What follows belongs to an exercise in optimizing a design on an open flow for a short achievable clock period and few clock cycles; a production flow would make more cautious choices.
RTL that was checked went through simulation tests only; none was proved equivalent to the original.
Some runs may be left out. An edit can pass the tests and still lose a function that they never use.
No functional check of the RTL was part of runs 3 to 6.
The flow treats the clock pin as an ideal source, which a real chip does not have.

==> design/flow/design.v <==
module trading_core #(
    parameter RSI_PERIOD = 14
)(
    input  logic        clk,
    input  logic        rst,
    input  logic [31:0] price_in,
    input  logic        price_valid,
    output logic [1:0]  action,
    output logic        action_valid,
    output logic [15:0] rsi_value
);
    localparam int SPLIT = 8;         
    logic [3:0]  cnt;                 
    logic [31:0] p0;                  
    logic [31:0] chg [0:11];          
    logic [31:0] sg, sl;              
    logic accept;
    assign accept = price_valid;      
    logic [31:0] c_new;
    logic        c_pos, c_neg;
    assign c_new = price_in - p0;
    assign c_neg = c_new[31];
    assign c_pos = !c_new[31] && (price_in != p0);
    logic [31:0] d_pos, d_neg;        
    assign d_pos = (!chg[11][31] && chg[11] != 32'd0) ? chg[11] : 32'd0;
    assign d_neg = chg[11][31] ? (32'd0 - chg[11]) : 32'd0;
    logic [31:0] g, l;                
    assign g = c_pos ? sg + c_new : sg;
    assign l = c_neg ? sl - c_new : sl;
    logic first;
    assign first = (cnt == 4'd0);
    always_ff @(posedge clk) begin
        if (rst) begin
            cnt <= 4'd0;
            sg  <= 32'd0;
            sl  <= 32'd0;
            for (int i = 0; i < 12; i++) chg[i] <= 32'd0;
        end else if (accept) begin
            p0 <= price_in;
            if (cnt != 4'd14) cnt <= cnt + 4'd1;
            if (!first) begin
                chg[0] <= c_new;
                for (int i = 1; i < 12; i++) chg[i] <= chg[i-1];
                sg <= g - d_pos;
                sl <= l - d_neg;
            end
        end
    end
    logic [27:0] ag, al;
    logic [28:0] den;
    assign ag  = g[31:4];
    assign al  = l[31:4];
    assign den = {1'b0, ag} + {1'b0, al};
    logic [28:0] rem_a [0:SPLIT];
    logic [SPLIT-1:0] q_hi;
    always_comb begin
        rem_a[0] = {1'b0, ag};
        for (int i = 0; i < SPLIT; i++) begin
            logic [29:0] t;
            t = {rem_a[i], 1'b0};
            if (t >= {1'b0, den}) begin
                q_hi[SPLIT-1-i] = 1'b1;
                rem_a[i+1] = 29'(t - {1'b0, den});
            end else begin
                q_hi[SPLIT-1-i] = 1'b0;
                rem_a[i+1] = t[28:0];
            end
        end
    end
    logic        r_valid;
    logic        r_al0, r_ag0;
    logic [28:0] r_rem, r_den;
    logic [SPLIT-1:0] r_qhi;
    logic        holding;
    always_ff @(posedge clk) begin
        if (rst) begin
            r_valid <= 1'b0;
        end else begin
            r_valid <= accept && (cnt == 4'd14);
        end
        r_al0 <= (al == 28'd0);
        r_ag0 <= (ag == 28'd0);
        r_rem <= rem_a[SPLIT];
        r_den <= den;
        r_qhi <= q_hi;
    end
    logic [28:0] rem_b [0:16-SPLIT];
    logic [15-SPLIT:0] q_lo;
    always_comb begin
        rem_b[0] = r_rem;
        for (int i = 0; i < 16 - SPLIT; i++) begin
            logic [29:0] t;
            t = {rem_b[i], 1'b0};
            if (t >= {1'b0, r_den}) begin
                q_lo[15-SPLIT-i] = 1'b1;
                rem_b[i+1] = 29'(t - {1'b0, r_den});
            end else begin
                q_lo[15-SPLIT-i] = 1'b0;
                rem_b[i+1] = t[28:0];
            end
        end
    end
    logic [15:0] ratio;
    logic [29:0] prod;
    logic [15:0] rsi;
    assign ratio = {r_qhi, q_lo};
    assign prod  = ratio * 30'd10000;
    assign rsi   = r_al0 ? 16'd10000 : r_ag0 ? 16'd0 : prod[29:16];
    logic buy, sell;
    assign buy  = !holding && rsi < 16'd3000;
    assign sell =  holding && rsi > 16'd7000;
    always_ff @(posedge clk) begin
        if (rst)          holding <= 1'b0;
        else if (r_valid) holding <= buy ? 1'b1 : sell ? 1'b0 : holding;
    end
    assign action_valid = r_valid;
    assign action       = buy ? 2'b01 : sell ? 2'b10 : 2'b00;
    assign rsi_value    = rsi;
endmodule
==> design/flow/run.sh <==
#!/bin/bash
# synth_recipe.tcl (not shown) runs the flow's synth.tcl, then flattens the netlist and writes it again
# the make line also repeats each setting of config.mk as NAME=value (left out here)
make -C /OpenROAD-flow-scripts/flow DESIGN_CONFIG=/design/flow/config.mk WORK_HOME=/design/flow/orfs CLKGATE_MAP_FILE= SYNTH_SCRIPT=/design/flow/synth_recipe.tcl finish
==> design/flow/config.mk <==
export PLATFORM = sky130hd
export DESIGN_NAME = trading_core
export DESIGN_NICKNAME = trading_core
export VERILOG_FILES = /design/flow/design.v
export SDC_FILE = /design/flow/constraint.sdc
export NUM_CORES = 4
export LEC_CHECK = 0
export CAP_MARGIN = 20
export CORE_MARGIN = 2
export CORE_UTILIZATION = 40
export SLEW_MARGIN = 20
==> design/flow/constraint.sdc <==
create_clock -name core_clock -period 180.0 [get_ports {clk}]
set_input_delay 36.0000 -clock core_clock [delete_from_list [all_inputs] [get_ports {clk}]]
set_output_delay 36.0000 -clock core_clock [all_outputs]
set_load 0.01 [all_outputs]
### Register map, names as in the netlist, run 1

The bar under the picture is 100 microns long. Other sequential cells in the stronger gray, the rest of the logic in the fainter gray.
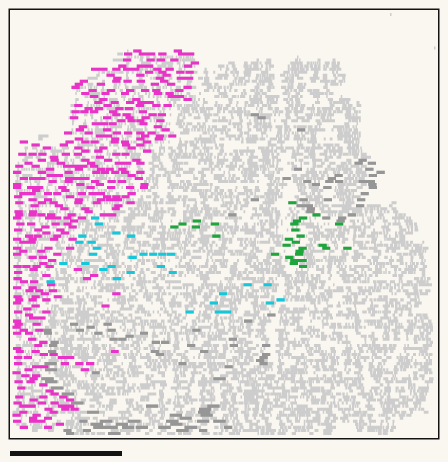
legend:
  magenta:
    name_in_the_netlist: chg
    placed_flops: 384
  cyan:
    name_in_the_netlist: sg
    placed_flops: 32
  green:
    name_in_the_netlist: r_den
    placed_flops: 29
Sequential cell area: 11400 sq um
Seq/total area: 18.3%

### Clock wires, drivers and flops, run 1

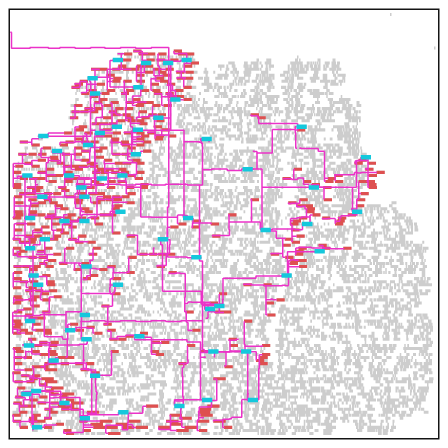
legend:
  cyan:
    item: clock-net drivers
    count: 67
  red:
    item: flip-flops
    count: 554
  magenta:
    item: clock wires
    length: 8640 microns
routed clock nets: 68

### Critical path on the layout, run 1

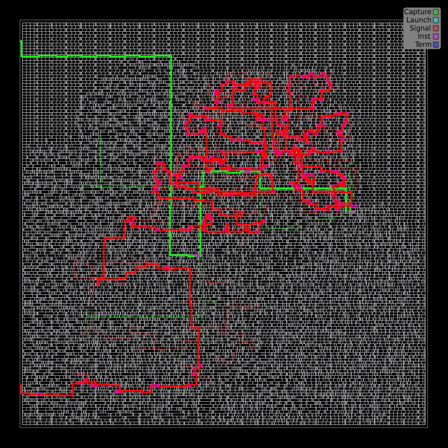
fin crit period: 85.66 ns
Final Instance Count excl. Fillers: 9707

### Final layout, run 1

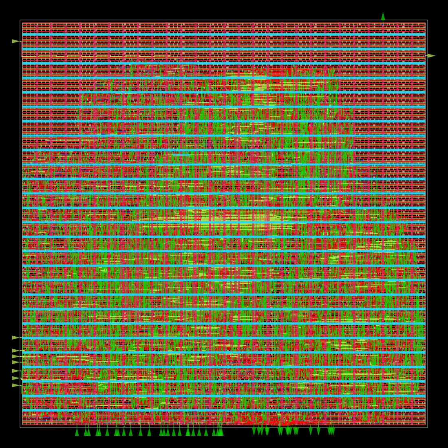
WL final: 187000 microns
Die Ht: 383 microns
Finished Cell Area: 62300 sq um

==> summary.md, run 1 <==
| Metric | Value |
|---|---|
| Fmax | 0.0117 GHz |
| Row Count | 139 |
| Remaining antenna violation count | 0 |
| Layout cells sized above 1 | 5.88% |
| Setup violation total in the final timing report | 0 |
| Overflow after GRT | 0 |
| # DRC | 0 |
| CTS resizes | 0 |
| Nonclk buf count | 125 |
| Synth unique cells | 132 |
| CTS Sinks | 554 |
| Hold crit path type | flip-flop to flip-flop |
| Hold Vio Cnt, Final | 0 |
| Clock-pin slew on the worst setup and hold paths | 0.06 ns |
| TNS Setup | 0 ns |
| Cells after Synth | 7861 |
| Top cells by area, synth | dfxtp_1 18%, ha_1 15%, nand2_1 8.5% |
| Worst Setup SP | price_in[4] |
| Post-synth EDFFs | 32 |
| Most common cell in the netlist | nand2_1 |
| RR Startpoint | p0[4]$_DFFE_PP_ |
| Combinational family with the most area after synthesis | compound AO/OA/AOI/OAI gates |
| Fraction of cell area in non-clock buffers | 1.79% |
| Number of flip-flops and latches | 554 |
| Number of synthesized register bits | 554 |
| Slew @ Worst Pin | 1.06 ns |
| Area leader, netlist | dfxtp_1 |
| Postcts setup bufs | 0 |
| Largest delay share family, worst path | compound AO/OA/AOI/OAI gates |
| IO Pins | 54 |
| Global Route met2 Usage | 41.5% |
| Routed vias | 55200 |
| ClkCell Share | 3.78% |
| Met1 Use GR | 31.3% |
| Initial core utilization | 40.2% |
| Syn Area/Cell | 7.33 sq um |
| Finished Core Util | 43.5% |
| Max transition margin | 29.6% |
| Die W | 383 microns |
| Core outline area | 143000 sq um |
| Worst skew pair latency | 0.66 ns |
| Status | finished clean |
| R2R cell count | 219 |
| H-tree levels | 3 |
| Total CTS buffers | 67 |
| Setup WS post-layout | 94.34 ns |
| Ant diodes | 0 |
| Cell repeated most along the worst path | o21a_1 |
| Vias per Instance | 5.69 |
| Placed Cells | 9588 |
| Compound-gate portion of the synthesized area | 25.9% |
| CP startpoint kind | input pin |
| Signal inverters | 558 |
| Slew Limit Fails | 0 |
| Crit-path max FO | 46 |
| Post-synth top cells | 1304 x nand2_1, 954 x a21oi_1, 674 x ha_1 |
| DP Area | 59900 sq um |
| Initial DRC Count | 3829 |
| Slowest library cell on the worst path | o21a_1 |
| Crit path kind | input pin to flip-flop |
| Port bufs | 51 |
| Worst Path Arrival | 86.20 ns |
| Synth top area share | 18.1% |
| Gpl congestion | 0.988 |
| Adder-cell share of the synthesized area | 16.4% |
| DR pass1 iterations | 6 |
| GR peak layer | met2 |
| Area grow syn2layout | 8.12% |
| Multi-input gate area | 42900 sq um |
| Slowest stage delay, CP | 0.67 ns |
| Worst clock skew | 0.0399 ns |
| Worst Setup EP | r_rem[12]$_DFF_P_ |
| RSZ-0062 raised after global routing | no |
| Hold path cells | 2 |
| Cell area after synthesis | 57600 sq um |
| Initial antenna violation count | 3 |
| Worst Path Buf+Inv | 14 |
| Total Routing Usage GR | 24.7% |
| Async S/R FF share, synth | 0% |
| Most common cell after layout, fill and taps aside | nand2_1 |
| CTS root buf | clkbuf_16 |
| CTS Hold Buffers Added | 0 |
| Die area | 147000 sq um |
| Dominant class by area | multi-input gates |
| Clock tree from TritonCTS | done |
| M3 GR Usage | 3.57% |
| Worst setup EP type | flip-flop |
| DRT met1 WL | 81800 microns |
| Routed length on met3 | 10100 microns |
| Max reg flops | 384 |
| Wire per inst | 19.2 microns |
| Multiplexer area fraction after synthesis | 3.32% |
| Largest register by flop count | chg |
| RR Endpoint | r_rem[12]$_DFF_P_ |
| Critical Path Stages | 219 |
| Hold Startpoint | chg[8][20]$_SDFFE_PP0P_ |
| Data required time of the critical path | 180.54 ns |
| Tap cells | 1903 |
| Simple logic cell fraction of the synthesized area | 21.3% |
| Synthesis Warnings | 4 |
| Fill cell count | 14900 |
| Ys flop type | dfxtp_1 |
| Placement Setup Slack | 94.24 ns |
| Hold endpoint | chg[9][20]$_SDFFE_PP0P_ |
| Crit share post-route | 47.6% |
| Pin count of the biggest net entering global routing | 232 |
| DP HPWL | 145000 microns |
| Vias in the first global route | 51900 |
| Layout Nets | 8505 |
| Max layer used | met5 |
| Clock buffers | 96 |
| Multi-In Gates | 6449 |
| R2R setup slack | 129.85 ns |
| Synth Area in XOR/XNOR | 7.55% |
| Hold Slack | 0.433 ns |
| Multi-input combinational area share | 68.9% |
| Global-route wire length before repair | 291000 microns |
| Sequential-to-total area share from yosys stat | 19.8% |
| Routed wl met2 | 86000 microns |
| Max-cap violation count | 0 |
| Max Root-Sink Buffers | 3 |
| Commonest cells after routing, fill and taps aside | 1303 x nand2_1, 954 x a21oi_1, 674 x ha_1 |
Testbench counts for the RTL of run 1, summed over its fixed seeds: cycles 3,312.
## Run 2: what changed since run 1
--- a/design/flow/config.mk
+++ b/design/flow/config.mk
@@ -5,6 +5,7 @@
 export SDC_FILE = /design/flow/constraint.sdc
 export NUM_CORES = 4
 export LEC_CHECK = 0
+export ABC_CLOCK_PERIOD_IN_PS = 1000
 export CAP_MARGIN = 20
 export CORE_MARGIN = 2
 export CORE_UTILIZATION = 40
### The metal 1 layer, run 2

The bar under the picture is 100 microns long. Supply wires on this layer in gray.
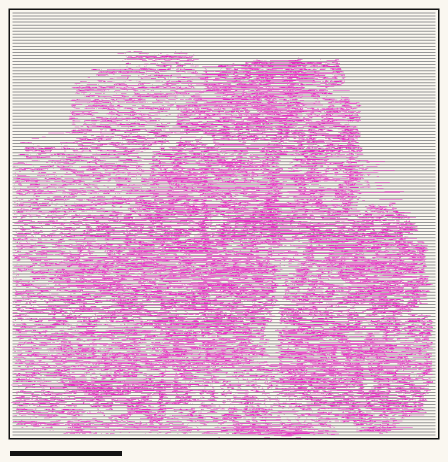
main direction: horizontal
longest straight run: 121 microns
met1 Use GR: 31.3%
routed vias: 55200

### M2 wires, run 2

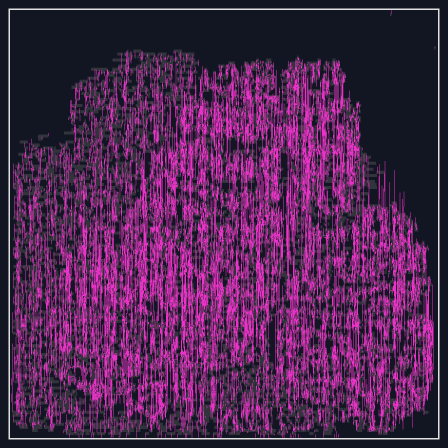
wire length on this layer: 86.0 mm
longest straight run: 122 microns

==> summary.md, run 2 <==
| Metric | Value |
|---|---|
| DRT met1 WL | 81800 microns (unchanged) |
| Clock tree from TritonCTS | done |
| Max reg flops | 384 (unchanged) |
| Fin crit period | 85.66 ns (unchanged) |
| R2R setup slack | 129.85 ns (about the same) |
| Postcts setup bufs | 0 (unchanged) |
| Critical Path Stages | 219 (unchanged) |
| Worst Setup SP | price_in[4] |
| Dominant class by area | multi-input gates |
| Sequential-to-total area share from yosys stat | 19.8% (unchanged) |
| Hold endpoint | chg[9][20]$_SDFFE_PP0P_ |
| Hold Slack | 0.433 ns (unchanged) |
| Remaining antenna violation count | 0 (unchanged) |
| Hold crit path type | flip-flop to flip-flop |
| Routed length on met3 | 10100 microns (unchanged) |
| Row Count | 139 (unchanged) |
| DP Area | 59900 sq um (unchanged) |
| Finished Cell Area | 62300 sq um (unchanged) |
| Core outline area | 143000 sq um (unchanged) |
| Fraction of cell area in non-clock buffers | 1.79% (unchanged) |
| Initial antenna violation count | 3 (unchanged) |
| Die W | 383 microns (unchanged) |
| Async S/R FF share, synth | 0% (unchanged) |
| Data required time of the critical path | 180.54 ns (about the same) |
| Vias in the first global route | 51900 (unchanged) |
| Total Routing Usage GR | 24.7% (unchanged) |
| GR peak layer | met2 |
| M3 GR Usage | 3.57% (unchanged) |
| Hold Startpoint | chg[8][20]$_SDFFE_PP0P_ |
| CTS Sinks | 554 (unchanged) |
| Status | finished clean |
| Cells after Synth | 7861 (unchanged) |
| Tap cells | 1903 (unchanged) |
| Signal inverters | 558 (unchanged) |
| Synth top area share | 18.1% (unchanged) |
| Layout cells sized above 1 | 5.88% (unchanged) |
| ClkCell Share | 3.78% (unchanged) |
| Wire per inst | 19.2 microns (unchanged) |
| Clock buffers | 96 (unchanged) |
| Die area | 147000 sq um (unchanged) |
| Top cells by area, synth | dfxtp_1 18%, ha_1 15%, nand2_1 8.5% |
| DP HPWL | 145000 microns (unchanged) |
| Worst Path Buf+Inv | 14 (unchanged) |
| Slew @ Worst Pin | 1.06 ns (unchanged) |
| Setup WS post-layout | 94.34 ns (unchanged) |
| Multi-input combinational area share | 68.9% (unchanged) |
| Post-synth EDFFs | 32 (unchanged) |
| Ant diodes | 0 (unchanged) |
| Seq/total area | 18.3% (unchanged) |
| Global-route wire length before repair | 291000 microns (unchanged) |
| Cell area after synthesis | 57600 sq um (unchanged) |
| Largest delay share family, worst path | compound AO/OA/AOI/OAI gates |
| R2R cell count | 219 (unchanged) |
| Gpl congestion | 0.988 (unchanged) |
| Crit share post-route | 47.6% (unchanged) |
| Sequential cell area | 11400 sq um (unchanged) |
| Die Ht | 383 microns (unchanged) |
| Worst Path Arrival | 86.20 ns (about the same) |
| CP startpoint kind | input pin |
| Placement Setup Slack | 94.24 ns (unchanged) |
| Largest register by flop count | chg |
| Adder-cell share of the synthesized area | 16.4% (unchanged) |
| Routed wl met2 | 86000 microns (unchanged) |
| Multiplexer area fraction after synthesis | 3.32% (unchanged) |
| Syn Area/Cell | 7.33 sq um (unchanged) |
| RR Endpoint | r_rem[12]$_DFF_P_ |
| Nonclk buf count | 125 (unchanged) |
| Clock-pin slew on the worst setup and hold paths | 0.06 ns (about the same) |
| CTS Hold Buffers Added | 0 (unchanged) |
| Commonest cells after routing, fill and taps aside | 1303 x nand2_1, 954 x a21oi_1, 674 x ha_1 |
| Synth unique cells | 132 (unchanged) |
| Multi-In Gates | 6449 (unchanged) |
| Multi-input gate area | 42900 sq um (unchanged) |
--- run 3 (changed files replaced; the others as in run 2) ---
removed: design/flow/run.sh
==> design/flow/design.v <==
module trading_core #(
    parameter RSI_PERIOD = 14
)(
    input  logic        clk,
    input  logic        rst,
    input  logic [31:0] price_in,
    input  logic        price_valid,
    output logic [1:0]  action,
    output logic        action_valid,
    output logic [15:0] rsi_value
);
    localparam int SPLIT = 2;         
    logic [3:0]  cnt;                 
    logic [31:0] p0;                  
    logic [31:0] chg [0:11];          
    logic [31:0] sg, sl;              
    logic [31:0] c_new;
    logic        c_pos, c_neg;
    assign c_new = price_in - p0;
    assign c_neg = c_new[31];
    assign c_pos = !c_new[31] && (price_in != p0);
    logic [31:0] d_pos, d_neg;        
    assign d_pos = (!chg[11][31] && chg[11] != 32'd0) ? chg[11] : 32'd0;
    assign d_neg = chg[11][31] ? (32'd0 - chg[11]) : 32'd0;
    logic [31:0] g, l;                
    assign g = c_pos ? sg + c_new : sg;
    assign l = c_neg ? sl - c_new : sl;
    always_ff @(posedge clk) begin
        if (rst) begin
            cnt <= 4'd0;
            sg  <= 32'd0;
            sl  <= 32'd0;
            for (int i = 0; i < 12; i++) chg[i] <= 32'd0;
        end else if (price_valid) begin
            p0 <= price_in;
            if (cnt != 4'd14) cnt <= cnt + 4'd1;
            if (cnt != 4'd0) begin
                chg[0] <= c_new;
                for (int i = 1; i < 12; i++) chg[i] <= chg[i-1];
                sg <= g - d_pos;
                sl <= l - d_neg;
            end
        end
    end
    logic [27:0] ag, al;
    logic [28:0] den;
    assign ag  = g[31:4];
    assign al  = l[31:4];
    assign den = {1'b0, ag} + {1'b0, al};
    logic [33*16-1:0] ma;             
    trading_mult u_mult (.d(den), .m(ma));
    logic [28:0] ra [0:SPLIT];
    logic [3:0]  qa [1:SPLIT];
    assign ra[0] = {1'b0, ag};
    for (genvar i = 0; i < SPLIT; i++) begin : g_a
        trading_step u (.r(ra[i]), .m(ma), .q(qa[i+1]), .ro(ra[i+1]));
    end
    logic        r_valid;
    logic        r_al0, r_ag0;
    logic [28:0] r_r;
    logic [33*16-1:0] r_m;
    logic [4*SPLIT-1:0] r_q;
    logic        holding;
    always_ff @(posedge clk) begin
        if (rst) r_valid <= 1'b0;
        else     r_valid <= price_valid && (cnt == 4'd14);
        r_al0 <= (al == 28'd0);
        r_ag0 <= (ag == 28'd0);
        r_r   <= ra[SPLIT];
        r_m   <= ma;
        for (int i = 0; i < SPLIT; i++) r_q[4*(SPLIT-1-i) +: 4] <= qa[i+1];
    end
    logic [28:0] rb [0:4-SPLIT];
    logic [3:0]  qb [1:4-SPLIT];
    assign rb[0] = r_r;
    for (genvar i = 0; i < 4 - SPLIT; i++) begin : g_b
        trading_step u (.r(rb[i]), .m(r_m), .q(qb[i+1]), .ro(rb[i+1]));
    end
    logic [15:0] ratio;
    always_comb begin
        ratio = {r_q, {(16-4*SPLIT){1'b0}}};
        for (int i = 0; i < 4 - SPLIT; i++) ratio[4*(3-SPLIT-i) +: 4] = qb[i+1];
    end
    logic [29:0] prod;
    logic [15:0] rsi;
    assign prod  = ratio * 30'd10000;
    assign rsi   = r_al0 ? 16'd10000 : r_ag0 ? 16'd0 : {2'b00, prod[29:16]};
    logic buy, sell;
    assign buy  = !holding && rsi < 16'd3000;
    assign sell =  holding && rsi > 16'd7000;
    always_ff @(posedge clk) begin
        if (rst)          holding <= 1'b0;
        else if (r_valid) holding <= buy ? 1'b1 : sell ? 1'b0 : holding;
    end
    assign action_valid = r_valid;
    assign action       = buy ? 2'b01 : sell ? 2'b10 : 2'b00;
    assign rsi_value    = rsi;
endmodule
module trading_mult (
    input  logic [28:0] d,
    output logic [33*16-1:0] m
);
    logic [32:0] d1;
    assign d1    = {4'd0, d};
    assign m[32:0] = '0;
    assign m[33*1 +: 33] = d1;
    assign m[33*2 +: 33] = d1 << 1;
    assign m[33*3 +: 33] = (d1 << 1) + d1;
    assign m[33*4 +: 33] = d1 << 2;
    assign m[33*5 +: 33] = (d1 << 2) + d1;
    assign m[33*6 +: 33] = ((d1 << 1) + d1) << 1;
    assign m[33*7 +: 33] = (d1 << 3) - d1;
    assign m[33*8 +: 33] = d1 << 3;
    assign m[33*9 +: 33] = (d1 << 3) + d1;
    assign m[33*10 +: 33] = ((d1 << 2) + d1) << 1;
    assign m[33*11 +: 33] = (d1 << 3) + (d1 << 1) + d1;
    assign m[33*12 +: 33] = ((d1 << 1) + d1) << 2;
    assign m[33*13 +: 33] = (d1 << 3) + (d1 << 2) + d1;
    assign m[33*14 +: 33] = ((d1 << 3) - d1) << 1;
    assign m[33*15 +: 33] = (d1 << 4) - d1;
endmodule
module trading_step (
    input  logic [28:0] r,
    input  logic [33*16-1:0] m,
    output logic [3:0]  q,
    output logic [28:0] ro
);
    logic [33:0] df [0:15];
    logic [15:0] t;                   
    logic [15:0] sel;                 
    assign df[0] = {1'b0, r, 4'd0};
    assign t[0]  = 1'b1;
    for (genvar k = 1; k < 16; k++) begin : g_k
        assign df[k] = {1'b0, r, 4'd0} - {1'b0, m[33*k +: 33]};
        assign t[k]  = !df[k][33];
    end
    always_comb begin
        for (int k = 0; k < 15; k++) sel[k] = t[k] && !t[k+1];
        sel[15] = t[15];
    end
    always_comb begin
        logic [28:0] a;
        logic [3:0]  b;
        a = '0;
        b = '0;
        for (int k = 0; k < 16; k++) begin
            a = a | ({29{sel[k]}} & df[k][28:0]);
            b = b | ({4{sel[k]}} & 4'(k));
        end
        ro = a;
        q  = b;
    end
endmodule
==> design/flow/flow/run.sh <==
#!/bin/bash
# The standard layout (standard.sh), with two synthesis changes: full adders
# are left to ABC instead of being mapped to adder cells first, and ABC maps
# for delay with flow/abc.script. All output goes to flow_make.log.
set -euo pipefail
W=$(pwd)
export FLOW_ABC_SCRIPT=$W/flow/abc.script
bash standard.sh SYNTH_SCRIPT=$W/flow/synth.tcl ADDER_MAP_FILE= finish > $W/flow_make.log 2>&1
==> design/flow/flow/abc.script <==
strash
dch -f
map -D 1000
buffer -c
upsize -c -D 1000
dnsize -c -D 1000
==> design/flow/flow/synth.tcl <==
# The standard flow's synthesis script (synth_recipe.tcl), with ABC run on this flow's own
# mapping script (FLOW_ABC_SCRIPT) instead of ORFS's abc_speed.script.
proc synth {args} { yosys synth -nofsm -noshare {*}$args }
proc abc {args} {
  set i [lsearch -exact $args -script]
  if { $i >= 0 } { lset args [expr { $i + 1 }] $::env(FLOW_ABC_SCRIPT) }
  yosys abc {*}$args
}
source $::env(SCRIPTS_DIR)/synth.tcl
# left out here: clear keep_hierarchy, flatten, clean up, hide names made inside functions, write 1_2_yosys.v
==> design/flow/standard.sh <==
#!/bin/bash
# synth_recipe.tcl (not shown) runs the flow's synth.tcl, then flattens the netlist and writes it again
# the make line also repeats each setting of config.mk as NAME=value (left out here)
make -C /OpenROAD-flow-scripts/flow DESIGN_CONFIG=/design/flow/config.mk WORK_HOME=/design/flow/orfs CLKGATE_MAP_FILE= SYNTH_SCRIPT=/design/flow/synth_recipe.tcl "${@:-finish}"
==> design/flow/config.mk <==
export PLATFORM = sky130hd
export DESIGN_NAME = trading_core
export DESIGN_NICKNAME = trading_core
export VERILOG_FILES = /design/flow/design.v
export SDC_FILE = /design/flow/constraint.sdc
export NUM_CORES = 4
export LEC_CHECK = 0
export CAP_MARGIN = 20
export CORE_MARGIN = 2
export CORE_UTILIZATION = 40
export SLEW_MARGIN = 20
==> summary.md, run 3 <==
| Metric | Value |
|---|---|
| DP Area | 169000 sq um (+180%) |
| Syn Area/Cell | 5.53 sq um (-25%) |
| DP HPWL | 1220000 microns (+740%) |
| Number of synthesized register bits | 765 |
| Sequential-to-total area share from yosys stat | 9.82% (-10 points) |
| Postcts setup bufs | 0 (unchanged) |
| CTS Hold Buffers Added | 0 (unchanged) |
| Total CTS buffers | 101 |
| Die W | 635 microns (+66%) |
| Placed Cells | 33900 |
| Log Error | [ERROR GRT-0116] Global routing finished with congestion. Check the congestion regions in the DRC Viewer. |
| Die Ht | 635 microns (+66%) |
| Total Routing Usage GR | 81.2% |
| Pin count of the biggest net entering global routing | 204 |
| CTS root buf | clkbuf_16 |
| Vias in the first global route | 257000 |
| Global-route wire length before repair | 2340000 microns |
| CTS Sinks | 765 (+38%) |
| Max Root-Sink Buffers | 4 |
| Most common cell in the netlist | nand2_1 |
| Failing step | 5_1_grt |
| Compound-gate portion of the synthesized area | 27.7% |
| Overflow after GRT | 2005 |
| M3 GR Usage | 71.2% |
| GR peak layer | met2 |
| Synth unique cells | 130 (-1.5%) |
| Gpl congestion | 1.46 (+48%) |
| Status | stopped before the end |
| Synth top area share | 13.7% (-4.5 points) |
| Simple logic cell fraction of the synthesized area | 47.6% |
| Placement Setup Slack | 125.96 ns (+31.72 ns) |
| H-tree levels | 3 |
| Ys flop type | dfxtp_1 |
| CTS resizes | 0 |
| Initial core utilization | 40.2% |
| Cells after Synth | 28800 (+270%) |
| Top cells by area, synth | nand2_1 14%, nor2_1 11%, dfxtp_1 9.2% |
| Row Count | 231 (+66%) |
| Post-synth EDFFs | 32 (unchanged) |
| Adder-cell share of the synthesized area | 0.0189% (-16 points) |
| Combinational family with the most area after synthesis | simple AND/OR/NAND/NOR gates |
| Cell area after synthesis | 159000 sq um (+180%) |
| Synthesis Warnings | 11 |
| IO Pins | 54 |
| Area leader, netlist | nand2_1 |
| Synth Area in XOR/XNOR | 6.38% |
| Post-synth top cells | 5799 x nand2_1, 4788 x nor2_1, 2357 x inv_1 |
| Port bufs | 51 |
| Met1 Use GR | 81.5% |
| Global Route met2 Usage | 92.9% |
| Multiplexer area fraction after synthesis | 0% (-3.3 points) |
| Async S/R FF share, synth | 0% (unchanged) |
## Run 4: what changed since run 3
--- a/design/flow/config.mk
+++ b/design/flow/config.mk
@@ -8,4 +8,5 @@
 export CAP_MARGIN = 20
 export CORE_MARGIN = 2
 export CORE_UTILIZATION = 40
+export GPL_TIMING_DRIVEN = 0
 export SLEW_MARGIN = 20
==> summary.md, run 4 <==
| Metric | Value |
|---|---|
| Syn Area/Cell | 5.53 sq um (unchanged) |
| Post-synth top cells | 5799 x nand2_1, 4788 x nor2_1, 2357 x inv_1 |
| Met1 Use GR | 85.7% |
| Number of synthesized register bits | 765 (unchanged) |
| Multiplexer area fraction after synthesis | 0% (unchanged) |
| Cells after Synth | 28800 (unchanged) |
| Die W | 635 microns (unchanged) |
| M3 GR Usage | 77.8% |
| Status | stopped before the end |
| Total Routing Usage GR | 85.9% |
| Initial core utilization | 40.2% (unchanged) |
| IO Pins | 54 (unchanged) |
| Ys flop type | dfxtp_1 |
| Simple logic cell fraction of the synthesized area | 47.6% (unchanged) |
| Placed Cells | 34300 (+1.1%) |
| Async S/R FF share, synth | 0% (unchanged) |
| Synthesis Warnings | 11 (unchanged) |
| Failing step | 5_1_grt |
| Synth unique cells | 130 (unchanged) |
| Combinational family with the most area after synthesis | simple AND/OR/NAND/NOR gates |
| Postcts setup bufs | 0 (unchanged) |
| Synth top area share | 13.7% (unchanged) |
| Gpl congestion | 1.54 (+5.5%) |
| Log Error | [ERROR GRT-0116] Global routing finished with congestion. Check the congestion regions in the DRC Viewer. |
| CTS Sinks | 765 (unchanged) |
| Sequential-to-total area share from yosys stat | 9.82% (unchanged) |
| Cell area after synthesis | 159000 sq um (unchanged) |
| Global Route met2 Usage | 96.7% |
| Max Root-Sink Buffers | 4 (unchanged) |
| Port bufs | 50 (-2.0%) |
| Placement Setup Slack | 124.08 ns (-1.88 ns) |
| Overflow after GRT | 5684 |
| Top cells by area, synth | nand2_1 14%, nor2_1 11%, dfxtp_1 9.2% |
| Total CTS buffers | 101 (unchanged) |
| Synth Area in XOR/XNOR | 6.38% (unchanged) |
| H-tree levels | 3 (unchanged) |
| DP Area | 172000 sq um (+1.7%) |
| Row Count | 231 (unchanged) |
| CTS Hold Buffers Added | 0 (unchanged) |
| Adder-cell share of the synthesized area | 0.0189% (unchanged) |
| GR peak layer | met2 |
| Compound-gate portion of the synthesized area | 27.7% (unchanged) |
| Pin count of the biggest net entering global routing | 28 |
| CTS root buf | clkbuf_16 |
| CTS resizes | 0 (unchanged) |
| Vias in the first global route | 267000 |
| DP HPWL | 1300000 microns (+6.7%) |
| Area leader, netlist | nand2_1 |
| Post-synth EDFFs | 32 (unchanged) |
| Most common cell in the netlist | nand2_1 |
| Die Ht | 635 microns (unchanged) |
| Global-route wire length before repair | 2480000 microns |
## Run 5: what changed since run 4
--- a/design/flow/config.mk
+++ b/design/flow/config.mk
@@ -7,6 +7,6 @@
 export LEC_CHECK = 0
 export CAP_MARGIN = 20
 export CORE_MARGIN = 2
-export CORE_UTILIZATION = 40
+export CORE_UTILIZATION = 25
 export GPL_TIMING_DRIVEN = 0
 export SLEW_MARGIN = 20
==> summary.md, run 5 <==
| Metric | Value |
|---|---|
| Number of synthesized register bits | 765 (unchanged) |
| Syn Area/Cell | 5.53 sq um (unchanged) |
| Overflow after GRT | 6568 |
| Placement Setup Slack | 126.22 ns (+2.14 ns) |
| DP HPWL | 1070000 microns (-18%) |
| Post-synth top cells | 5799 x nand2_1, 4788 x nor2_1, 2357 x inv_1 |
| Die Ht | 802 microns (+26%) |
| Total CTS buffers | 97 (-4.0%) |
| Total Routing Usage GR | 61.2% |
| Synth top area share | 13.7% (unchanged) |
| Port bufs | 50 (unchanged) |
| Async S/R FF share, synth | 0% (unchanged) |
| Global-route wire length before repair | 2810000 microns |
| Top cells by area, synth | nand2_1 14%, nor2_1 11%, dfxtp_1 9.2% |
| CTS root buf | clkbuf_16 |
| Cells after Synth | 28800 (unchanged) |
| Row Count | 293 (+27%) |
| CTS Sinks | 765 (unchanged) |
| Die W | 802 microns (+26%) |
| Log Error | [ERROR GRT-0116] Global routing finished with congestion. Check the congestion regions in the DRC Viewer. |
| H-tree levels | 3 (unchanged) |
| Vias in the first global route | 296000 |
| Multiplexer area fraction after synthesis | 0% (unchanged) |
| DP Area | 172000 sq um (+0.32%) |
| Most common cell in the netlist | nand2_1 |
| Postcts setup bufs | 0 (unchanged) |
| Combinational family with the most area after synthesis | simple AND/OR/NAND/NOR gates |
| Cell area after synthesis | 159000 sq um (unchanged) |
| CTS Hold Buffers Added | 0 (unchanged) |
| Gpl congestion | 1.80 (+16%) |
| M3 GR Usage | 52.5% |
| CTS resizes | 0 (unchanged) |
| Global Route met2 Usage | 69.2% |
| Status | stopped before the end |
| Initial core utilization | 25.0% (-15 points) |
| Synth Area in XOR/XNOR | 6.38% (unchanged) |
| Sequential-to-total area share from yosys stat | 9.82% (unchanged) |
| IO Pins | 54 (unchanged) |
| Placed Cells | 37300 (+8.8%) |
| Max Root-Sink Buffers | 4 (unchanged) |
| Post-synth EDFFs | 32 (unchanged) |
| Synthesis Warnings | 11 (unchanged) |
| Adder-cell share of the synthesized area | 0.0189% (unchanged) |
| Synth unique cells | 130 (unchanged) |
| Compound-gate portion of the synthesized area | 27.7% (unchanged) |
| Met1 Use GR | 65.2% |
| Simple logic cell fraction of the synthesized area | 47.6% (unchanged) |
| Pin count of the biggest net entering global routing | 28 |
| Area leader, netlist | nand2_1 |
| GR peak layer | met2 |
| Failing step | 5_1_grt |
| Ys flop type | dfxtp_1 |
## Run 6: files that changed since run 5, shown whole
==> design/flow/design.v <==
module trading_core #(
    parameter RSI_PERIOD = 14
)(
    input  logic        clk,
    input  logic        rst,
    input  logic [31:0] price_in,
    input  logic        price_valid,
    output logic [1:0]  action,
    output logic        action_valid,
    output logic [15:0] rsi_value
);
    logic [3:0]  cnt;                 
    logic [31:0] p0;                  
    logic [31:0] chp [0:11];          
    logic [31:0] chn [0:11];          
    logic [31:0] sg, sl;              
    logic [31:0] kg, kl;              
    logic [28:0] e_pos;               
    logic [28:0] f_neg;               
    logic [28:0] d0;                  
    logic [31:0] p;
    assign p = price_in;
    logic [31:0] c;                   
    logic        first, c_pos, c_neg;
    assign c     = p - p0;
    assign first = (cnt == 4'd0);
    assign c_pos = !first && !c[31] && (p != p0);
    assign c_neg = !first && c[31];
    logic [31:0] a_g, a_l, u_g, u_l;
    assign a_g = sg - chp[11];        
    assign a_l = sl - chn[11];        
    assign u_g = kg - chp[11];        
    assign u_l = kl - chn[11];        
    logic [31:0] sg_n, sl_n, kg_n, kl_n;
    assign sg_n = c_pos ? p + u_g : a_g;
    assign kg_n = c_pos ? u_g     : a_g - p;
    assign sl_n = c_neg ? u_l - p : a_l;
    assign kl_n = c_neg ? u_l     : a_l + p;
    always_ff @(posedge clk) begin
        if (rst) begin
            cnt <= 4'd0;
            sg  <= 32'd0;
            sl  <= 32'd0;
            for (int i = 0; i < 12; i++) begin
                chp[i] <= 32'd0;
                chn[i] <= 32'd0;
            end
        end else if (price_valid) begin
            if (cnt != 4'd14) cnt <= cnt + 4'd1;
            chp[0] <= c_pos ? c : 32'd0;
            chn[0] <= c_neg ? 32'd0 - c : 32'd0;
            for (int i = 1; i < 12; i++) begin
                chp[i] <= chp[i-1];
                chn[i] <= chn[i-1];
            end
            sg <= sg_n;
            sl <= sl_n;
        end
    end
    always_ff @(posedge clk) begin
        if (price_valid) begin
            p0    <= p;
            kg    <= kg_n;
            kl    <= kl_n;
            e_pos <= {1'b0, kg_n[31:4]} + {1'b0, sl_n[31:4]};
            f_neg <= {1'b0, kl_n[31:4]} + {1'b0, sg_n[31:4]};
            d0    <= {1'b0, sg_n[31:4]} + {1'b0, sl_n[31:4]};
        end
    end
    logic [32:0] gsum;
    logic        cy4;
    logic [28:0] dps;
    logic [28:0] den_pos;
    assign gsum    = {1'b0, p} + {1'b0, kg};
    assign cy4     = ({1'b0, p[3:0]} + {1'b0, kg[3:0]}) >= 5'd16;
    assign dps     = {1'b0, p[31:4]} + e_pos + {28'd0, cy4};
    assign den_pos = {dps[28] ^ gsum[32], dps[27:0]};
    logic [32:0] lsub;
    logic        bw4;
    logic [28:0] dns;
    logic [28:0] den_neg;
    assign lsub    = {1'b0, kl} - {1'b0, p};
    assign bw4     = kl[3:0] < p[3:0];
    assign dns     = f_neg + ~{1'b0, p[31:4]} + {28'd0, !bw4};
    assign den_neg = {dns[28] ^ lsub[32], dns[27:0]};
    logic [27:0] num;
    logic [28:0] den;
    logic        al0, ag0;
    assign num = c_pos ? gsum[31:4] : sg[31:4];
    assign den = c_pos ? den_pos : c_neg ? den_neg : d0;
    assign al0 = c_neg ? (lsub[31:4] == 28'd0) : (sl[31:4] == 28'd0);
    assign ag0 = c_pos ? (gsum[31:4] == 28'd0) : (sg[31:4] == 28'd0);
    localparam int W = 35;
    logic [W-1:0] n16, d1, d2, d4, d8, d16;
    assign n16 = {3'd0, num, 4'd0};
    assign d1  = {6'd0, den};
    assign d2  = d1 << 1;
    assign d4  = d1 << 2;
    assign d8  = d1 << 3;
    assign d16 = d1 << 4;
    logic [W-1:0] s1 [1:15];
    trading_add2 #(W) k01 (.a(n16 | 35'd1), .b(~d1),  .y(s1[1]));
    trading_add2 #(W) k02 (.a(n16 | 35'd1), .b(~d2),  .y(s1[2]));
    trading_add3 #(W) k03 (.a(n16 | 35'd1), .b(~d4),  .c(d1),  .y(s1[3]));
    trading_add2 #(W) k04 (.a(n16 | 35'd1), .b(~d4),  .y(s1[4]));
    trading_add3 #(W) k05 (.a(n16 | 35'd2), .b(~d4),  .c(~d1), .y(s1[5]));
    trading_add3 #(W) k06 (.a(n16 | 35'd1), .b(~d8),  .c(d2),  .y(s1[6]));
    trading_add3 #(W) k07 (.a(n16 | 35'd1), .b(~d8),  .c(d1),  .y(s1[7]));
    trading_add2 #(W) k08 (.a(n16 | 35'd1), .b(~d8),  .y(s1[8]));
    trading_add3 #(W) k09 (.a(n16 | 35'd2), .b(~d8),  .c(~d1), .y(s1[9]));
    trading_add3 #(W) k10 (.a(n16 | 35'd2), .b(~d8),  .c(~d2), .y(s1[10]));
    trading_add4 #(W) k11 (.a(n16 | 35'd1), .b(~d16), .c(d4),  .d(d1), .y(s1[11]));
    trading_add3 #(W) k12 (.a(n16 | 35'd1), .b(~d16), .c(d4),  .y(s1[12]));
    trading_add4 #(W) k13 (.a(n16 | 35'd1), .b(~d16), .c(d2),  .d(d1), .y(s1[13]));
    trading_add3 #(W) k14 (.a(n16 | 35'd1), .b(~d16), .c(d2),  .y(s1[14]));
    trading_add3 #(W) k15 (.a(n16 | 35'd1), .b(~d16), .c(d1),  .y(s1[15]));
    logic [15:0]  t1;
    logic [29*16-1:0] r1c;
    assign t1[0] = 1'b1;
    assign r1c[28:0] = n16[28:0];
    for (genvar k = 1; k < 16; k++) begin : g_t1
        assign t1[k] = !s1[k][W-1];
        assign r1c[29*k +: 29] = s1[k][28:0];
    end
    logic [15:0] o1;
    logic [28:0] r1;
    logic [3:0]  q1;
    trading_pick u_p1 (.t(t1), .cand(r1c), .o(o1), .r(r1), .q(q1));
    logic [32:0] m [1:15];
    logic [32:0] e1;
    assign e1    = {4'd0, den};
    assign m[1]  = e1;
    assign m[2]  = e1 << 1;
    assign m[4]  = e1 << 2;
    assign m[8]  = e1 << 3;
    assign m[3]  = (e1 << 1) + e1;
    assign m[5]  = (e1 << 2) + e1;
    assign m[7]  = (e1 << 3) - e1;
    assign m[9]  = (e1 << 3) + e1;
    trading_add3 #(33) u_m11 (.a(e1 << 3), .b(e1 << 1), .c(e1), .y(m[11]));
    trading_add3 #(33) u_m13 (.a(e1 << 3), .b(e1 << 2), .c(e1), .y(m[13]));
    assign m[15] = (e1 << 4) - e1;
    assign m[6]  = m[3] << 1;
    assign m[10] = m[5] << 1;
    assign m[12] = m[3] << 2;
    assign m[14] = m[7] << 1;
    logic [33*16-1:0] mp, s_mp;
    always_comb begin
        mp[32:0] = '0;
        for (int k = 1; k < 16; k++) mp[33*k +: 33] = m[k];
    end
    logic [15:0]      t2;
    logic [29*16-1:0] r2c;
    trading_cmp u_c2 (.r(r1), .m(mp), .t(t2), .cand(r2c));
    logic        s_valid, s_al0, s_ag0;
    logic [15:0] s_t2;
    logic [29*16-1:0] s_r2c;
    logic [3:0]  s_q1;
    logic        holding;
    always_ff @(posedge clk) begin
        if (rst) s_valid <= 1'b0;
        else     s_valid <= price_valid && (cnt == 4'd14);
        s_al0 <= al0;
        s_ag0 <= ag0;
        s_t2  <= t2;
        s_r2c <= r2c;
        s_q1  <= q1;
        s_mp  <= mp;
    end
    logic [15:0] o2, o3;
    logic [28:0] r2, r3;
    logic [3:0]  q2, q3;
    trading_pick u_p2 (.t(s_t2), .cand(s_r2c), .o(o2), .r(r2), .q(q2));
    logic [15:0]      t3;
    logic [29*16-1:0] r3c;
    trading_cmp  u_c3 (.r(r2), .m(s_mp), .t(t3), .cand(r3c));
    trading_pick u_p3 (.t(t3), .cand(r3c), .o(o3), .r(r3), .q(q3));
    logic [15:0]      t4;
    logic [29*16-1:0] r4c;
    trading_cmp  u_c4 (.r(r3), .m(s_mp), .t(t4), .cand(r4c));
    logic [25:0] b1, b2;
    always_comb begin
        b1 = 26'd2560000 * 26'(s_q1);
        b2 = '0;
        for (int j = 0; j < 16; j++) if (o2[j]) b2 = b2 | 26'(160000 * j);
    end
    logic [25:0] ac [0:15];
    logic [25:0] a;
    always_comb begin
        for (int j = 0; j < 16; j++) ac[j] = b1 + (b2 | 26'(0)) + 26'(10000 * j);
    end
    always_comb begin
        logic [25:0] x;
        x = '0;
        for (int j = 0; j < 16; j++) if (o3[j]) x = x | ac[j];
        a = x;
    end
    logic [1:0]  cy [0:15];
    always_comb begin
        for (int k = 0; k < 16; k++) begin
            logic [13:0] v;
            v = {2'b00, a[11:0]} + 14'(625 * k);
            cy[k] = v[13:12];
        end
    end
    logic [15:0] o4;
    always_comb begin
        for (int k = 0; k < 15; k++) o4[k] = t4[k] && !t4[k+1];
        o4[15] = t4[15];
    end
    logic [1:0]  cs;
    always_comb begin
        logic [1:0] x;
        x = '0;
        for (int k = 0; k < 16; k++) if (o4[k]) x = x | cy[k];
        cs = x;
    end
    logic [13:0] ahi, rsi_r;
    assign ahi   = a[25:12];
    assign rsi_r = ahi + 14'(cs);
    logic [11:0] hi;
    logic        lt, gt;
    assign hi = {s_q1, q2, q3};
    assign lt = (hi < 12'h4CC) || (hi == 12'h4CC && !t4[13]);
    assign gt = (hi > 12'hB33) || (hi == 12'hB33 && t4[10]);
    logic buy, sell;
    assign buy  = !holding && !s_al0 && (s_ag0 || lt);
    assign sell =  holding && (s_al0 || (!s_ag0 && gt));
    always_ff @(posedge clk) begin
        if (rst)          holding <= 1'b0;
        else if (s_valid) holding <= buy ? 1'b1 : sell ? 1'b0 : holding;
    end
    assign action_valid = s_valid;
    assign action       = {sell, buy};
    assign rsi_value    = s_al0 ? 16'd10000 : s_ag0 ? 16'd0 : {2'b00, rsi_r};
endmodule
module trading_add2 #(parameter int W = 32) (
    input  logic [W-1:0] a, b,
    output logic [W-1:0] y
);
    assign y = a + b;
endmodule
module trading_add3 #(parameter int W = 32) (
    input  logic [W-1:0] a, b, c,
    output logic [W-1:0] y
);
    logic [W-1:0] s, k;
    assign s = a ^ b ^ c;
    assign k = {((a & b) | (a & c) | (b & c)), 1'b0};
    assign y = s + k;
endmodule
module trading_add4 #(parameter int W = 32) (
    input  logic [W-1:0] a, b, c, d,
    output logic [W-1:0] y
);
    logic [W-1:0] s1, k1, s2, k2;
    assign s1 = a ^ b ^ c;
    assign k1 = {((a & b) | (a & c) | (b & c)), 1'b0};
    assign s2 = s1 ^ k1 ^ d;
    assign k2 = {((s1 & k1) | (s1 & d) | (k1 & d)), 1'b0};
    assign y  = s2 + k2;
endmodule
module trading_cmp (
    input  logic [28:0]       r,
    input  logic [33*16-1:0]  m,         
    output logic [15:0]       t,
    output logic [29*16-1:0]  cand
);
    logic [33:0] r16;
    assign r16 = {1'b0, r, 4'd0};
    assign t[0] = 1'b1;
    assign cand[28:0] = r16[28:0];
    for (genvar k = 1; k < 16; k++) begin : g_k
        logic [33:0] df;
        assign df = r16 - {1'b0, m[33*k +: 33]};
        assign t[k] = !df[33];
        assign cand[29*k +: 29] = df[28:0];
    end
endmodule
module trading_pick (
    input  logic [15:0]      t,
    input  logic [29*16-1:0] cand,
    output logic [15:0]      o,
    output logic [28:0]      r,
    output logic [3:0]       q
);
    always_comb begin
        for (int k = 0; k < 15; k++) o[k] = t[k] && !t[k+1];
        o[15] = t[15];
    end
    always_comb begin
        logic [28:0] x;
        logic [3:0]  y;
        x = '0;
        y = '0;
        for (int k = 0; k < 16; k++) begin
            x = x | ({29{o[k]}} & cand[29*k +: 29]);
            y = y | ({4{o[k]}} & 4'(k));
        end
        r = x;
        q = y;
    end
endmodule
==> design/flow/config.mk <==
export PLATFORM = sky130hd
export DESIGN_NAME = trading_core
export DESIGN_NICKNAME = trading_core
export VERILOG_FILES = /design/flow/design.v
export SDC_FILE = /design/flow/constraint.sdc
export NUM_CORES = 4
export LEC_CHECK = 0
export CAP_MARGIN = 20
export CORE_MARGIN = 2
export CORE_UTILIZATION = 25
export SLEW_MARGIN = 20
==> summary.md, run 6 <==
| Metric | Value |
|---|---|
| Die Ht | 948 microns (+18%) |
| Die W | 948 microns (+18%) |
| Top cells by area, synth | nand2_1 16%, dfxtp_1 14%, nand4_1 8.8% |
| Port bufs | 51 (+2.0%) |
| Most common cell in the netlist | nand2_1 |
| Vias in the first global route | 355000 |
| Cells after Synth | 38600 (+34%) |
| CTS resizes | 0 (unchanged) |
| Combinational family with the most area after synthesis | simple AND/OR/NAND/NOR gates |
| Failing step | 5_1_grt |
| Synth unique cells | 133 (+2.3%) |
| Area leader, netlist | nand2_1 |
| M3 GR Usage | 51.3% |
| Total CTS buffers | 229 (+140%) |
| Sequential-to-total area share from yosys stat | 16.0% (+6.2 points) |
| Met1 Use GR | 71.5% |
| Status | stopped before the end |
| Max Root-Sink Buffers | 4 (unchanged) |
| Overflow after GRT | 1085 |
| Syn Area/Cell | 5.76 sq um (+4.2%) |
| Synth Area in XOR/XNOR | 3.93% (-2.4 points) |
| Global Route met2 Usage | 82.2% |
| Compound-gate portion of the synthesized area | 27.3% (-0.45 points) |
| CTS root buf | clkbuf_16 |
| Number of synthesized register bits | 1693 (+120%) |
| Placement Setup Slack | 129.27 ns (+3.05 ns) |
| Post-synth top cells | 9533 x nand2_1, 4405 x nor2_1, 3133 x nand4_1 |
| Gpl congestion | 1.28 (-29%) |
| Simple logic cell fraction of the synthesized area | 44.4% (-3.2 points) |
| IO Pins | 54 (unchanged) |
| Initial core utilization | 25.1% (+0.036 points) |
| Postcts setup bufs | 0 (unchanged) |
| Multiplexer area fraction after synthesis | 0.00450% (+0.0045 points) |
| CTS Hold Buffers Added | 0 (unchanged) |
| CTS Sinks | 1693 (+120%) |
| Log Error | [ERROR GRT-0116] Global routing finished with congestion. Check the congestion regions in the DRC Viewer. |
| Global-route wire length before repair | 4080000 microns |
| Cell area after synthesis | 223000 sq um (+40%) |
| H-tree levels | 4 (+1) |
| Ys flop type | dfxtp_1 |
| GR peak layer | met2 |
| Adder-cell share of the synthesized area | 0.00899% (-0.0099 points) |
| Synthesis Warnings | 13 (+2) |
| Async S/R FF share, synth | 0% (unchanged) |
| Post-synth EDFFs | 183 (+470%) |
| Placed Cells | 50700 (+36%) |
| Pin count of the biggest net entering global routing | 181 |
| Synth top area share | 16.1% (+2.4 points) |
| DP HPWL | 2350000 microns (+120%) |
| Row Count | 346 (+18%) |
| Total Routing Usage GR | 67.3% |
| DP Area | 247000 sq um (+44%) |
## Run 7: what changed since run 6
--- a/design/flow/design.v
+++ b/design/flow/design.v
@@ -11,8 +11,8 @@
 );
     logic [3:0]  cnt;                 
     logic [31:0] p0;                  
-    logic [31:0] chp [0:11];          
-    logic [31:0] chn [0:11];          
+    logic [31:0] chg [0:11];          
+    logic [31:0] dp, dn;              
     logic [31:0] sg, sl;              
     logic [31:0] kg, kl;              
     logic [28:0] e_pos;               
@@ -27,10 +27,12 @@
     assign c_pos = !first && !c[31] && (p != p0);
     assign c_neg = !first && c[31];
     logic [31:0] a_g, a_l, u_g, u_l;
-    assign a_g = sg - chp[11];        
-    assign a_l = sl - chn[11];        
-    assign u_g = kg - chp[11];        
-    assign u_l = kl - chn[11];        
+    assign a_g = sg - dp;             
+    assign a_l = sl - dn;             
+    assign u_g = kg - dp;             
+    assign u_l = kl - dn;             
+    logic [31:0] c10;                 
+    assign c10 = chg[10];
     logic [31:0] sg_n, sl_n, kg_n, kl_n;
     assign sg_n = c_pos ? p + u_g : a_g;
     assign kg_n = c_pos ? u_g     : a_g - p;
@@ -41,18 +43,15 @@
             cnt <= 4'd0;
             sg  <= 32'd0;
             sl  <= 32'd0;
-            for (int i = 0; i < 12; i++) begin
-                chp[i] <= 32'd0;
-                chn[i] <= 32'd0;
-            end
+            dp  <= 32'd0;
+            dn  <= 32'd0;
+            for (int i = 0; i < 12; i++) chg[i] <= 32'd0;
         end else if (price_valid) begin
             if (cnt != 4'd14) cnt <= cnt + 4'd1;
-            chp[0] <= c_pos ? c : 32'd0;
-            chn[0] <= c_neg ? 32'd0 - c : 32'd0;
-            for (int i = 1; i < 12; i++) begin
-                chp[i] <= chp[i-1];
-                chn[i] <= chn[i-1];
-            end
+            chg[0] <= (c_pos || c_neg) ? c : 32'd0;
+            for (int i = 1; i < 12; i++) chg[i] <= chg[i-1];
+            dp <= (!c10[31] && c10 != 32'd0) ? c10 : 32'd0;
+            dn <= c10[31] ? 32'd0 - c10 : 32'd0;
             sg <= sg_n;
             sl <= sl_n;
         end
@@ -145,10 +144,27 @@
     assign m[12] = m[3] << 2;
     assign m[14] = m[7] << 1;
     logic [33*16-1:0] mp, s_mp;
+    logic [32:0]      s_mo [0:7];     
     always_comb begin
         mp[32:0] = '0;
         for (int k = 1; k < 16; k++) mp[33*k +: 33] = m[k];
     end
+    assign s_mp[32:0] = '0;
+    assign s_mp[33*1 +: 33] = s_mo[0];
+    assign s_mp[33*2 +: 33] = s_mo[0] << 1;
+    assign s_mp[33*3 +: 33] = s_mo[1];
+    assign s_mp[33*4 +: 33] = s_mo[0] << 2;
+    assign s_mp[33*5 +: 33] = s_mo[2];
+    assign s_mp[33*6 +: 33] = s_mo[1] << 1;
+    assign s_mp[33*7 +: 33] = s_mo[3];
+    assign s_mp[33*8 +: 33] = s_mo[0] << 3;
+    assign s_mp[33*9 +: 33] = s_mo[4];
+    assign s_mp[33*10 +: 33] = s_mo[2] << 1;
+    assign s_mp[33*11 +: 33] = s_mo[5];
+    assign s_mp[33*12 +: 33] = s_mo[1] << 2;
+    assign s_mp[33*13 +: 33] = s_mo[6];
+    assign s_mp[33*14 +: 33] = s_mo[3] << 1;
+    assign s_mp[33*15 +: 33] = s_mo[7];
     logic [15:0]      t2;
     logic [29*16-1:0] r2c;
     trading_cmp u_c2 (.r(r1), .m(mp), .t(t2), .cand(r2c));
@@ -165,7 +181,7 @@
         s_t2  <= t2;
         s_r2c <= r2c;
         s_q1  <= q1;
-        s_mp  <= mp;
+        for (int i = 0; i < 8; i++) s_mo[i] <= m[2*i+1];
     end
     logic [15:0] o2, o3;
     logic [28:0] r2, r3;
--- a/design/flow/config.mk
+++ b/design/flow/config.mk
@@ -7,5 +7,5 @@
 export LEC_CHECK = 0
 export CAP_MARGIN = 20
 export CORE_MARGIN = 2
-export CORE_UTILIZATION = 25
+export CORE_UTILIZATION = 15
 export SLEW_MARGIN = 20
==> summary.md, run 7 <==
| Metric | Value |
|---|---|
| Synth unique cells | 123 (-7.5%) |
| Syn Area/Cell | 5.63 sq um (-2.3%) |
| Sequential-to-total area share from yosys stat | 13.1% (-2.9 points) |
| Area leader, netlist | nand2_1 |
| Placed Cells | 59100 (+16%) |
| Global Route met2 Usage | 78.5% |
| Adder-cell share of the synthesized area | 0% (-0.0090 points) |
| Log Error | [ERROR GRT-0116] Global routing finished with congestion. Check the congestion regions in the DRC Viewer. |
| Max Root-Sink Buffers | 5 (+1) |
| Met1 Use GR | 53.8% |
| Cells after Synth | 38800 (+0.34%) |
| Overflow after GRT | 11 |
| H-tree levels | 4 (unchanged) |
| CTS resizes | 0 (unchanged) |
| Total Routing Usage GR | 52.8% |
| Status | stopped before the end |
| Top cells by area, synth | nand2_1 17%, dfxtp_1 11%, nand4_1 10% |
| Vias in the first global route | 370000 |
| GR peak layer | met2 |
| Synthesis Warnings | 13 (unchanged) |
| M3 GR Usage | 21.8% |
| Ys flop type | dfxtp_1 |
| CTS root buf | clkbuf_16 |
| IO Pins | 54 (unchanged) |
| CTS Sinks | 1341 (-21%) |
| Global-route wire length before repair | 4960000 microns |
| Synth Area in XOR/XNOR | 3.55% (-0.38 points) |
| Failing step | 5_1_grt |
| Postcts setup bufs | 0 (unchanged) |
| Row Count | 443 (+28%) |
| Total CTS buffers | 232 (+1.3%) |
| DP HPWL | 3280000 microns (+40%) |
| Simple logic cell fraction of the synthesized area | 47.0% (+2.7 points) |
| Synth top area share | 16.8% (+0.77 points) |
| Pin count of the biggest net entering global routing | 169 |
| Post-synth top cells | 9789 x nand2_1, 4223 x nor2_1, 3544 x nand4_1 |
| DP Area | 259000 sq um (+4.8%) |
| Post-synth EDFFs | 183 (unchanged) |
| Die W | 1210 microns (+28%) |
| Initial core utilization | 15.0% (-10 points) |
| Multiplexer area fraction after synthesis | 0% (-0.0045 points) |
| Async S/R FF share, synth | 0% (unchanged) |
| Port bufs | 51 (unchanged) |
| Combinational family with the most area after synthesis | simple AND/OR/NAND/NOR gates |
| Cell area after synthesis | 218000 sq um (-2.0%) |
| Die Ht | 1210 microns (+28%) |
| CTS Hold Buffers Added | 0 (unchanged) |
| Most common cell in the netlist | nand2_1 |
| Placement Setup Slack | 127.71 ns (-1.56 ns) |
| Number of synthesized register bits | 1341 (-21%) |
| Gpl congestion | 1.17 (-8.7%) |
| Compound-gate portion of the synthesized area | 27.9% (+0.66 points) |
Testbench counts for the RTL of run 7, summed over its fixed seeds: cycles 3,312.
## Run 8: what changed since run 7
==> design/flow/flow/run.sh (replaced) <==
#!/bin/bash
# The standard layout (standard.sh) with these changes:
# - synthesis: adders keep Yosys's Brent-Kung carry network (not ORFS's
#   Kogge-Stone) and are not mapped to full-adder cells first; ABC maps for
#   delay with flow/abc.script (flow/synth.tcl is synth_recipe.tcl with that
#   script swapped in).
# - after the post-placement repair, flow/repair.tcl sizes and buffers gates
#   on the worst paths.
# All of make's output goes to flow_make.log.
set -euo pipefail
W=$(pwd)
export FLOW_ABC_SCRIPT=$W/flow/abc.script
export FLOW_SETUP_TARGET=${FLOW_SETUP_TARGET:-136}
export FLOW_REPAIR_ITERS=${FLOW_REPAIR_ITERS:-3000}
bash standard.sh SYNTH_SCRIPT=$W/flow/synth.tcl ADDER_MAP_FILE= \
  SYNTH_OPERATIONS_ARGS=-nofsm POST_RESIZE_TCL=$W/flow/repair.tcl finish \
  > $W/flow_make.log 2>&1
==> design/flow/flow/repair.tcl (new file) <==
# Gate sizing and buffering for delay after the standard post-placement
# repair: the design meets the 180 ns clock with a wide margin, so ORFS's own
# repair_timing never runs; this asks it to improve the worst paths.
estimate_parasitics -placement
report_worst_slack -max
repair_timing -setup -setup_margin $::env(FLOW_SETUP_TARGET) -repair_tns 0 \
  -max_iterations $::env(FLOW_REPAIR_ITERS) -skip_pin_swap -verbose
estimate_parasitics -placement
report_worst_slack -max
--- a/design/flow/config.mk
+++ b/design/flow/config.mk
@@ -7,5 +7,6 @@
 export LEC_CHECK = 0
 export CAP_MARGIN = 20
 export CORE_MARGIN = 2
-export CORE_UTILIZATION = 15
+export CORE_UTILIZATION = 25
+export PLACE_DENSITY = 0.45
 export SLEW_MARGIN = 20
### The metal 1 layer, run 8

The bar under the picture is 200 microns long. Supply wires on this layer in gray.
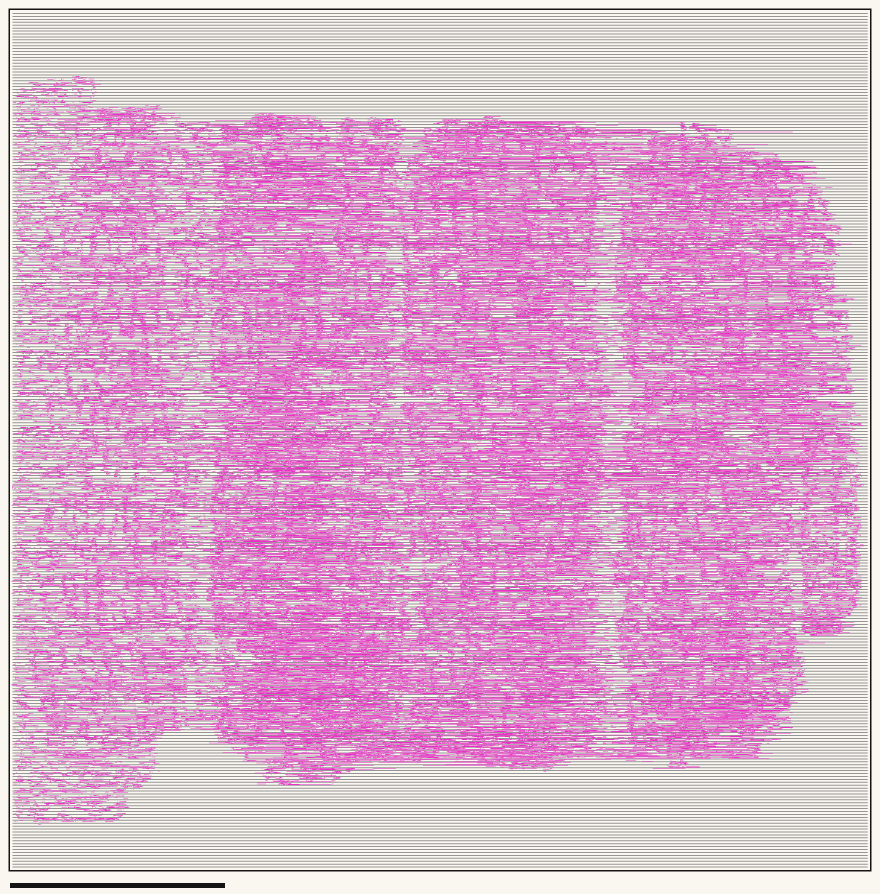
longest straight run: 159 microns
nets with wire on the layer: 27026
wire length on this layer: 394 mm

### Clock wires, drivers and flops, run 8

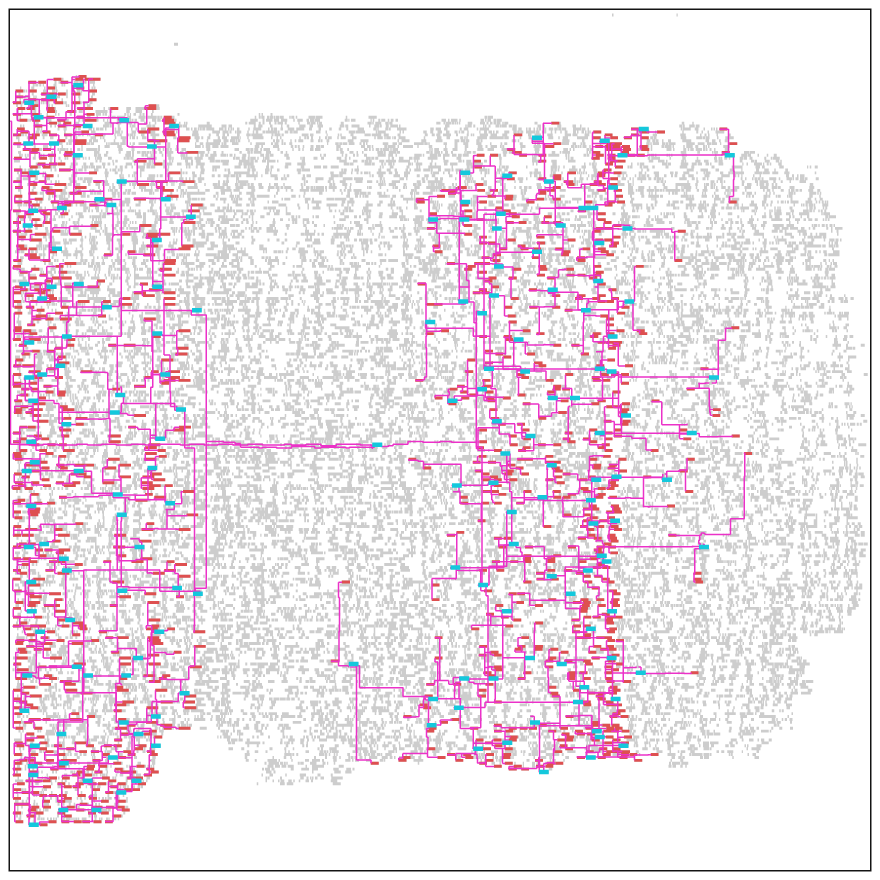
legend:
  cyan:
    item: clock-net drivers
    count: 178
  magenta:
    item: clock wires
    length: 25.3 mm
  red:
    item: flip-flops
    count: 1341
routed clock nets: 179

### Register map, names as in the netlist, run 8

The bar under the picture is 200 microns long. Other sequential cells in the stronger gray, the rest of the logic in the fainter gray.
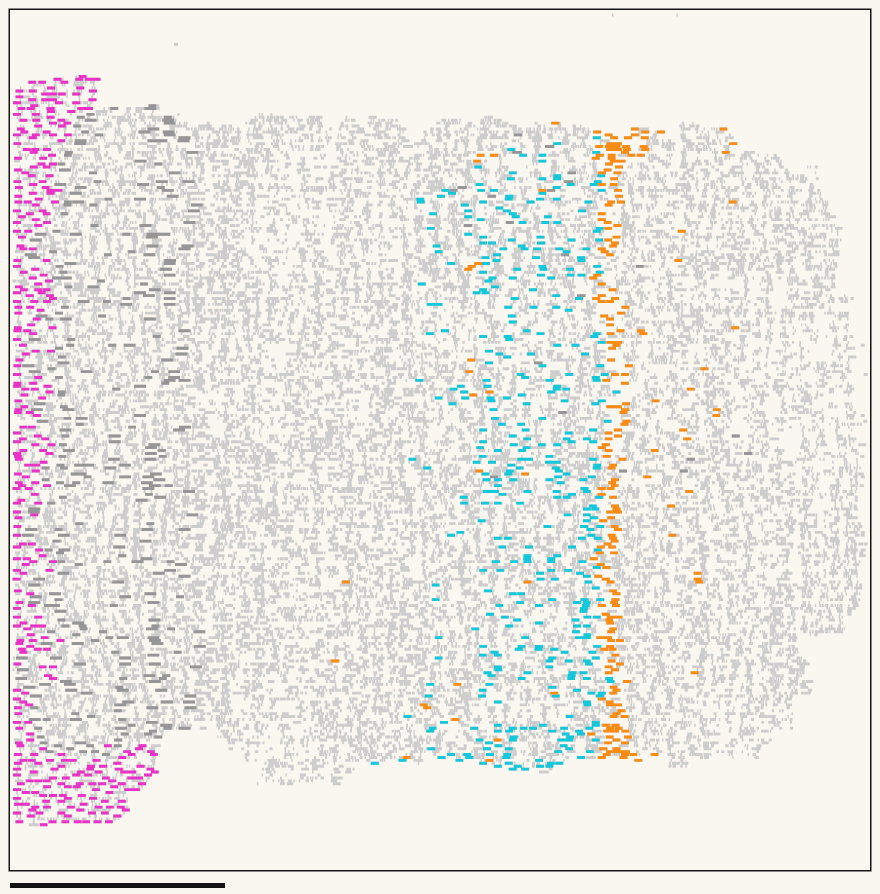
legend:
  cyan:
    name_in_the_netlist: s_r2c
    placed_flops: 411
    where: a column down the middle
  orange:
    name_in_the_netlist: s_mo
    placed_flops: 240
  magenta:
    name_in_the_netlist: chg
    placed_flops: 352
    where: a column on the left
Sequential cell area: 28700 sq um
Seq/total area: 14.8%
Finished Core Util: 30.8%

==> summary.md, run 8 <==
| Metric | Value |
|---|---|
| Post-synth EDFFs | 183 (unchanged) |
| Number of synthesized register bits | 1341 (unchanged) |
| Hold Startpoint | chg[4][13]$_SDFFE_PP0P_ |
| Met1 Use GR | 36.5% |
| Synthesis Warnings | 13 (unchanged) |
| Worst Setup EP | rsi_value[10] |
| Post-synth top cells | 6329 x nand2_1, 4268 x nor2_1, 2433 x inv_1 |
| Slew Limit Fails | 0 |
| CTS Sinks | 1341 (unchanged) |
| Clock buffers | 236 |
| Critical Path Stages | 45 |
| CP startpoint kind | flip-flop |
| RR Endpoint | s_t2[14]$_DFF_P_ |
| Core outline area | 632000 sq um |
| Initial antenna violation count | 45 |
| Hold Slack | 0.432 ns |
| Number of flip-flops and latches | 1341 |
| Fill cell count | 70200 |
| Max reg flops | 411 |
| Initial DRC Count | 23100 |
| CTS Hold Buffers Added | 0 (unchanged) |
| Cell repeated most along the worst path | nand4_1 |
| Setup WS post-layout | 133.73 ns |
| H-tree levels | 4 (unchanged) |
| Routed vias | 207000 |
| Syn Area/Cell | 5.79 sq um (+2.8%) |
| Wire per inst | 27.8 microns |
| Most common cell after layout, fill and taps aside | nand2_1 |
| Worst skew pair latency | 0.95 ns |
| Die area | 640000 sq um |
| Max transition margin | 18.8% |
| Compound-gate portion of the synthesized area | 24.8% (-3.2 points) |
| Worst Path Arrival | 10.27 ns |
| Worst setup EP type | primary output |
| Slowest library cell on the worst path | nand4_1 |
| Multi-input gate area | 124000 sq um |
| Clock-pin slew on the worst setup and hold paths | 0.06 ns |
| Slowest stage delay, CP | 0.61 ns |
| Gpl congestion | 1.04 (-11%) |
| Hold crit path type | flip-flop to flip-flop |
| Layout cells sized above 1 | 12.7% |
| Synth unique cells | 127 (+3.3%) |
| Crit-path max FO | 28 |
| Nonclk buf count | 1441 |
| Max-cap violation count | 0 |
| Placed Cells | 36200 (-39%) |
| Regs by FF count | s_r2c x411, chg x352, s_mo x240 |
| Hold path cells | 2 |
| CTS root buf | clkbuf_16 |
| Cells after Synth | 27400 (-29%) |
| Ant diodes | 33 |
| Vias per Instance | 5.66 |
| Fraction of cell area in non-clock buffers | 7.93% |
| Global Route met2 Usage | 47.2% |
| Die W | 800 microns (-34%) |
| Final Instance Count excl. Fillers | 36500 |
| Fin crit period | 46.27 ns |
| Combinational family with the most area after synthesis | simple AND/OR/NAND/NOR gates |
| M3 GR Usage | 5.40% |
| # DRC | 0 |
| Pin count of the biggest net entering global routing | 165 |
| Cell area after synthesis | 159000 sq um (-27%) |
| R2R cell count | 38 |
| Synth Area in XOR/XNOR | 5.56% (+2.0 points) |
| Remaining antenna violation count | 0 |
| Status | finished clean |
| DR pass1 iterations | 9 |
| Placement Setup Slack | 135.08 ns (+7.37 ns) |
| Sequential-to-total area share from yosys stat | 18.1% (+4.9 points) |
| Hold endpoint | chg[5][13]$_SDFFE_PP0P_ |
| Crit share post-route | 25.7% |
| Dominant class by area | multi-input gates |
| Simple logic cell fraction of the synthesized area | 42.3% (-4.7 points) |
| Adder-cell share of the synthesized area | 0.0632% (+0.063 points) |
| Overflow after GRT | 0 |
| Commonest cells after routing, fill and taps aside | 6152 x nand2_1, 4113 x nor2_1, 2390 x inv_1 |
| Synth top area share | 15.0% (-1.9 points) |
| Multi-In Gates | 22500 |
| Tap cells | 8379 |
| Slew @ Worst Pin | 1.21 ns |
| Postcts setup bufs | 0 (unchanged) |
| RSZ-0062 raised after global routing | no |
| Largest register by flop count | s_r2c |
| Setup violation total in the final timing report | 0 |
| GR peak layer | met2 |
| Most common cell in the netlist | nand2_1 |
| Routed wl met2 | 435000 microns |
| Worst clock skew | 0.0703 ns |
| RR Startpoint | p0[3]$_DFFE_PP_ |
| IO Pins | 54 (unchanged) |
| Max layer used | met5 |
| Area leader, netlist | nand2_1 |
| TNS Setup | 0 ns |
| Ys flop type | dfxtp_1 |
| ClkCell Share | 3.20% |
| Layout Nets | 28000 |
| Finished Cell Area | 194000 sq um |
| Crit path kind | flip-flop to primary output |
| Initial core utilization | 25.1% (+10 points) |
| Port bufs | 51 (unchanged) |
| Multi-input combinational area share | 63.7% |
| Total Routing Usage GR | 30.2% |
| Data required time of the critical path | 144.00 ns |
| Signal inverters | 2519 |
| CTS resizes | 0 (unchanged) |
| Row Count | 292 (-34%) |
| Area grow syn2layout | 22.7% |
| WL final | 1020000 microns |
| Worst Path Buf+Inv | 13 |
| Top cells by area, synth | nand2_1 15%, dfxtp_1 15%, nor2_1 10% |
| Routed length on met3 | 86000 microns |
| Global-route wire length before repair | 1410000 microns |
| Die Ht | 800 microns (-34%) |
| Multiplexer area fraction after synthesis | 0.00632% (+0.0063 points) |
| Worst Setup SP | s_t2[12]$_DFF_P_ |
| DP HPWL | 829000 microns (-75%) |
| Fmax | 0.0216 GHz |
| DRT met1 WL | 394000 microns |
| Hold Vio Cnt, Final | 0 |
| Async S/R FF share, synth | 0% (unchanged) |
| Vias in the first global route | 192000 |
| Largest delay share family, worst path | compound AO/OA/AOI/OAI gates |
| Total CTS buffers | 178 (-23%) |
| R2R setup slack | 170.73 ns |
| DP Area | 188000 sq um (-27%) |
| Clock tree from TritonCTS | done |
| Max Root-Sink Buffers | 4 (-1) |
### M2 wires, run 8

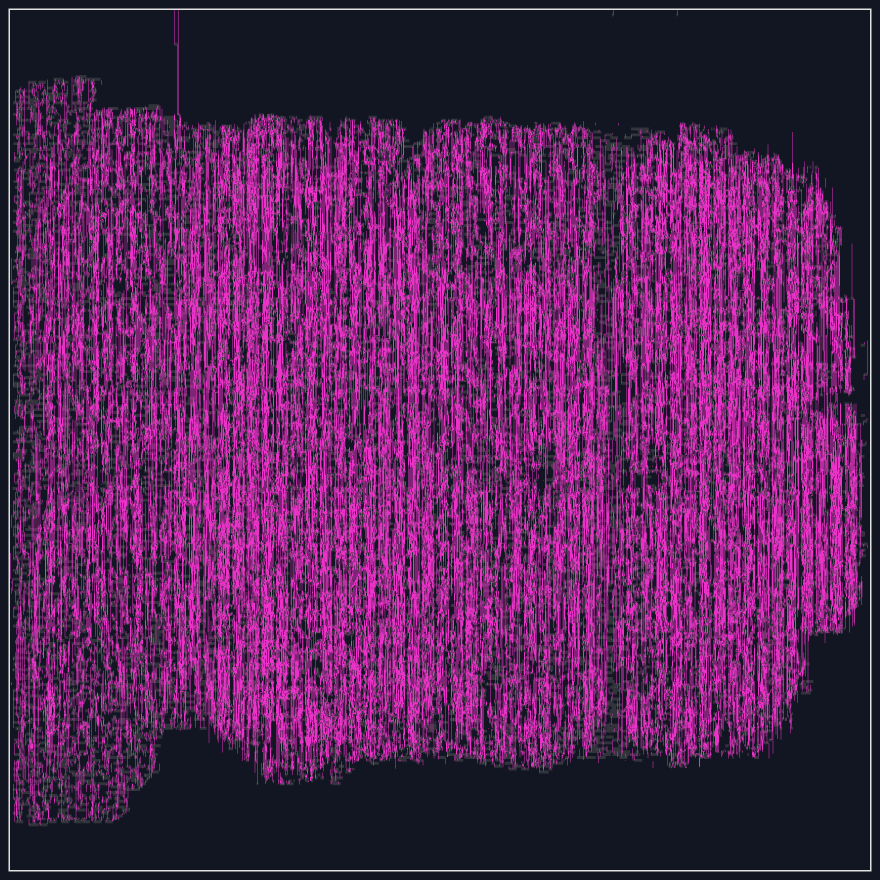

## Run 9: what changed since run 8
--- a/design/flow/design.v
+++ b/design/flow/design.v
@@ -183,27 +183,48 @@
         s_q1  <= q1;
         for (int i = 0; i < 8; i++) s_mo[i] <= m[2*i+1];
     end
+    logic buy, sell;
+    trading_out u_out (.t2(s_t2), .r2c(s_r2c), .mp(s_mp), .q1(s_q1), .al0(s_al0), .ag0(s_ag0),
+                       .holding(holding), .buy(buy), .sell(sell), .rsi_value(rsi_value));
+    always_ff @(posedge clk) begin
+        if (rst)          holding <= 1'b0;
+        else if (s_valid) holding <= buy ? 1'b1 : sell ? 1'b0 : holding;
+    end
+    assign action_valid = s_valid;
+    assign action       = {sell, buy};
+endmodule
+module trading_out (
+    input  logic [15:0]      t2,
+    input  logic [29*16-1:0] r2c,
+    input  logic [33*16-1:0] mp,
+    input  logic [3:0]       q1,
+    input  logic             al0, ag0, holding,
+    output logic             buy, sell,
+    output logic [15:0]      rsi_value
+);
     logic [15:0] o2, o3;
     logic [28:0] r2, r3;
     logic [3:0]  q2, q3;
-    trading_pick u_p2 (.t(s_t2), .cand(s_r2c), .o(o2), .r(r2), .q(q2));
+    trading_pick u_p2 (.t(t2), .cand(r2c), .o(o2), .r(r2), .q(q2));
     logic [15:0]      t3;
     logic [29*16-1:0] r3c;
-    trading_cmp  u_c3 (.r(r2), .m(s_mp), .t(t3), .cand(r3c));
+    trading_cmp  u_c3 (.r(r2), .m(mp), .t(t3), .cand(r3c));
     trading_pick u_p3 (.t(t3), .cand(r3c), .o(o3), .r(r3), .q(q3));
     logic [15:0]      t4;
     logic [29*16-1:0] r4c;
-    trading_cmp  u_c4 (.r(r3), .m(s_mp), .t(t4), .cand(r4c));
+    trading_cmp  u_c4 (.r(r3), .m(mp), .t(t4), .cand(r4c));
     logic [25:0] b1, b2;
     always_comb begin
-        b1 = 26'd2560000 * 26'(s_q1);
+        b1 = 26'd2560000 * 26'(q1);
         b2 = '0;
         for (int j = 0; j < 16; j++) if (o2[j]) b2 = b2 | 26'(160000 * j);
     end
+    logic [25:0] b12;
+    assign b12 = b1 + b2;
     logic [25:0] ac [0:15];
     logic [25:0] a;
     always_comb begin
-        for (int j = 0; j < 16; j++) ac[j] = b1 + (b2 | 26'(0)) + 26'(10000 * j);
+        for (int j = 0; j < 16; j++) ac[j] = b12 + 26'(10000 * j);
     end
     always_comb begin
         logic [25:0] x;
@@ -236,19 +257,12 @@
     assign rsi_r = ahi + 14'(cs);
     logic [11:0] hi;
     logic        lt, gt;
-    assign hi = {s_q1, q2, q3};
+    assign hi = {q1, q2, q3};
     assign lt = (hi < 12'h4CC) || (hi == 12'h4CC && !t4[13]);
     assign gt = (hi > 12'hB33) || (hi == 12'hB33 && t4[10]);
-    logic buy, sell;
-    assign buy  = !holding && !s_al0 && (s_ag0 || lt);
-    assign sell =  holding && (s_al0 || (!s_ag0 && gt));
-    always_ff @(posedge clk) begin
-        if (rst)          holding <= 1'b0;
-        else if (s_valid) holding <= buy ? 1'b1 : sell ? 1'b0 : holding;
-    end
-    assign action_valid = s_valid;
-    assign action       = {sell, buy};
-    assign rsi_value    = s_al0 ? 16'd10000 : s_ag0 ? 16'd0 : {2'b00, rsi_r};
+    assign buy  = !holding && !al0 && (ag0 || lt);
+    assign sell =  holding && (al0 || (!ag0 && gt));
+    assign rsi_value = al0 ? 16'd10000 : ag0 ? 16'd0 : {2'b00, rsi_r};
 endmodule
 module trading_add2 #(parameter int W = 32) (
     input  logic [W-1:0] a, b,
==> design/flow/flow/run.sh (replaced) <==
#!/bin/bash
# The standard layout (standard.sh) with these changes:
# - synthesis: adders keep Yosys's Brent-Kung carry network (not ORFS's
#   Kogge-Stone) and are not mapped to full-adder cells first; ABC maps for
#   delay with flow/abc.script (flow/synth.tcl is synth_recipe.tcl with that
#   script swapped in).
# - trading_out (the output cycle's logic) is mapped by ABC on its own, so
#   that it is mapped for its own critical path, then flattened like the rest.
# - after the post-placement repair, flow/repair.tcl sizes and buffers gates
#   on the worst paths; after clock tree synthesis flow/repair_cts.tcl does so
#   again.
# - the input and output ports are buffered with buf_4 cells.
# All of make's output goes to flow_make.log.
set -euo pipefail
W=$(pwd)
export FLOW_ABC_SCRIPT=$W/flow/abc.script
export SYNTH_KEEP_MODULES="trading_out"
export FLOW_SETUP_TARGET=${FLOW_SETUP_TARGET:-136}
export FLOW_REPAIR_ITERS=${FLOW_REPAIR_ITERS:-3000}
bash standard.sh SYNTH_SCRIPT=$W/flow/synth.tcl ADDER_MAP_FILE= \
  SYNTH_OPERATIONS_ARGS=-nofsm POST_RESIZE_TCL=$W/flow/repair.tcl \
  POST_CTS_TCL=$W/flow/repair_cts.tcl \
  "BUFFER_PORTS_ARGS=-buffer_cell sky130_fd_sc_hd__buf_4" finish \
  > $W/flow_make.log 2>&1
==> design/flow/flow/repair_cts.tcl (new file) <==
# After clock tree synthesis: size and buffer gates on the worst paths again,
# now with the clock tree in place, then legalise the placement.
estimate_parasitics -placement
report_worst_slack -max
repair_timing -setup -setup_margin $::env(FLOW_SETUP_TARGET) -repair_tns 0 \
  -max_iterations $::env(FLOW_REPAIR_ITERS) -skip_pin_swap -verbose
detailed_placement
check_placement -verbose
estimate_parasitics -placement
report_worst_slack -max
### M2 wires, run 9

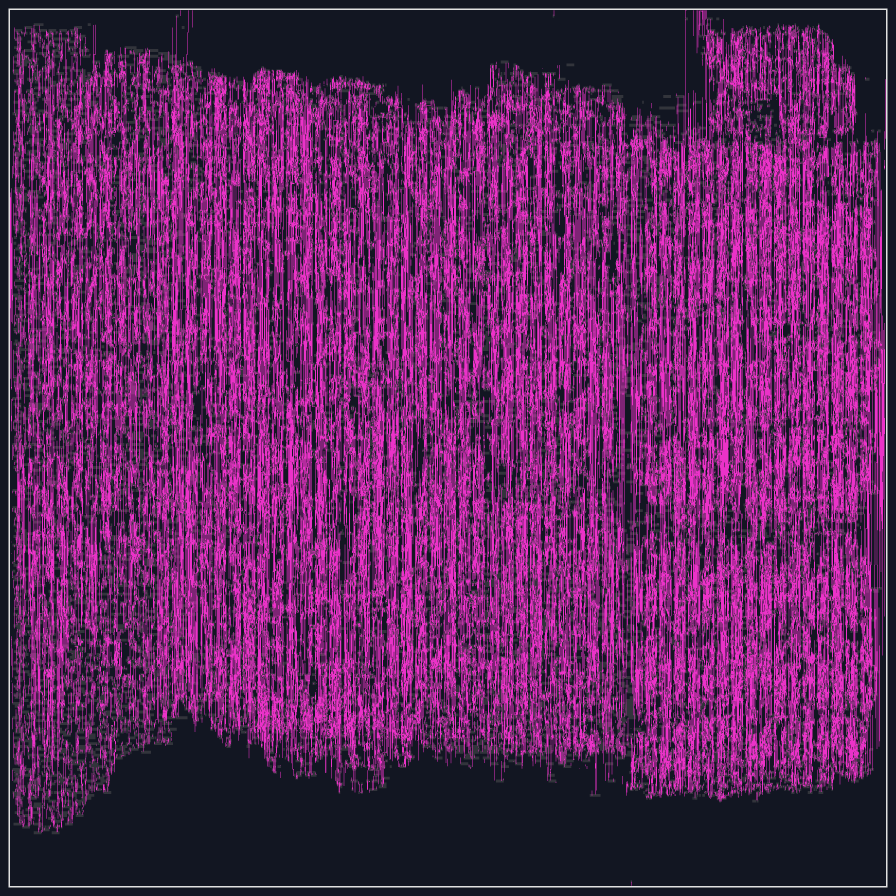
nets with wire on the layer: 25006
share of all routed wire: 43%
longest straight run: 238 microns
wire length on this layer: 522 mm

### The metal 1 layer, run 9

The bar under the picture is 200 microns long. Supply wires on this layer in gray.
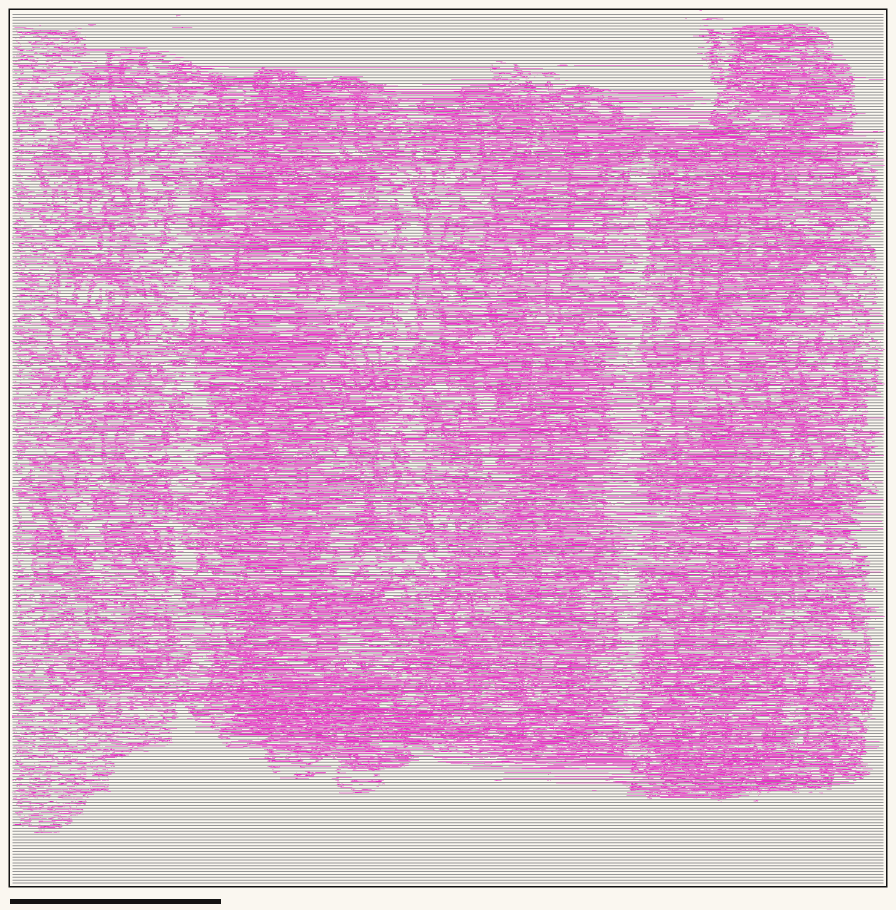
longest straight run: 256 microns
nets with wire on the layer: 28957
share of all routed wire: 39%
wire length on this layer: 473 mm
main direction: horizontal
routed vias: 227000
WL final: 1210000 microns

==> summary.md, run 9 <==
| Metric | Value |
|---|---|
| Multi-In Gates | 24000 (+6.8%) |
| Final Instance Count excl. Fillers | 39200 (+7.2%) |
| Combinational family with the most area after synthesis | simple AND/OR/NAND/NOR gates |
| Dominant class by area | multi-input gates |
| CP startpoint kind | flip-flop |
| Core outline area | 677000 sq um (+7.1%) |
| IO Pins | 54 (unchanged) |
| Hold Startpoint | chg[9][14]$_SDFFE_PP0P_ |
| Layout cells sized above 1 | 14.4% (+1.7 points) |
| Sequential-to-total area share from yosys stat | 16.9% (-1.2 points) |
| Slowest library cell on the worst path | o221a_2 |
| Number of flip-flops and latches | 1341 (unchanged) |
| Clock buffers | 233 (-1.3%) |
| Ys flop type | dfxtp_1 |
| Multi-input gate area | 136000 sq um (+9.9%) |
| Most common cell after layout, fill and taps aside | nand2_1 |
| Area grow syn2layout | 25.2% |
| Met1 Use GR | 40.8% (+4.3 points) |
| Post-synth EDFFs | 183 (unchanged) |
| Setup WS post-layout | 134.97 ns (+1.24 ns) |
| Status | finished clean |
| Synthesis Warnings | 12 (-1) |
| Synth top area share | 15.5% (+0.51 points) |
| Worst Setup SP | s_t2[3]$_DFF_P_ |
| Cell repeated most along the worst path | nand2_1 |
| Hold endpoint | chg[10][14]$_SDFFE_PP0P_ |
| Max-cap violation count | 0 (unchanged) |
| Ant diodes | 47 (+42%) |
| Most common cell in the netlist | nand2_1 |
| Worst clock skew | 0.0964 ns (+0.0260 ns) |
| Critical Path Stages | 39 (-13%) |
| Global Route met2 Usage | 52.5% (+5.3 points) |
| Crit-path max FO | 30 (+7.1%) |
| RSZ-0062 raised after global routing | no |
| Regs by FF count | s_r2c x411, chg x352, s_mo x240 |
| Vias in the first global route | 212000 (+11%) |
| Adder-cell share of the synthesized area | 0.0471% (-0.016 points) |
| Synth unique cells | 133 (+4.7%) |
| Crit share post-route | 25.0% (-0.69 points) |
| Post-synth top cells | 7017 x nand2_1, 3386 x nor2_1, 2767 x nand3_1 |
| Number of synthesized register bits | 1341 (unchanged) |
| Simple logic cell fraction of the synthesized area | 44.9% (+2.6 points) |
| Compound-gate portion of the synthesized area | 23.8% (-0.99 points) |
| Worst setup EP type | primary output |
| Initial DRC Count | 27000 (+17%) |
| Syn Area/Cell | 5.86 sq um (+1.2%) |
| Largest delay share family, worst path | simple AND/OR/NAND/NOR gates |
| Placed Cells | 38200 (+5.7%) |
| DP Area | 197000 sq um (+4.5%) |
| RR Startpoint | p0[2]$_DFFE_PP_ |
| Row Count | 302 (+3.4%) |
| Data required time of the critical path | 144.00 ns (about the same) |
| Finished Cell Area | 213000 sq um (+9.4%) |
| CTS Sinks | 1341 (unchanged) |
| Worst skew pair latency | 0.98 ns (+0.03 ns) |
| M3 GR Usage | 4.95% (-0.45 points) |
| # DRC | 0 (unchanged) |
| Routed wl met2 | 522000 microns (+20%) |
| Synth Area in XOR/XNOR | 4.94% (-0.61 points) |
| GR peak layer | met2 |
| Routed length on met3 | 97100 microns (+13%) |
| DRT met1 WL | 473000 microns (+20%) |
| Worst Path Buf+Inv | 10 (-3) |
| Max layer used | met5 |
| Die Ht | 828 microns (+3.5%) |
| Multi-input combinational area share | 64.0% (+0.31 points) |
| Fin crit period | 45.03 ns (-1.24 ns) |
| Vias per Instance | 5.80 (+2.6%) |
| Cells after Synth | 29000 (+5.9%) |
Testbench counts for the RTL of run 9, summed over its fixed seeds: cycles 3,312.
### Register map, names as in the netlist, run 9

The bar under the picture is 200 microns long. Other sequential cells in the stronger gray, the rest of the logic in the fainter gray.
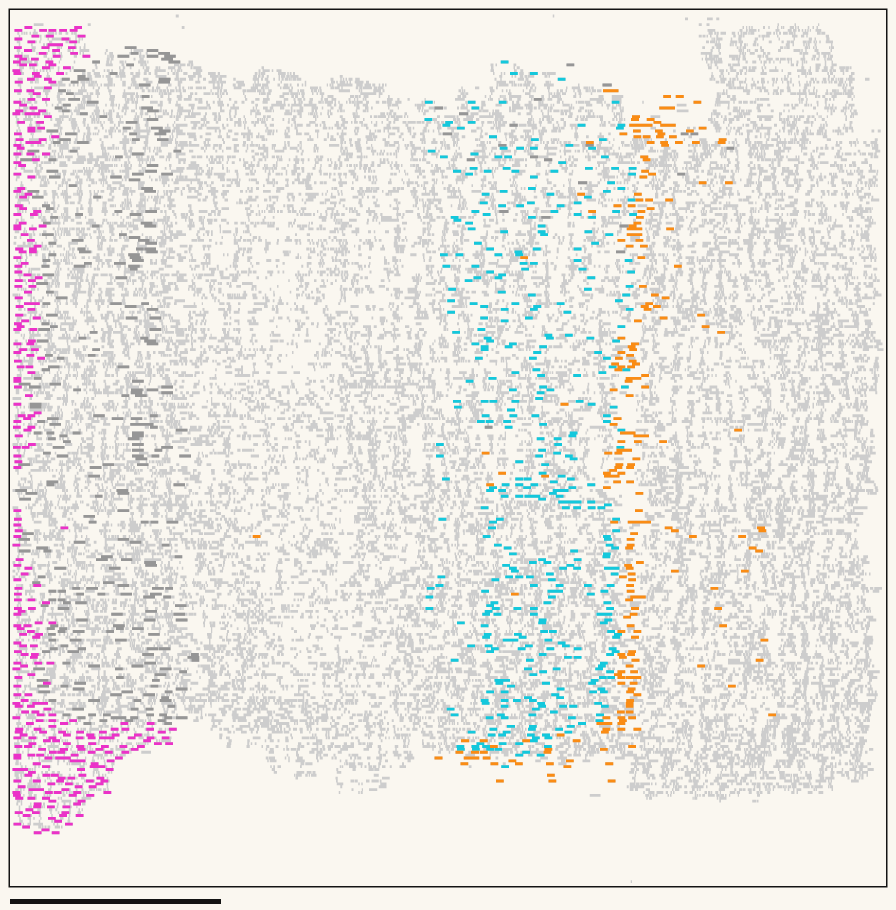
Sequential cell area: 28700 sq um
Seq/total area: 13.5%

### Clock wires, drivers and flops, run 9

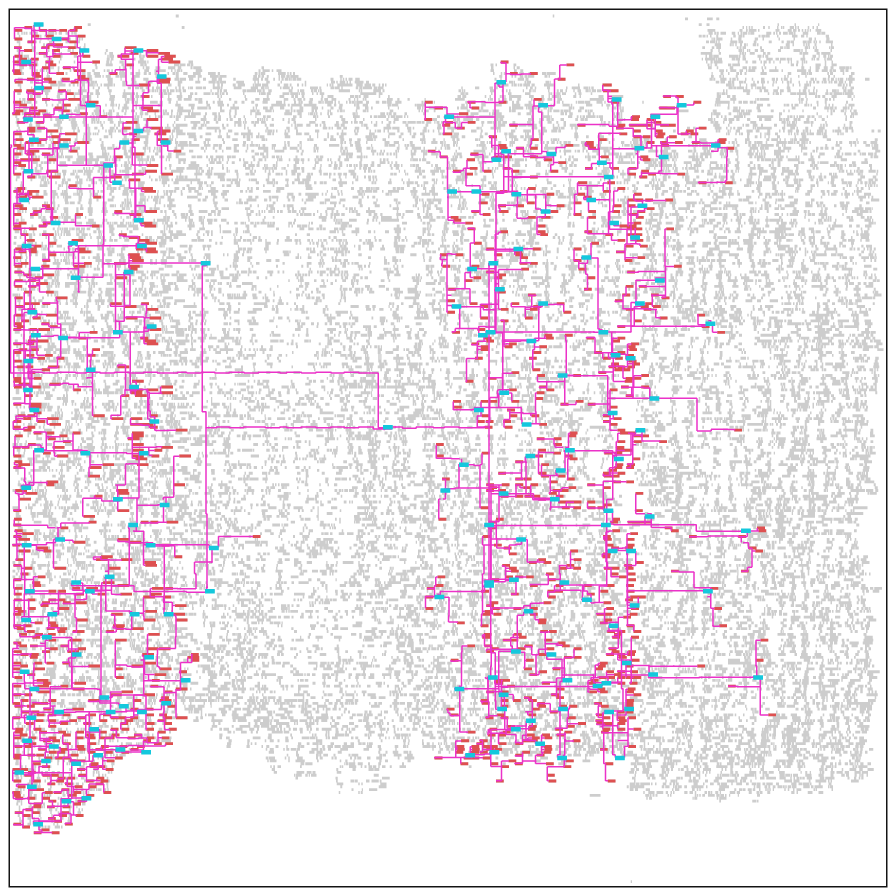

## Run 10: what changed since run 9
--- a/design/flow/design.v
+++ b/design/flow/design.v
@@ -169,7 +169,7 @@
     logic [29*16-1:0] r2c;
     trading_cmp u_c2 (.r(r1), .m(mp), .t(t2), .cand(r2c));
     logic        s_valid, s_al0, s_ag0;
-    logic [15:0] s_t2;
+    logic [15:0] s_o2;                
     logic [29*16-1:0] s_r2c;
     logic [3:0]  s_q1;
     logic        holding;
@@ -178,13 +178,14 @@
         else     s_valid <= price_valid && (cnt == 4'd14);
         s_al0 <= al0;
         s_ag0 <= ag0;
-        s_t2  <= t2;
+        for (int k = 0; k < 15; k++) s_o2[k] <= t2[k] && !t2[k+1];
+        s_o2[15] <= t2[15];
         s_r2c <= r2c;
         s_q1  <= q1;
         for (int i = 0; i < 8; i++) s_mo[i] <= m[2*i+1];
     end
     logic buy, sell;
-    trading_out u_out (.t2(s_t2), .r2c(s_r2c), .mp(s_mp), .q1(s_q1), .al0(s_al0), .ag0(s_ag0),
+    trading_out u_out (.o2(s_o2), .r2c(s_r2c), .mp(s_mp), .q1(s_q1), .al0(s_al0), .ag0(s_ag0),
                        .holding(holding), .buy(buy), .sell(sell), .rsi_value(rsi_value));
     always_ff @(posedge clk) begin
         if (rst)          holding <= 1'b0;
@@ -194,7 +195,7 @@
     assign action       = {sell, buy};
 endmodule
 module trading_out (
-    input  logic [15:0]      t2,
+    input  logic [15:0]      o2,
     input  logic [29*16-1:0] r2c,
     input  logic [33*16-1:0] mp,
     input  logic [3:0]       q1,
@@ -202,10 +203,10 @@
     output logic             buy, sell,
     output logic [15:0]      rsi_value
 );
-    logic [15:0] o2, o3;
+    logic [15:0] o3;
     logic [28:0] r2, r3;
     logic [3:0]  q2, q3;
-    trading_pick u_p2 (.t(t2), .cand(r2c), .o(o2), .r(r2), .q(q2));
+    trading_sel  u_s2 (.o(o2), .cand(r2c), .r(r2), .q(q2));
     logic [15:0]      t3;
     logic [29*16-1:0] r3c;
     trading_cmp  u_c3 (.r(r2), .m(mp), .t(t3), .cand(r3c));
@@ -245,16 +246,26 @@
         for (int k = 0; k < 15; k++) o4[k] = t4[k] && !t4[k+1];
         o4[15] = t4[15];
     end
-    logic [1:0]  cs;
+    logic [13:0] ahi;
+    logic [13:0] rc [0:3];
+    assign ahi = a[25:12];
     always_comb begin
-        logic [1:0] x;
+        for (int j = 0; j < 4; j++) rc[j] = ahi + 14'(j);
+    end
+    logic [3:0]  cs;                  
+    always_comb begin
+        for (int j = 0; j < 4; j++) begin
+            cs[j] = 1'b0;
+            for (int k = 0; k < 16; k++) cs[j] = cs[j] | (o4[k] && cy[k] == 2'(j));
+        end
+    end
+    logic [13:0] rsi_r;
+    always_comb begin
+        logic [13:0] x;
         x = '0;
-        for (int k = 0; k < 16; k++) if (o4[k]) x = x | cy[k];
-        cs = x;
+        for (int j = 0; j < 4; j++) x = x | ({14{cs[j]}} & rc[j]);
+        rsi_r = x;
     end
-    logic [13:0] ahi, rsi_r;
-    assign ahi   = a[25:12];
-    assign rsi_r = ahi + 14'(cs);
     logic [11:0] hi;
     logic        lt, gt;
     assign hi = {q1, q2, q3};
@@ -318,6 +329,14 @@
         for (int k = 0; k < 15; k++) o[k] = t[k] && !t[k+1];
         o[15] = t[15];
     end
+    trading_sel u_s (.o(o), .cand(cand), .r(r), .q(q));
+endmodule
+module trading_sel (
+    input  logic [15:0]      o,
+    input  logic [29*16-1:0] cand,
+    output logic [28:0]      r,
+    output logic [3:0]       q
+);
     always_comb begin
         logic [28:0] x;
         logic [3:0]  y;
--- a/design/flow/config.mk
+++ b/design/flow/config.mk
@@ -8,5 +8,5 @@
 export CAP_MARGIN = 20
 export CORE_MARGIN = 2
 export CORE_UTILIZATION = 25
-export PLACE_DENSITY = 0.45
+export PLACE_DENSITY = 0.5
 export SLEW_MARGIN = 20
### Clock wires, drivers and flops, run 10

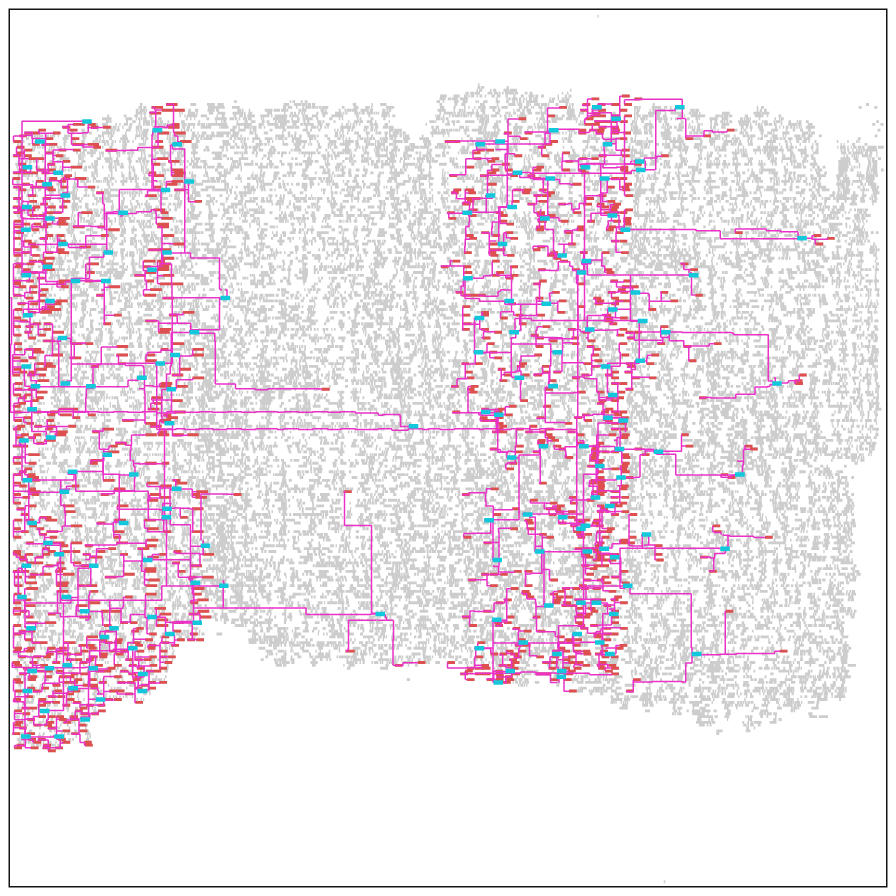
legend:
  red:
    item: flip-flops
    count: 1342
  magenta:
    item: clock wires
    length: 25.0 mm
  cyan:
    item: clock-net drivers
    count: 168
routed clock nets: 169
worst skew pair latency: 0.97 ns

### Critical path on the layout, run 10

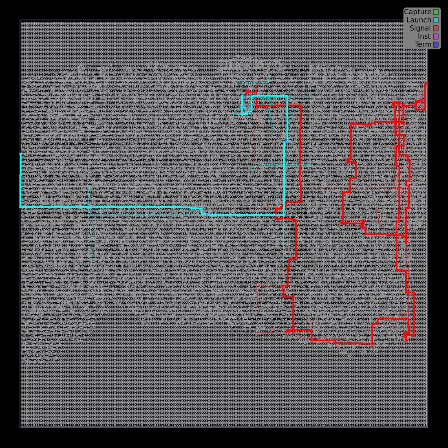
Final Instance Count excl. Fillers: 40000
TNS Setup: 0 ns
fin crit period: 45.01 ns
Setup WS post-layout: 134.99 ns

==> summary.md, run 10 <==
| Metric | Value |
|---|---|
| IO Pins | 54 (unchanged) |
| Die Ht | 837 microns (+1.0%) |
| Global-route wire length before repair | 1540000 microns |
| Signal inverters | 2670 |
| Layout cells sized above 1 | 14.0% (-0.39 points) |
| Hold Startpoint | chg[7][6]$_SDFFE_PP0P_ |
| Compound-gate portion of the synthesized area | 24.4% (+0.60 points) |
| Simple logic cell fraction of the synthesized area | 44.7% (-0.21 points) |
| Ys flop type | dfxtp_1 |
| Synth Area in XOR/XNOR | 4.78% (-0.16 points) |
| Row Count | 305 (+0.99%) |
| Fmax | 0.0222 GHz |
| Top cells by area, synth | nand2_1 16%, dfxtp_1 13%, nor2_1 7.6% |
| Wire per inst | 27.8 microns |
| Fill cell count | 76400 |
| Worst setup EP type | primary output |
| Number of flip-flops and latches | 1342 (+0.075%) |
| Adder-cell share of the synthesized area | 0.0577% (+0.011 points) |
| Total Routing Usage GR | 29.9% |
| Crit-path max FO | 56 (+87%) |
| Placement Setup Slack | 135.71 ns |
| Setup violation total in the final timing report | 0 |
| Global Route met2 Usage | 44.2% (-8.3 points) |
| Finished Core Util | 31.0% |
| Initial antenna violation count | 59 |
| Synthesis Warnings | 14 (+2) |
| R2R cell count | 38 |
| DP HPWL | 885000 microns |
| Hold crit path type | flip-flop to flip-flop |
| Combinational family with the most area after synthesis | simple AND/OR/NAND/NOR gates |
| Clock buffers | 222 (-4.7%) |
| Worst Path Arrival | 9.01 ns |
| # DRC | 0 (unchanged) |
| Seq/total area | 13.4% (-0.069 points) |
| Crit share post-route | 25.0% (about the same) |
| Max layer used | met5 |
| Overflow after GRT | 0 |
| Slew Limit Fails | 0 |
| Clock tree from TritonCTS | done |
| DR pass1 iterations | 21 |
| Synth top area share | 16.3% (+0.83 points) |
| Most common cell after layout, fill and taps aside | nand2_1 |
| Initial DRC Count | 33600 (+25%) |
| Cell area after synthesis | 173000 sq um |
| Sequential-to-total area share from yosys stat | 16.5% (-0.33 points) |
| Post-synth EDFFs | 183 (unchanged) |
| Largest delay share family, worst path | compound AO/OA/AOI/OAI gates |
| RR Endpoint | s_o2[9]$_DFF_P_ |
| Fraction of cell area in non-clock buffers | 8.70% |
| Crit path kind | flip-flop to primary output |
| Post-synth top cells | 7544 x nand2_1, 3531 x nor2_1, 2615 x inv_1 |
| Slowest library cell on the worst path | o21ai_0 |
| Vias in the first global route | 214000 (+0.92%) |
| Hold path cells | 2 |
| DP Area | 203000 sq um (+3.4%) |
| Routed wl met2 | 450000 microns (-14%) |
| Multi-input gate area | 139000 sq um (+2.4%) |
| Ant diodes | 69 (+47%) |
| Layout Nets | 30600 |
| Die area | 700000 sq um |
| Gpl congestion | 1.07 |
| Port bufs | 51 |
| Nonclk buf count | 1722 |
| Die W | 837 microns |
| Most common cell in the netlist | nand2_1 |
| Cells after Synth | 29700 (+2.4%) |
| Syn Area/Cell | 5.84 sq um (-0.37%) |
| Area grow syn2layout | 23.4% |
| Routed vias | 234000 (+3.1%) |
| Status | finished clean |
| Number of synthesized register bits | 1342 (+0.075%) |
| Slew @ Worst Pin | 1.28 ns |
| Max reg flops | 411 |
| Max transition margin | 14.1% |
| Data required time of the critical path | 144.00 ns (about the same) |
| RR Startpoint | kl[3]$_DFFE_PP_ |
| Synth unique cells | 141 (+6.0%) |
| Worst Path Buf+Inv | 9 (-1) |
| Multiplexer area fraction after synthesis | 0.00577% |
| Pin count of the biggest net entering global routing | 135 |
| Multi-In Gates | 24700 (+2.6%) |
| Largest register by flop count | s_r2c |
| ClkCell Share | 2.56% |
| Max-cap violation count | 0 (unchanged) |
| CTS Sinks | 1342 (+0.075%) |
| Regs by FF count | s_r2c x411, chg x352, s_mo x240 |
| GR peak layer | met2 |
| Clock-pin slew on the worst setup and hold paths | 0.06 ns |
| Worst Setup EP | rsi_value[3] |
| CP startpoint kind | flip-flop |
| Core outline area | 691000 sq um (+2.1%) |
| Hold Vio Cnt, Final | 0 |
| Worst Setup SP | s_o2[7]$_DFF_P_ |
| WL final | 1110000 microns (-8.2%) |
| Tap cells | 9210 |
| R2R setup slack | 171.07 ns |
| Multi-input combinational area share | 65.1% (+1.1 points) |
| Async S/R FF share, synth | 0% |
| Finished Cell Area | 214000 sq um (+0.62%) |
| Commonest cells after routing, fill and taps aside | 7349 x nand2_1, 3359 x nor2_1, 2602 x inv_1 |
| Area leader, netlist | nand2_1 |
| Hold Slack | 0.445 ns |
| DRT met1 WL | 420000 microns (-11%) |
| Routed length on met3 | 131000 microns (+35%) |
| Placed Cells | 39300 (+2.9%) |
| Remaining antenna violation count | 0 |
| Initial core utilization | 25.1% |
| Slowest stage delay, CP | 0.90 ns |
| Vias per Instance | 5.86 (+1.0%) |
| Critical Path Stages | 32 (-18%) |
| RSZ-0062 raised after global routing | no |
| Worst clock skew | 0.0858 ns (-0.0106 ns) |
| Dominant class by area | multi-input gates |
| Met1 Use GR | 37.0% (-3.8 points) |
| M3 GR Usage | 7.31% (+2.4 points) |
| Hold endpoint | chg[8][6]$_SDFFE_PP0P_ |
| Sequential cell area | 28700 sq um (+0.10%) |
Testbench counts for the RTL of run 10, summed over its fixed seeds: cycles 3,312.
### The metal 1 layer, run 10

The bar under the picture is 200 microns long. Supply wires on this layer in gray.
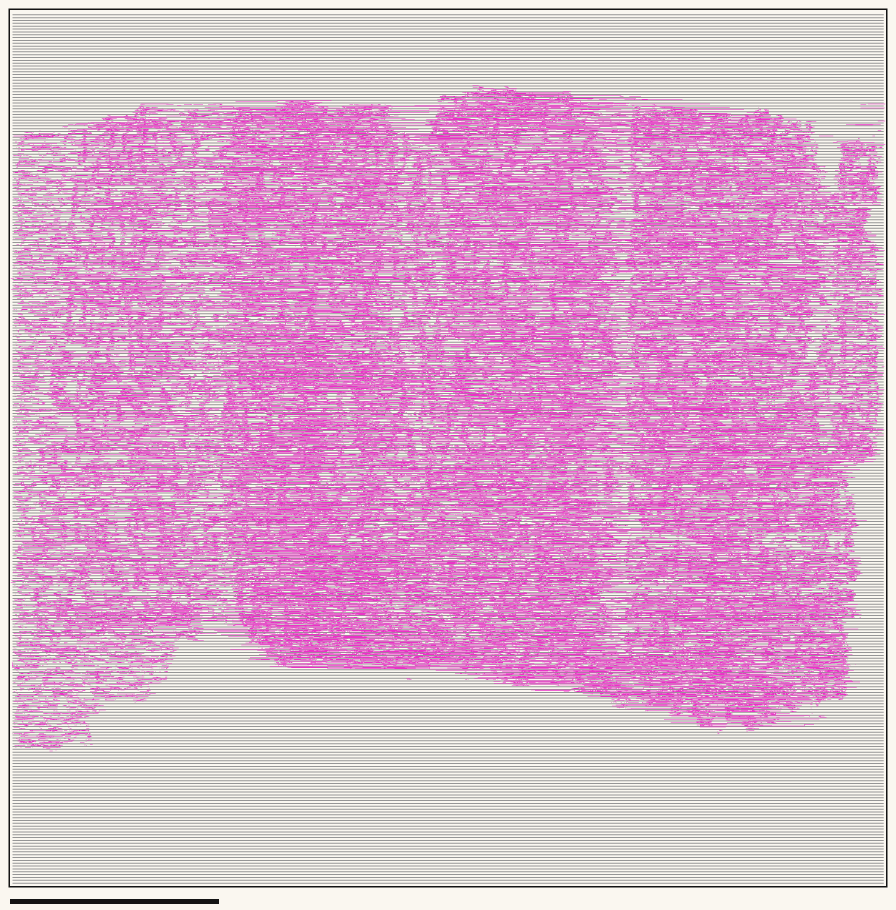
longest straight run: 170 microns
wire length on this layer: 420 mm
share of all routed wire: 38%

### Register map, names as in the netlist, run 10

The bar under the picture is 200 microns long. Other sequential cells in the stronger gray, the rest of the logic in the fainter gray.
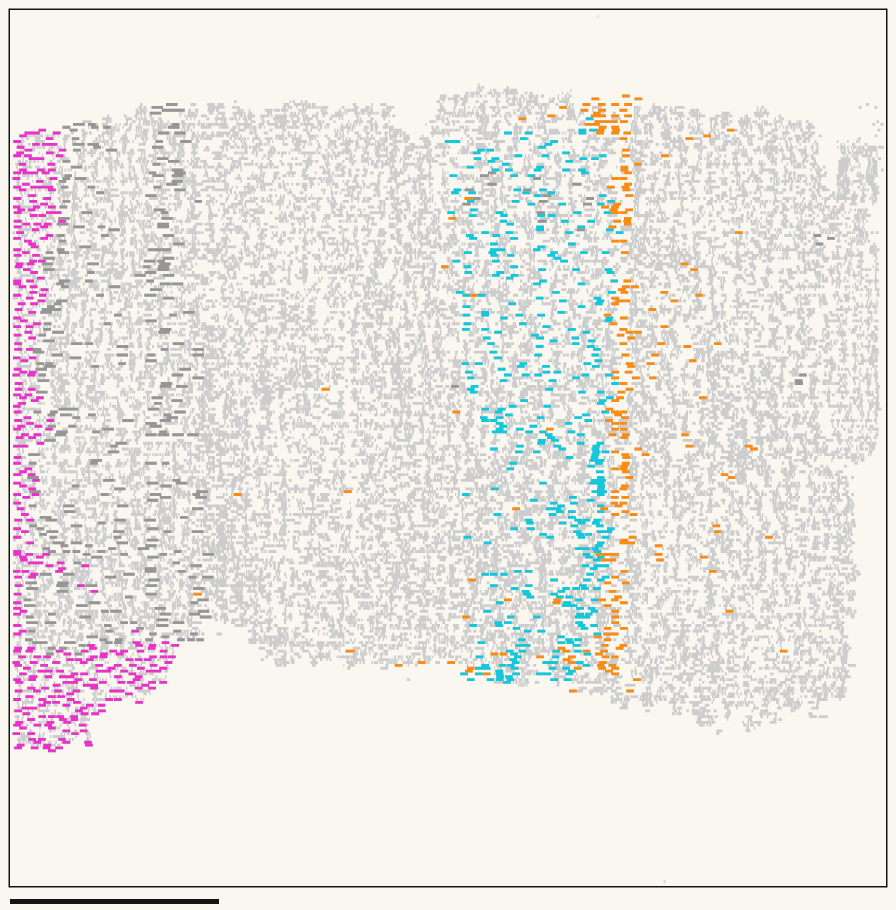

## Run 11: what changed since run 10
--- a/design/flow/design.v
+++ b/design/flow/design.v
@@ -169,7 +169,7 @@
     logic [29*16-1:0] r2c;
     trading_cmp u_c2 (.r(r1), .m(mp), .t(t2), .cand(r2c));
     logic        s_valid, s_al0, s_ag0;
-    logic [15:0] s_o2;                
+    logic [15:0] s_t2;
     logic [29*16-1:0] s_r2c;
     logic [3:0]  s_q1;
     logic        holding;
@@ -178,14 +178,13 @@
         else     s_valid <= price_valid && (cnt == 4'd14);
         s_al0 <= al0;
         s_ag0 <= ag0;
-        for (int k = 0; k < 15; k++) s_o2[k] <= t2[k] && !t2[k+1];
-        s_o2[15] <= t2[15];
+        s_t2  <= t2;
         s_r2c <= r2c;
         s_q1  <= q1;
         for (int i = 0; i < 8; i++) s_mo[i] <= m[2*i+1];
     end
     logic buy, sell;
-    trading_out u_out (.o2(s_o2), .r2c(s_r2c), .mp(s_mp), .q1(s_q1), .al0(s_al0), .ag0(s_ag0),
+    trading_out u_out (.t2(s_t2), .r2c(s_r2c), .mp(s_mp), .q1(s_q1), .al0(s_al0), .ag0(s_ag0),
                        .holding(holding), .buy(buy), .sell(sell), .rsi_value(rsi_value));
     always_ff @(posedge clk) begin
         if (rst)          holding <= 1'b0;
@@ -195,7 +194,7 @@
     assign action       = {sell, buy};
 endmodule
 module trading_out (
-    input  logic [15:0]      o2,
+    input  logic [15:0]      t2,
     input  logic [29*16-1:0] r2c,
     input  logic [33*16-1:0] mp,
     input  logic [3:0]       q1,
@@ -203,10 +202,10 @@
     output logic             buy, sell,
     output logic [15:0]      rsi_value
 );
-    logic [15:0] o3;
+    logic [15:0] o2, o3;
     logic [28:0] r2, r3;
     logic [3:0]  q2, q3;
-    trading_sel  u_s2 (.o(o2), .cand(r2c), .r(r2), .q(q2));
+    trading_pick u_p2 (.t(t2), .cand(r2c), .o(o2), .r(r2), .q(q2));
     logic [15:0]      t3;
     logic [29*16-1:0] r3c;
     trading_cmp  u_c3 (.r(r2), .m(mp), .t(t3), .cand(r3c));
@@ -329,14 +328,6 @@
         for (int k = 0; k < 15; k++) o[k] = t[k] && !t[k+1];
         o[15] = t[15];
     end
-    trading_sel u_s (.o(o), .cand(cand), .r(r), .q(q));
-endmodule
-module trading_sel (
-    input  logic [15:0]      o,
-    input  logic [29*16-1:0] cand,
-    output logic [28:0]      r,
-    output logic [3:0]       q
-);
     always_comb begin
         logic [28:0] x;
         logic [3:0]  y;
==> design/flow/flow/run.sh (replaced) <==
#!/bin/bash
# The standard layout (standard.sh, with its synthesis unchanged) with these
# additions:
# - after the post-placement repair, flow/repair.tcl sizes and buffers gates
#   on the worst paths; after clock tree synthesis flow/repair_cts.tcl does so
#   again.
# - the input and output ports are buffered with buf_4 cells.
# All of make's output goes to flow_make.log.
set -euo pipefail
W=$(pwd)
export FLOW_SETUP_TARGET=${FLOW_SETUP_TARGET:-136}
export FLOW_REPAIR_ITERS=${FLOW_REPAIR_ITERS:-3000}
bash standard.sh POST_RESIZE_TCL=$W/flow/repair.tcl \
  POST_CTS_TCL=$W/flow/repair_cts.tcl \
  "BUFFER_PORTS_ARGS=-buffer_cell sky130_fd_sc_hd__buf_4" finish \
  > $W/flow_make.log 2>&1
--- a/design/flow/config.mk
+++ b/design/flow/config.mk
@@ -8,5 +8,5 @@
 export CAP_MARGIN = 20
 export CORE_MARGIN = 2
 export CORE_UTILIZATION = 25
-export PLACE_DENSITY = 0.5
+export PLACE_DENSITY = 0.45
 export SLEW_MARGIN = 20
removed: design/flow/flow/abc.script
removed: design/flow/flow/synth.tcl
### Register map, names as in the netlist, run 11

The bar under the picture is 200 microns long. Other sequential cells in the stronger gray, the rest of the logic in the fainter gray.
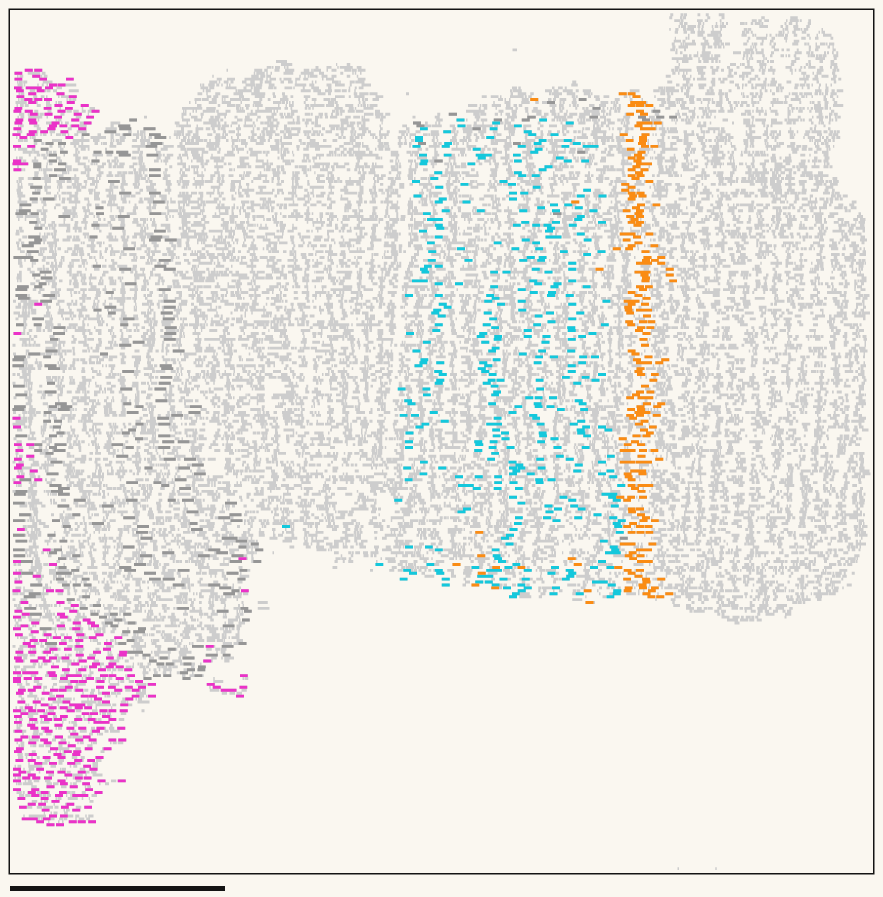
Finished Core Util: 29.1%
Seq/total area: 15.5%
Sequential cell area: 28700 sq um

### The metal 1 layer, run 11

The bar under the picture is 200 microns long. Supply wires on this layer in gray.
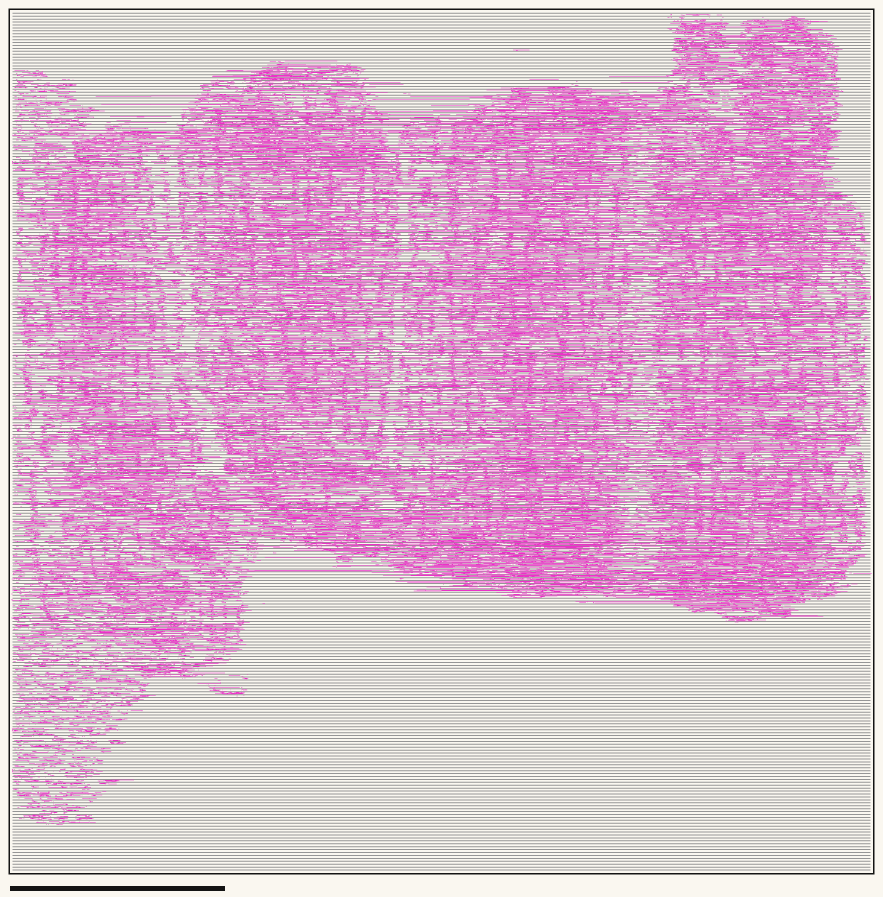
WL final: 763000 microns
met1 Use GR: 28.8%

### Final layout, run 11

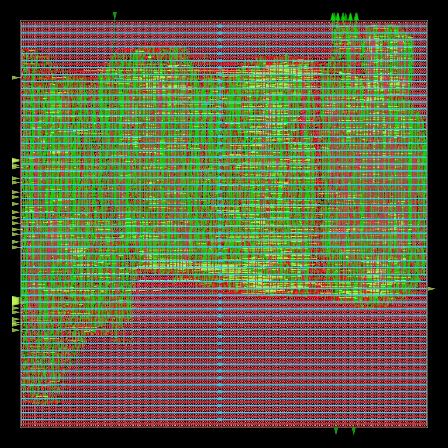
Row Count: 293
Die W: 803 microns

==> summary.md, run 11 <==
| Metric | Value |
|---|---|
| Vias per Instance | 5.42 (-7.5%) |
| Crit-path max FO | 16 (-71%) |
| Layout Nets | 23100 (-24%) |
| Worst Setup SP | price_in[5] |
| Hold Vio Cnt, Final | 0 (unchanged) |
| Multi-input combinational area share | 68.2% (+3.1 points) |
| Multiplexer area fraction after synthesis | 2.41% (+2.4 points) |
| # DRC | 0 (unchanged) |
| Synth Area in XOR/XNOR | 9.31% (+4.5 points) |
| Sequential-to-total area share from yosys stat | 18.0% (+1.4 points) |
| Signal inverters | 1750 (-34%) |
| Synth unique cells | 115 (-18%) |
| Global-route wire length before repair | 1080000 microns (-30%) |
| Combinational family with the most area after synthesis | adder cells |
| RR Endpoint | s_r2c[173]$_DFF_P_ |
| Crit path kind | input pin to flip-flop |
| Post-synth EDFFs | 183 (unchanged) |
| DP HPWL | 621000 microns (-30%) |
| Max transition margin | 14.4% (+0.26 points) |
| Largest delay share family, worst path | compound AO/OA/AOI/OAI gates |
| Fraction of cell area in non-clock buffers | 3.95% (-4.7 points) |
| Status | finished clean |
| Dominant class by area | multi-input gates |
| Most common cell after layout, fill and taps aside | ha_1 |
| Setup WS post-layout | 132.59 ns (-2.40 ns) |
| GR peak layer | met2 |
| Placement Setup Slack | 131.74 ns (-3.97 ns) |
| Synthesis Warnings | 13 (-1) |
| RR Startpoint | kg[5]$_DFFE_PP_ |
| Number of synthesized register bits | 1341 (-0.075%) |
| Data required time of the critical path | 180.81 ns (+36.81 ns) |
| Area grow syn2layout | 16.1% |
| M3 GR Usage | 2.63% (-4.7 points) |
| Routed wl met2 | 348000 microns (-23%) |
| Nonclk buf count | 744 (-57%) |
| Clock buffers | 228 (+2.7%) |
| Most common cell in the netlist | ha_1 |
| Worst Path Buf+Inv | 6 (-3) |
| Port bufs | 51 (unchanged) |
| Slowest stage delay, CP | 0.67 ns (-0.23 ns) |
| Total Routing Usage GR | 22.6% (-7.3 points) |
| Max reg flops | 411 (unchanged) |
| Fin crit period | 47.41 ns (+2.40 ns) |
| Remaining antenna violation count | 0 (unchanged) |
| Post-synth top cells | 2538 x ha_1, 1745 x inv_1, 1698 x nor2_1 |
| DP Area | 177000 sq um (-13%) |
| Multi-In Gates | 16200 (-34%) |
| Overflow after GRT | 0 (unchanged) |
| Pin count of the biggest net entering global routing | 124 (-8.1%) |
| Hold Startpoint | chg[0][21]$_SDFFE_PP0P_ |
| Wire per inst | 26.5 microns (-4.6%) |
| Fill cell count | 68300 (-11%) |
| IO Pins | 54 (unchanged) |
| TNS Setup | 0 ns (unchanged) |
| Number of flip-flops and latches | 1341 (-0.075%) |
| Simple logic cell fraction of the synthesized area | 16.2% (-29 points) |
| Hold path cells | 2 (unchanged) |
| ClkCell Share | 3.07% (+0.50 points) |
| Routed length on met3 | 46000 microns (-65%) |
| Multi-input gate area | 126000 sq um (-9.4%) |
| Worst Setup EP | s_r2c[173]$_DFF_P_ |
| Gpl congestion | 0.959 (-11%) |
| Initial antenna violation count | 32 (-46%) |
| Max layer used | met5 |
| Ant diodes | 26 (-62%) |
Testbench counts for the RTL of run 11, summed over its fixed seeds: cycles 3,312.

==> re-timing with driven ports <==
In the flow no input, the clock included, has a driving cell. The finished layouts below were timed again as built, in two steps.
Step 1 (the two cells are an assumption about what drives the block):
set clk [get_ports {clk}]
set_driving_cell -lib_cell sky130_fd_sc_hd__clkbuf_16 $clk
set_driving_cell -lib_cell sky130_fd_sc_hd__buf_2 [delete_from_list [all_inputs] $clk]
Step 2 moves the port delays by t, midway between the first and last clock arrival at a register: inputs arrive t later, outputs are due t later. That takes back most of the time a late clock gives input paths.
Three values: no drivers, after step 1, after step 2; two values: the first two.
| run | t, ns | setup WS [ns] | worst setup path at the end | cell pins on the clock port's net |
|---|---|---|---|---|
| run 1 | 0.720 | 94.340 / 94.386 / 93.667 | input to register | 1 |
| run 2 | 0.720 | 94.340 / 94.386 / 93.667 | input to register | 1 |
| run 8 | 1.034 | 133.734 / 133.615 / 134.636 | input to register | 1 |
| run 9 | 1.063 | 134.974 / 134.843 / 134.632 | input to register | 1 |
| run 10 | 1.038 | 134.991 / 134.877 / 135.292 | input to register | 1 |
| run 11 | 0.978 | 132.589 / 132.523 / 131.689 | input to register | 1 |
After both steps setup and hold are still met in every run listed. For run 11, which loses most, drivers alone change the setup slack by -0.066 ns; drivers and shift together by -0.900 ns.
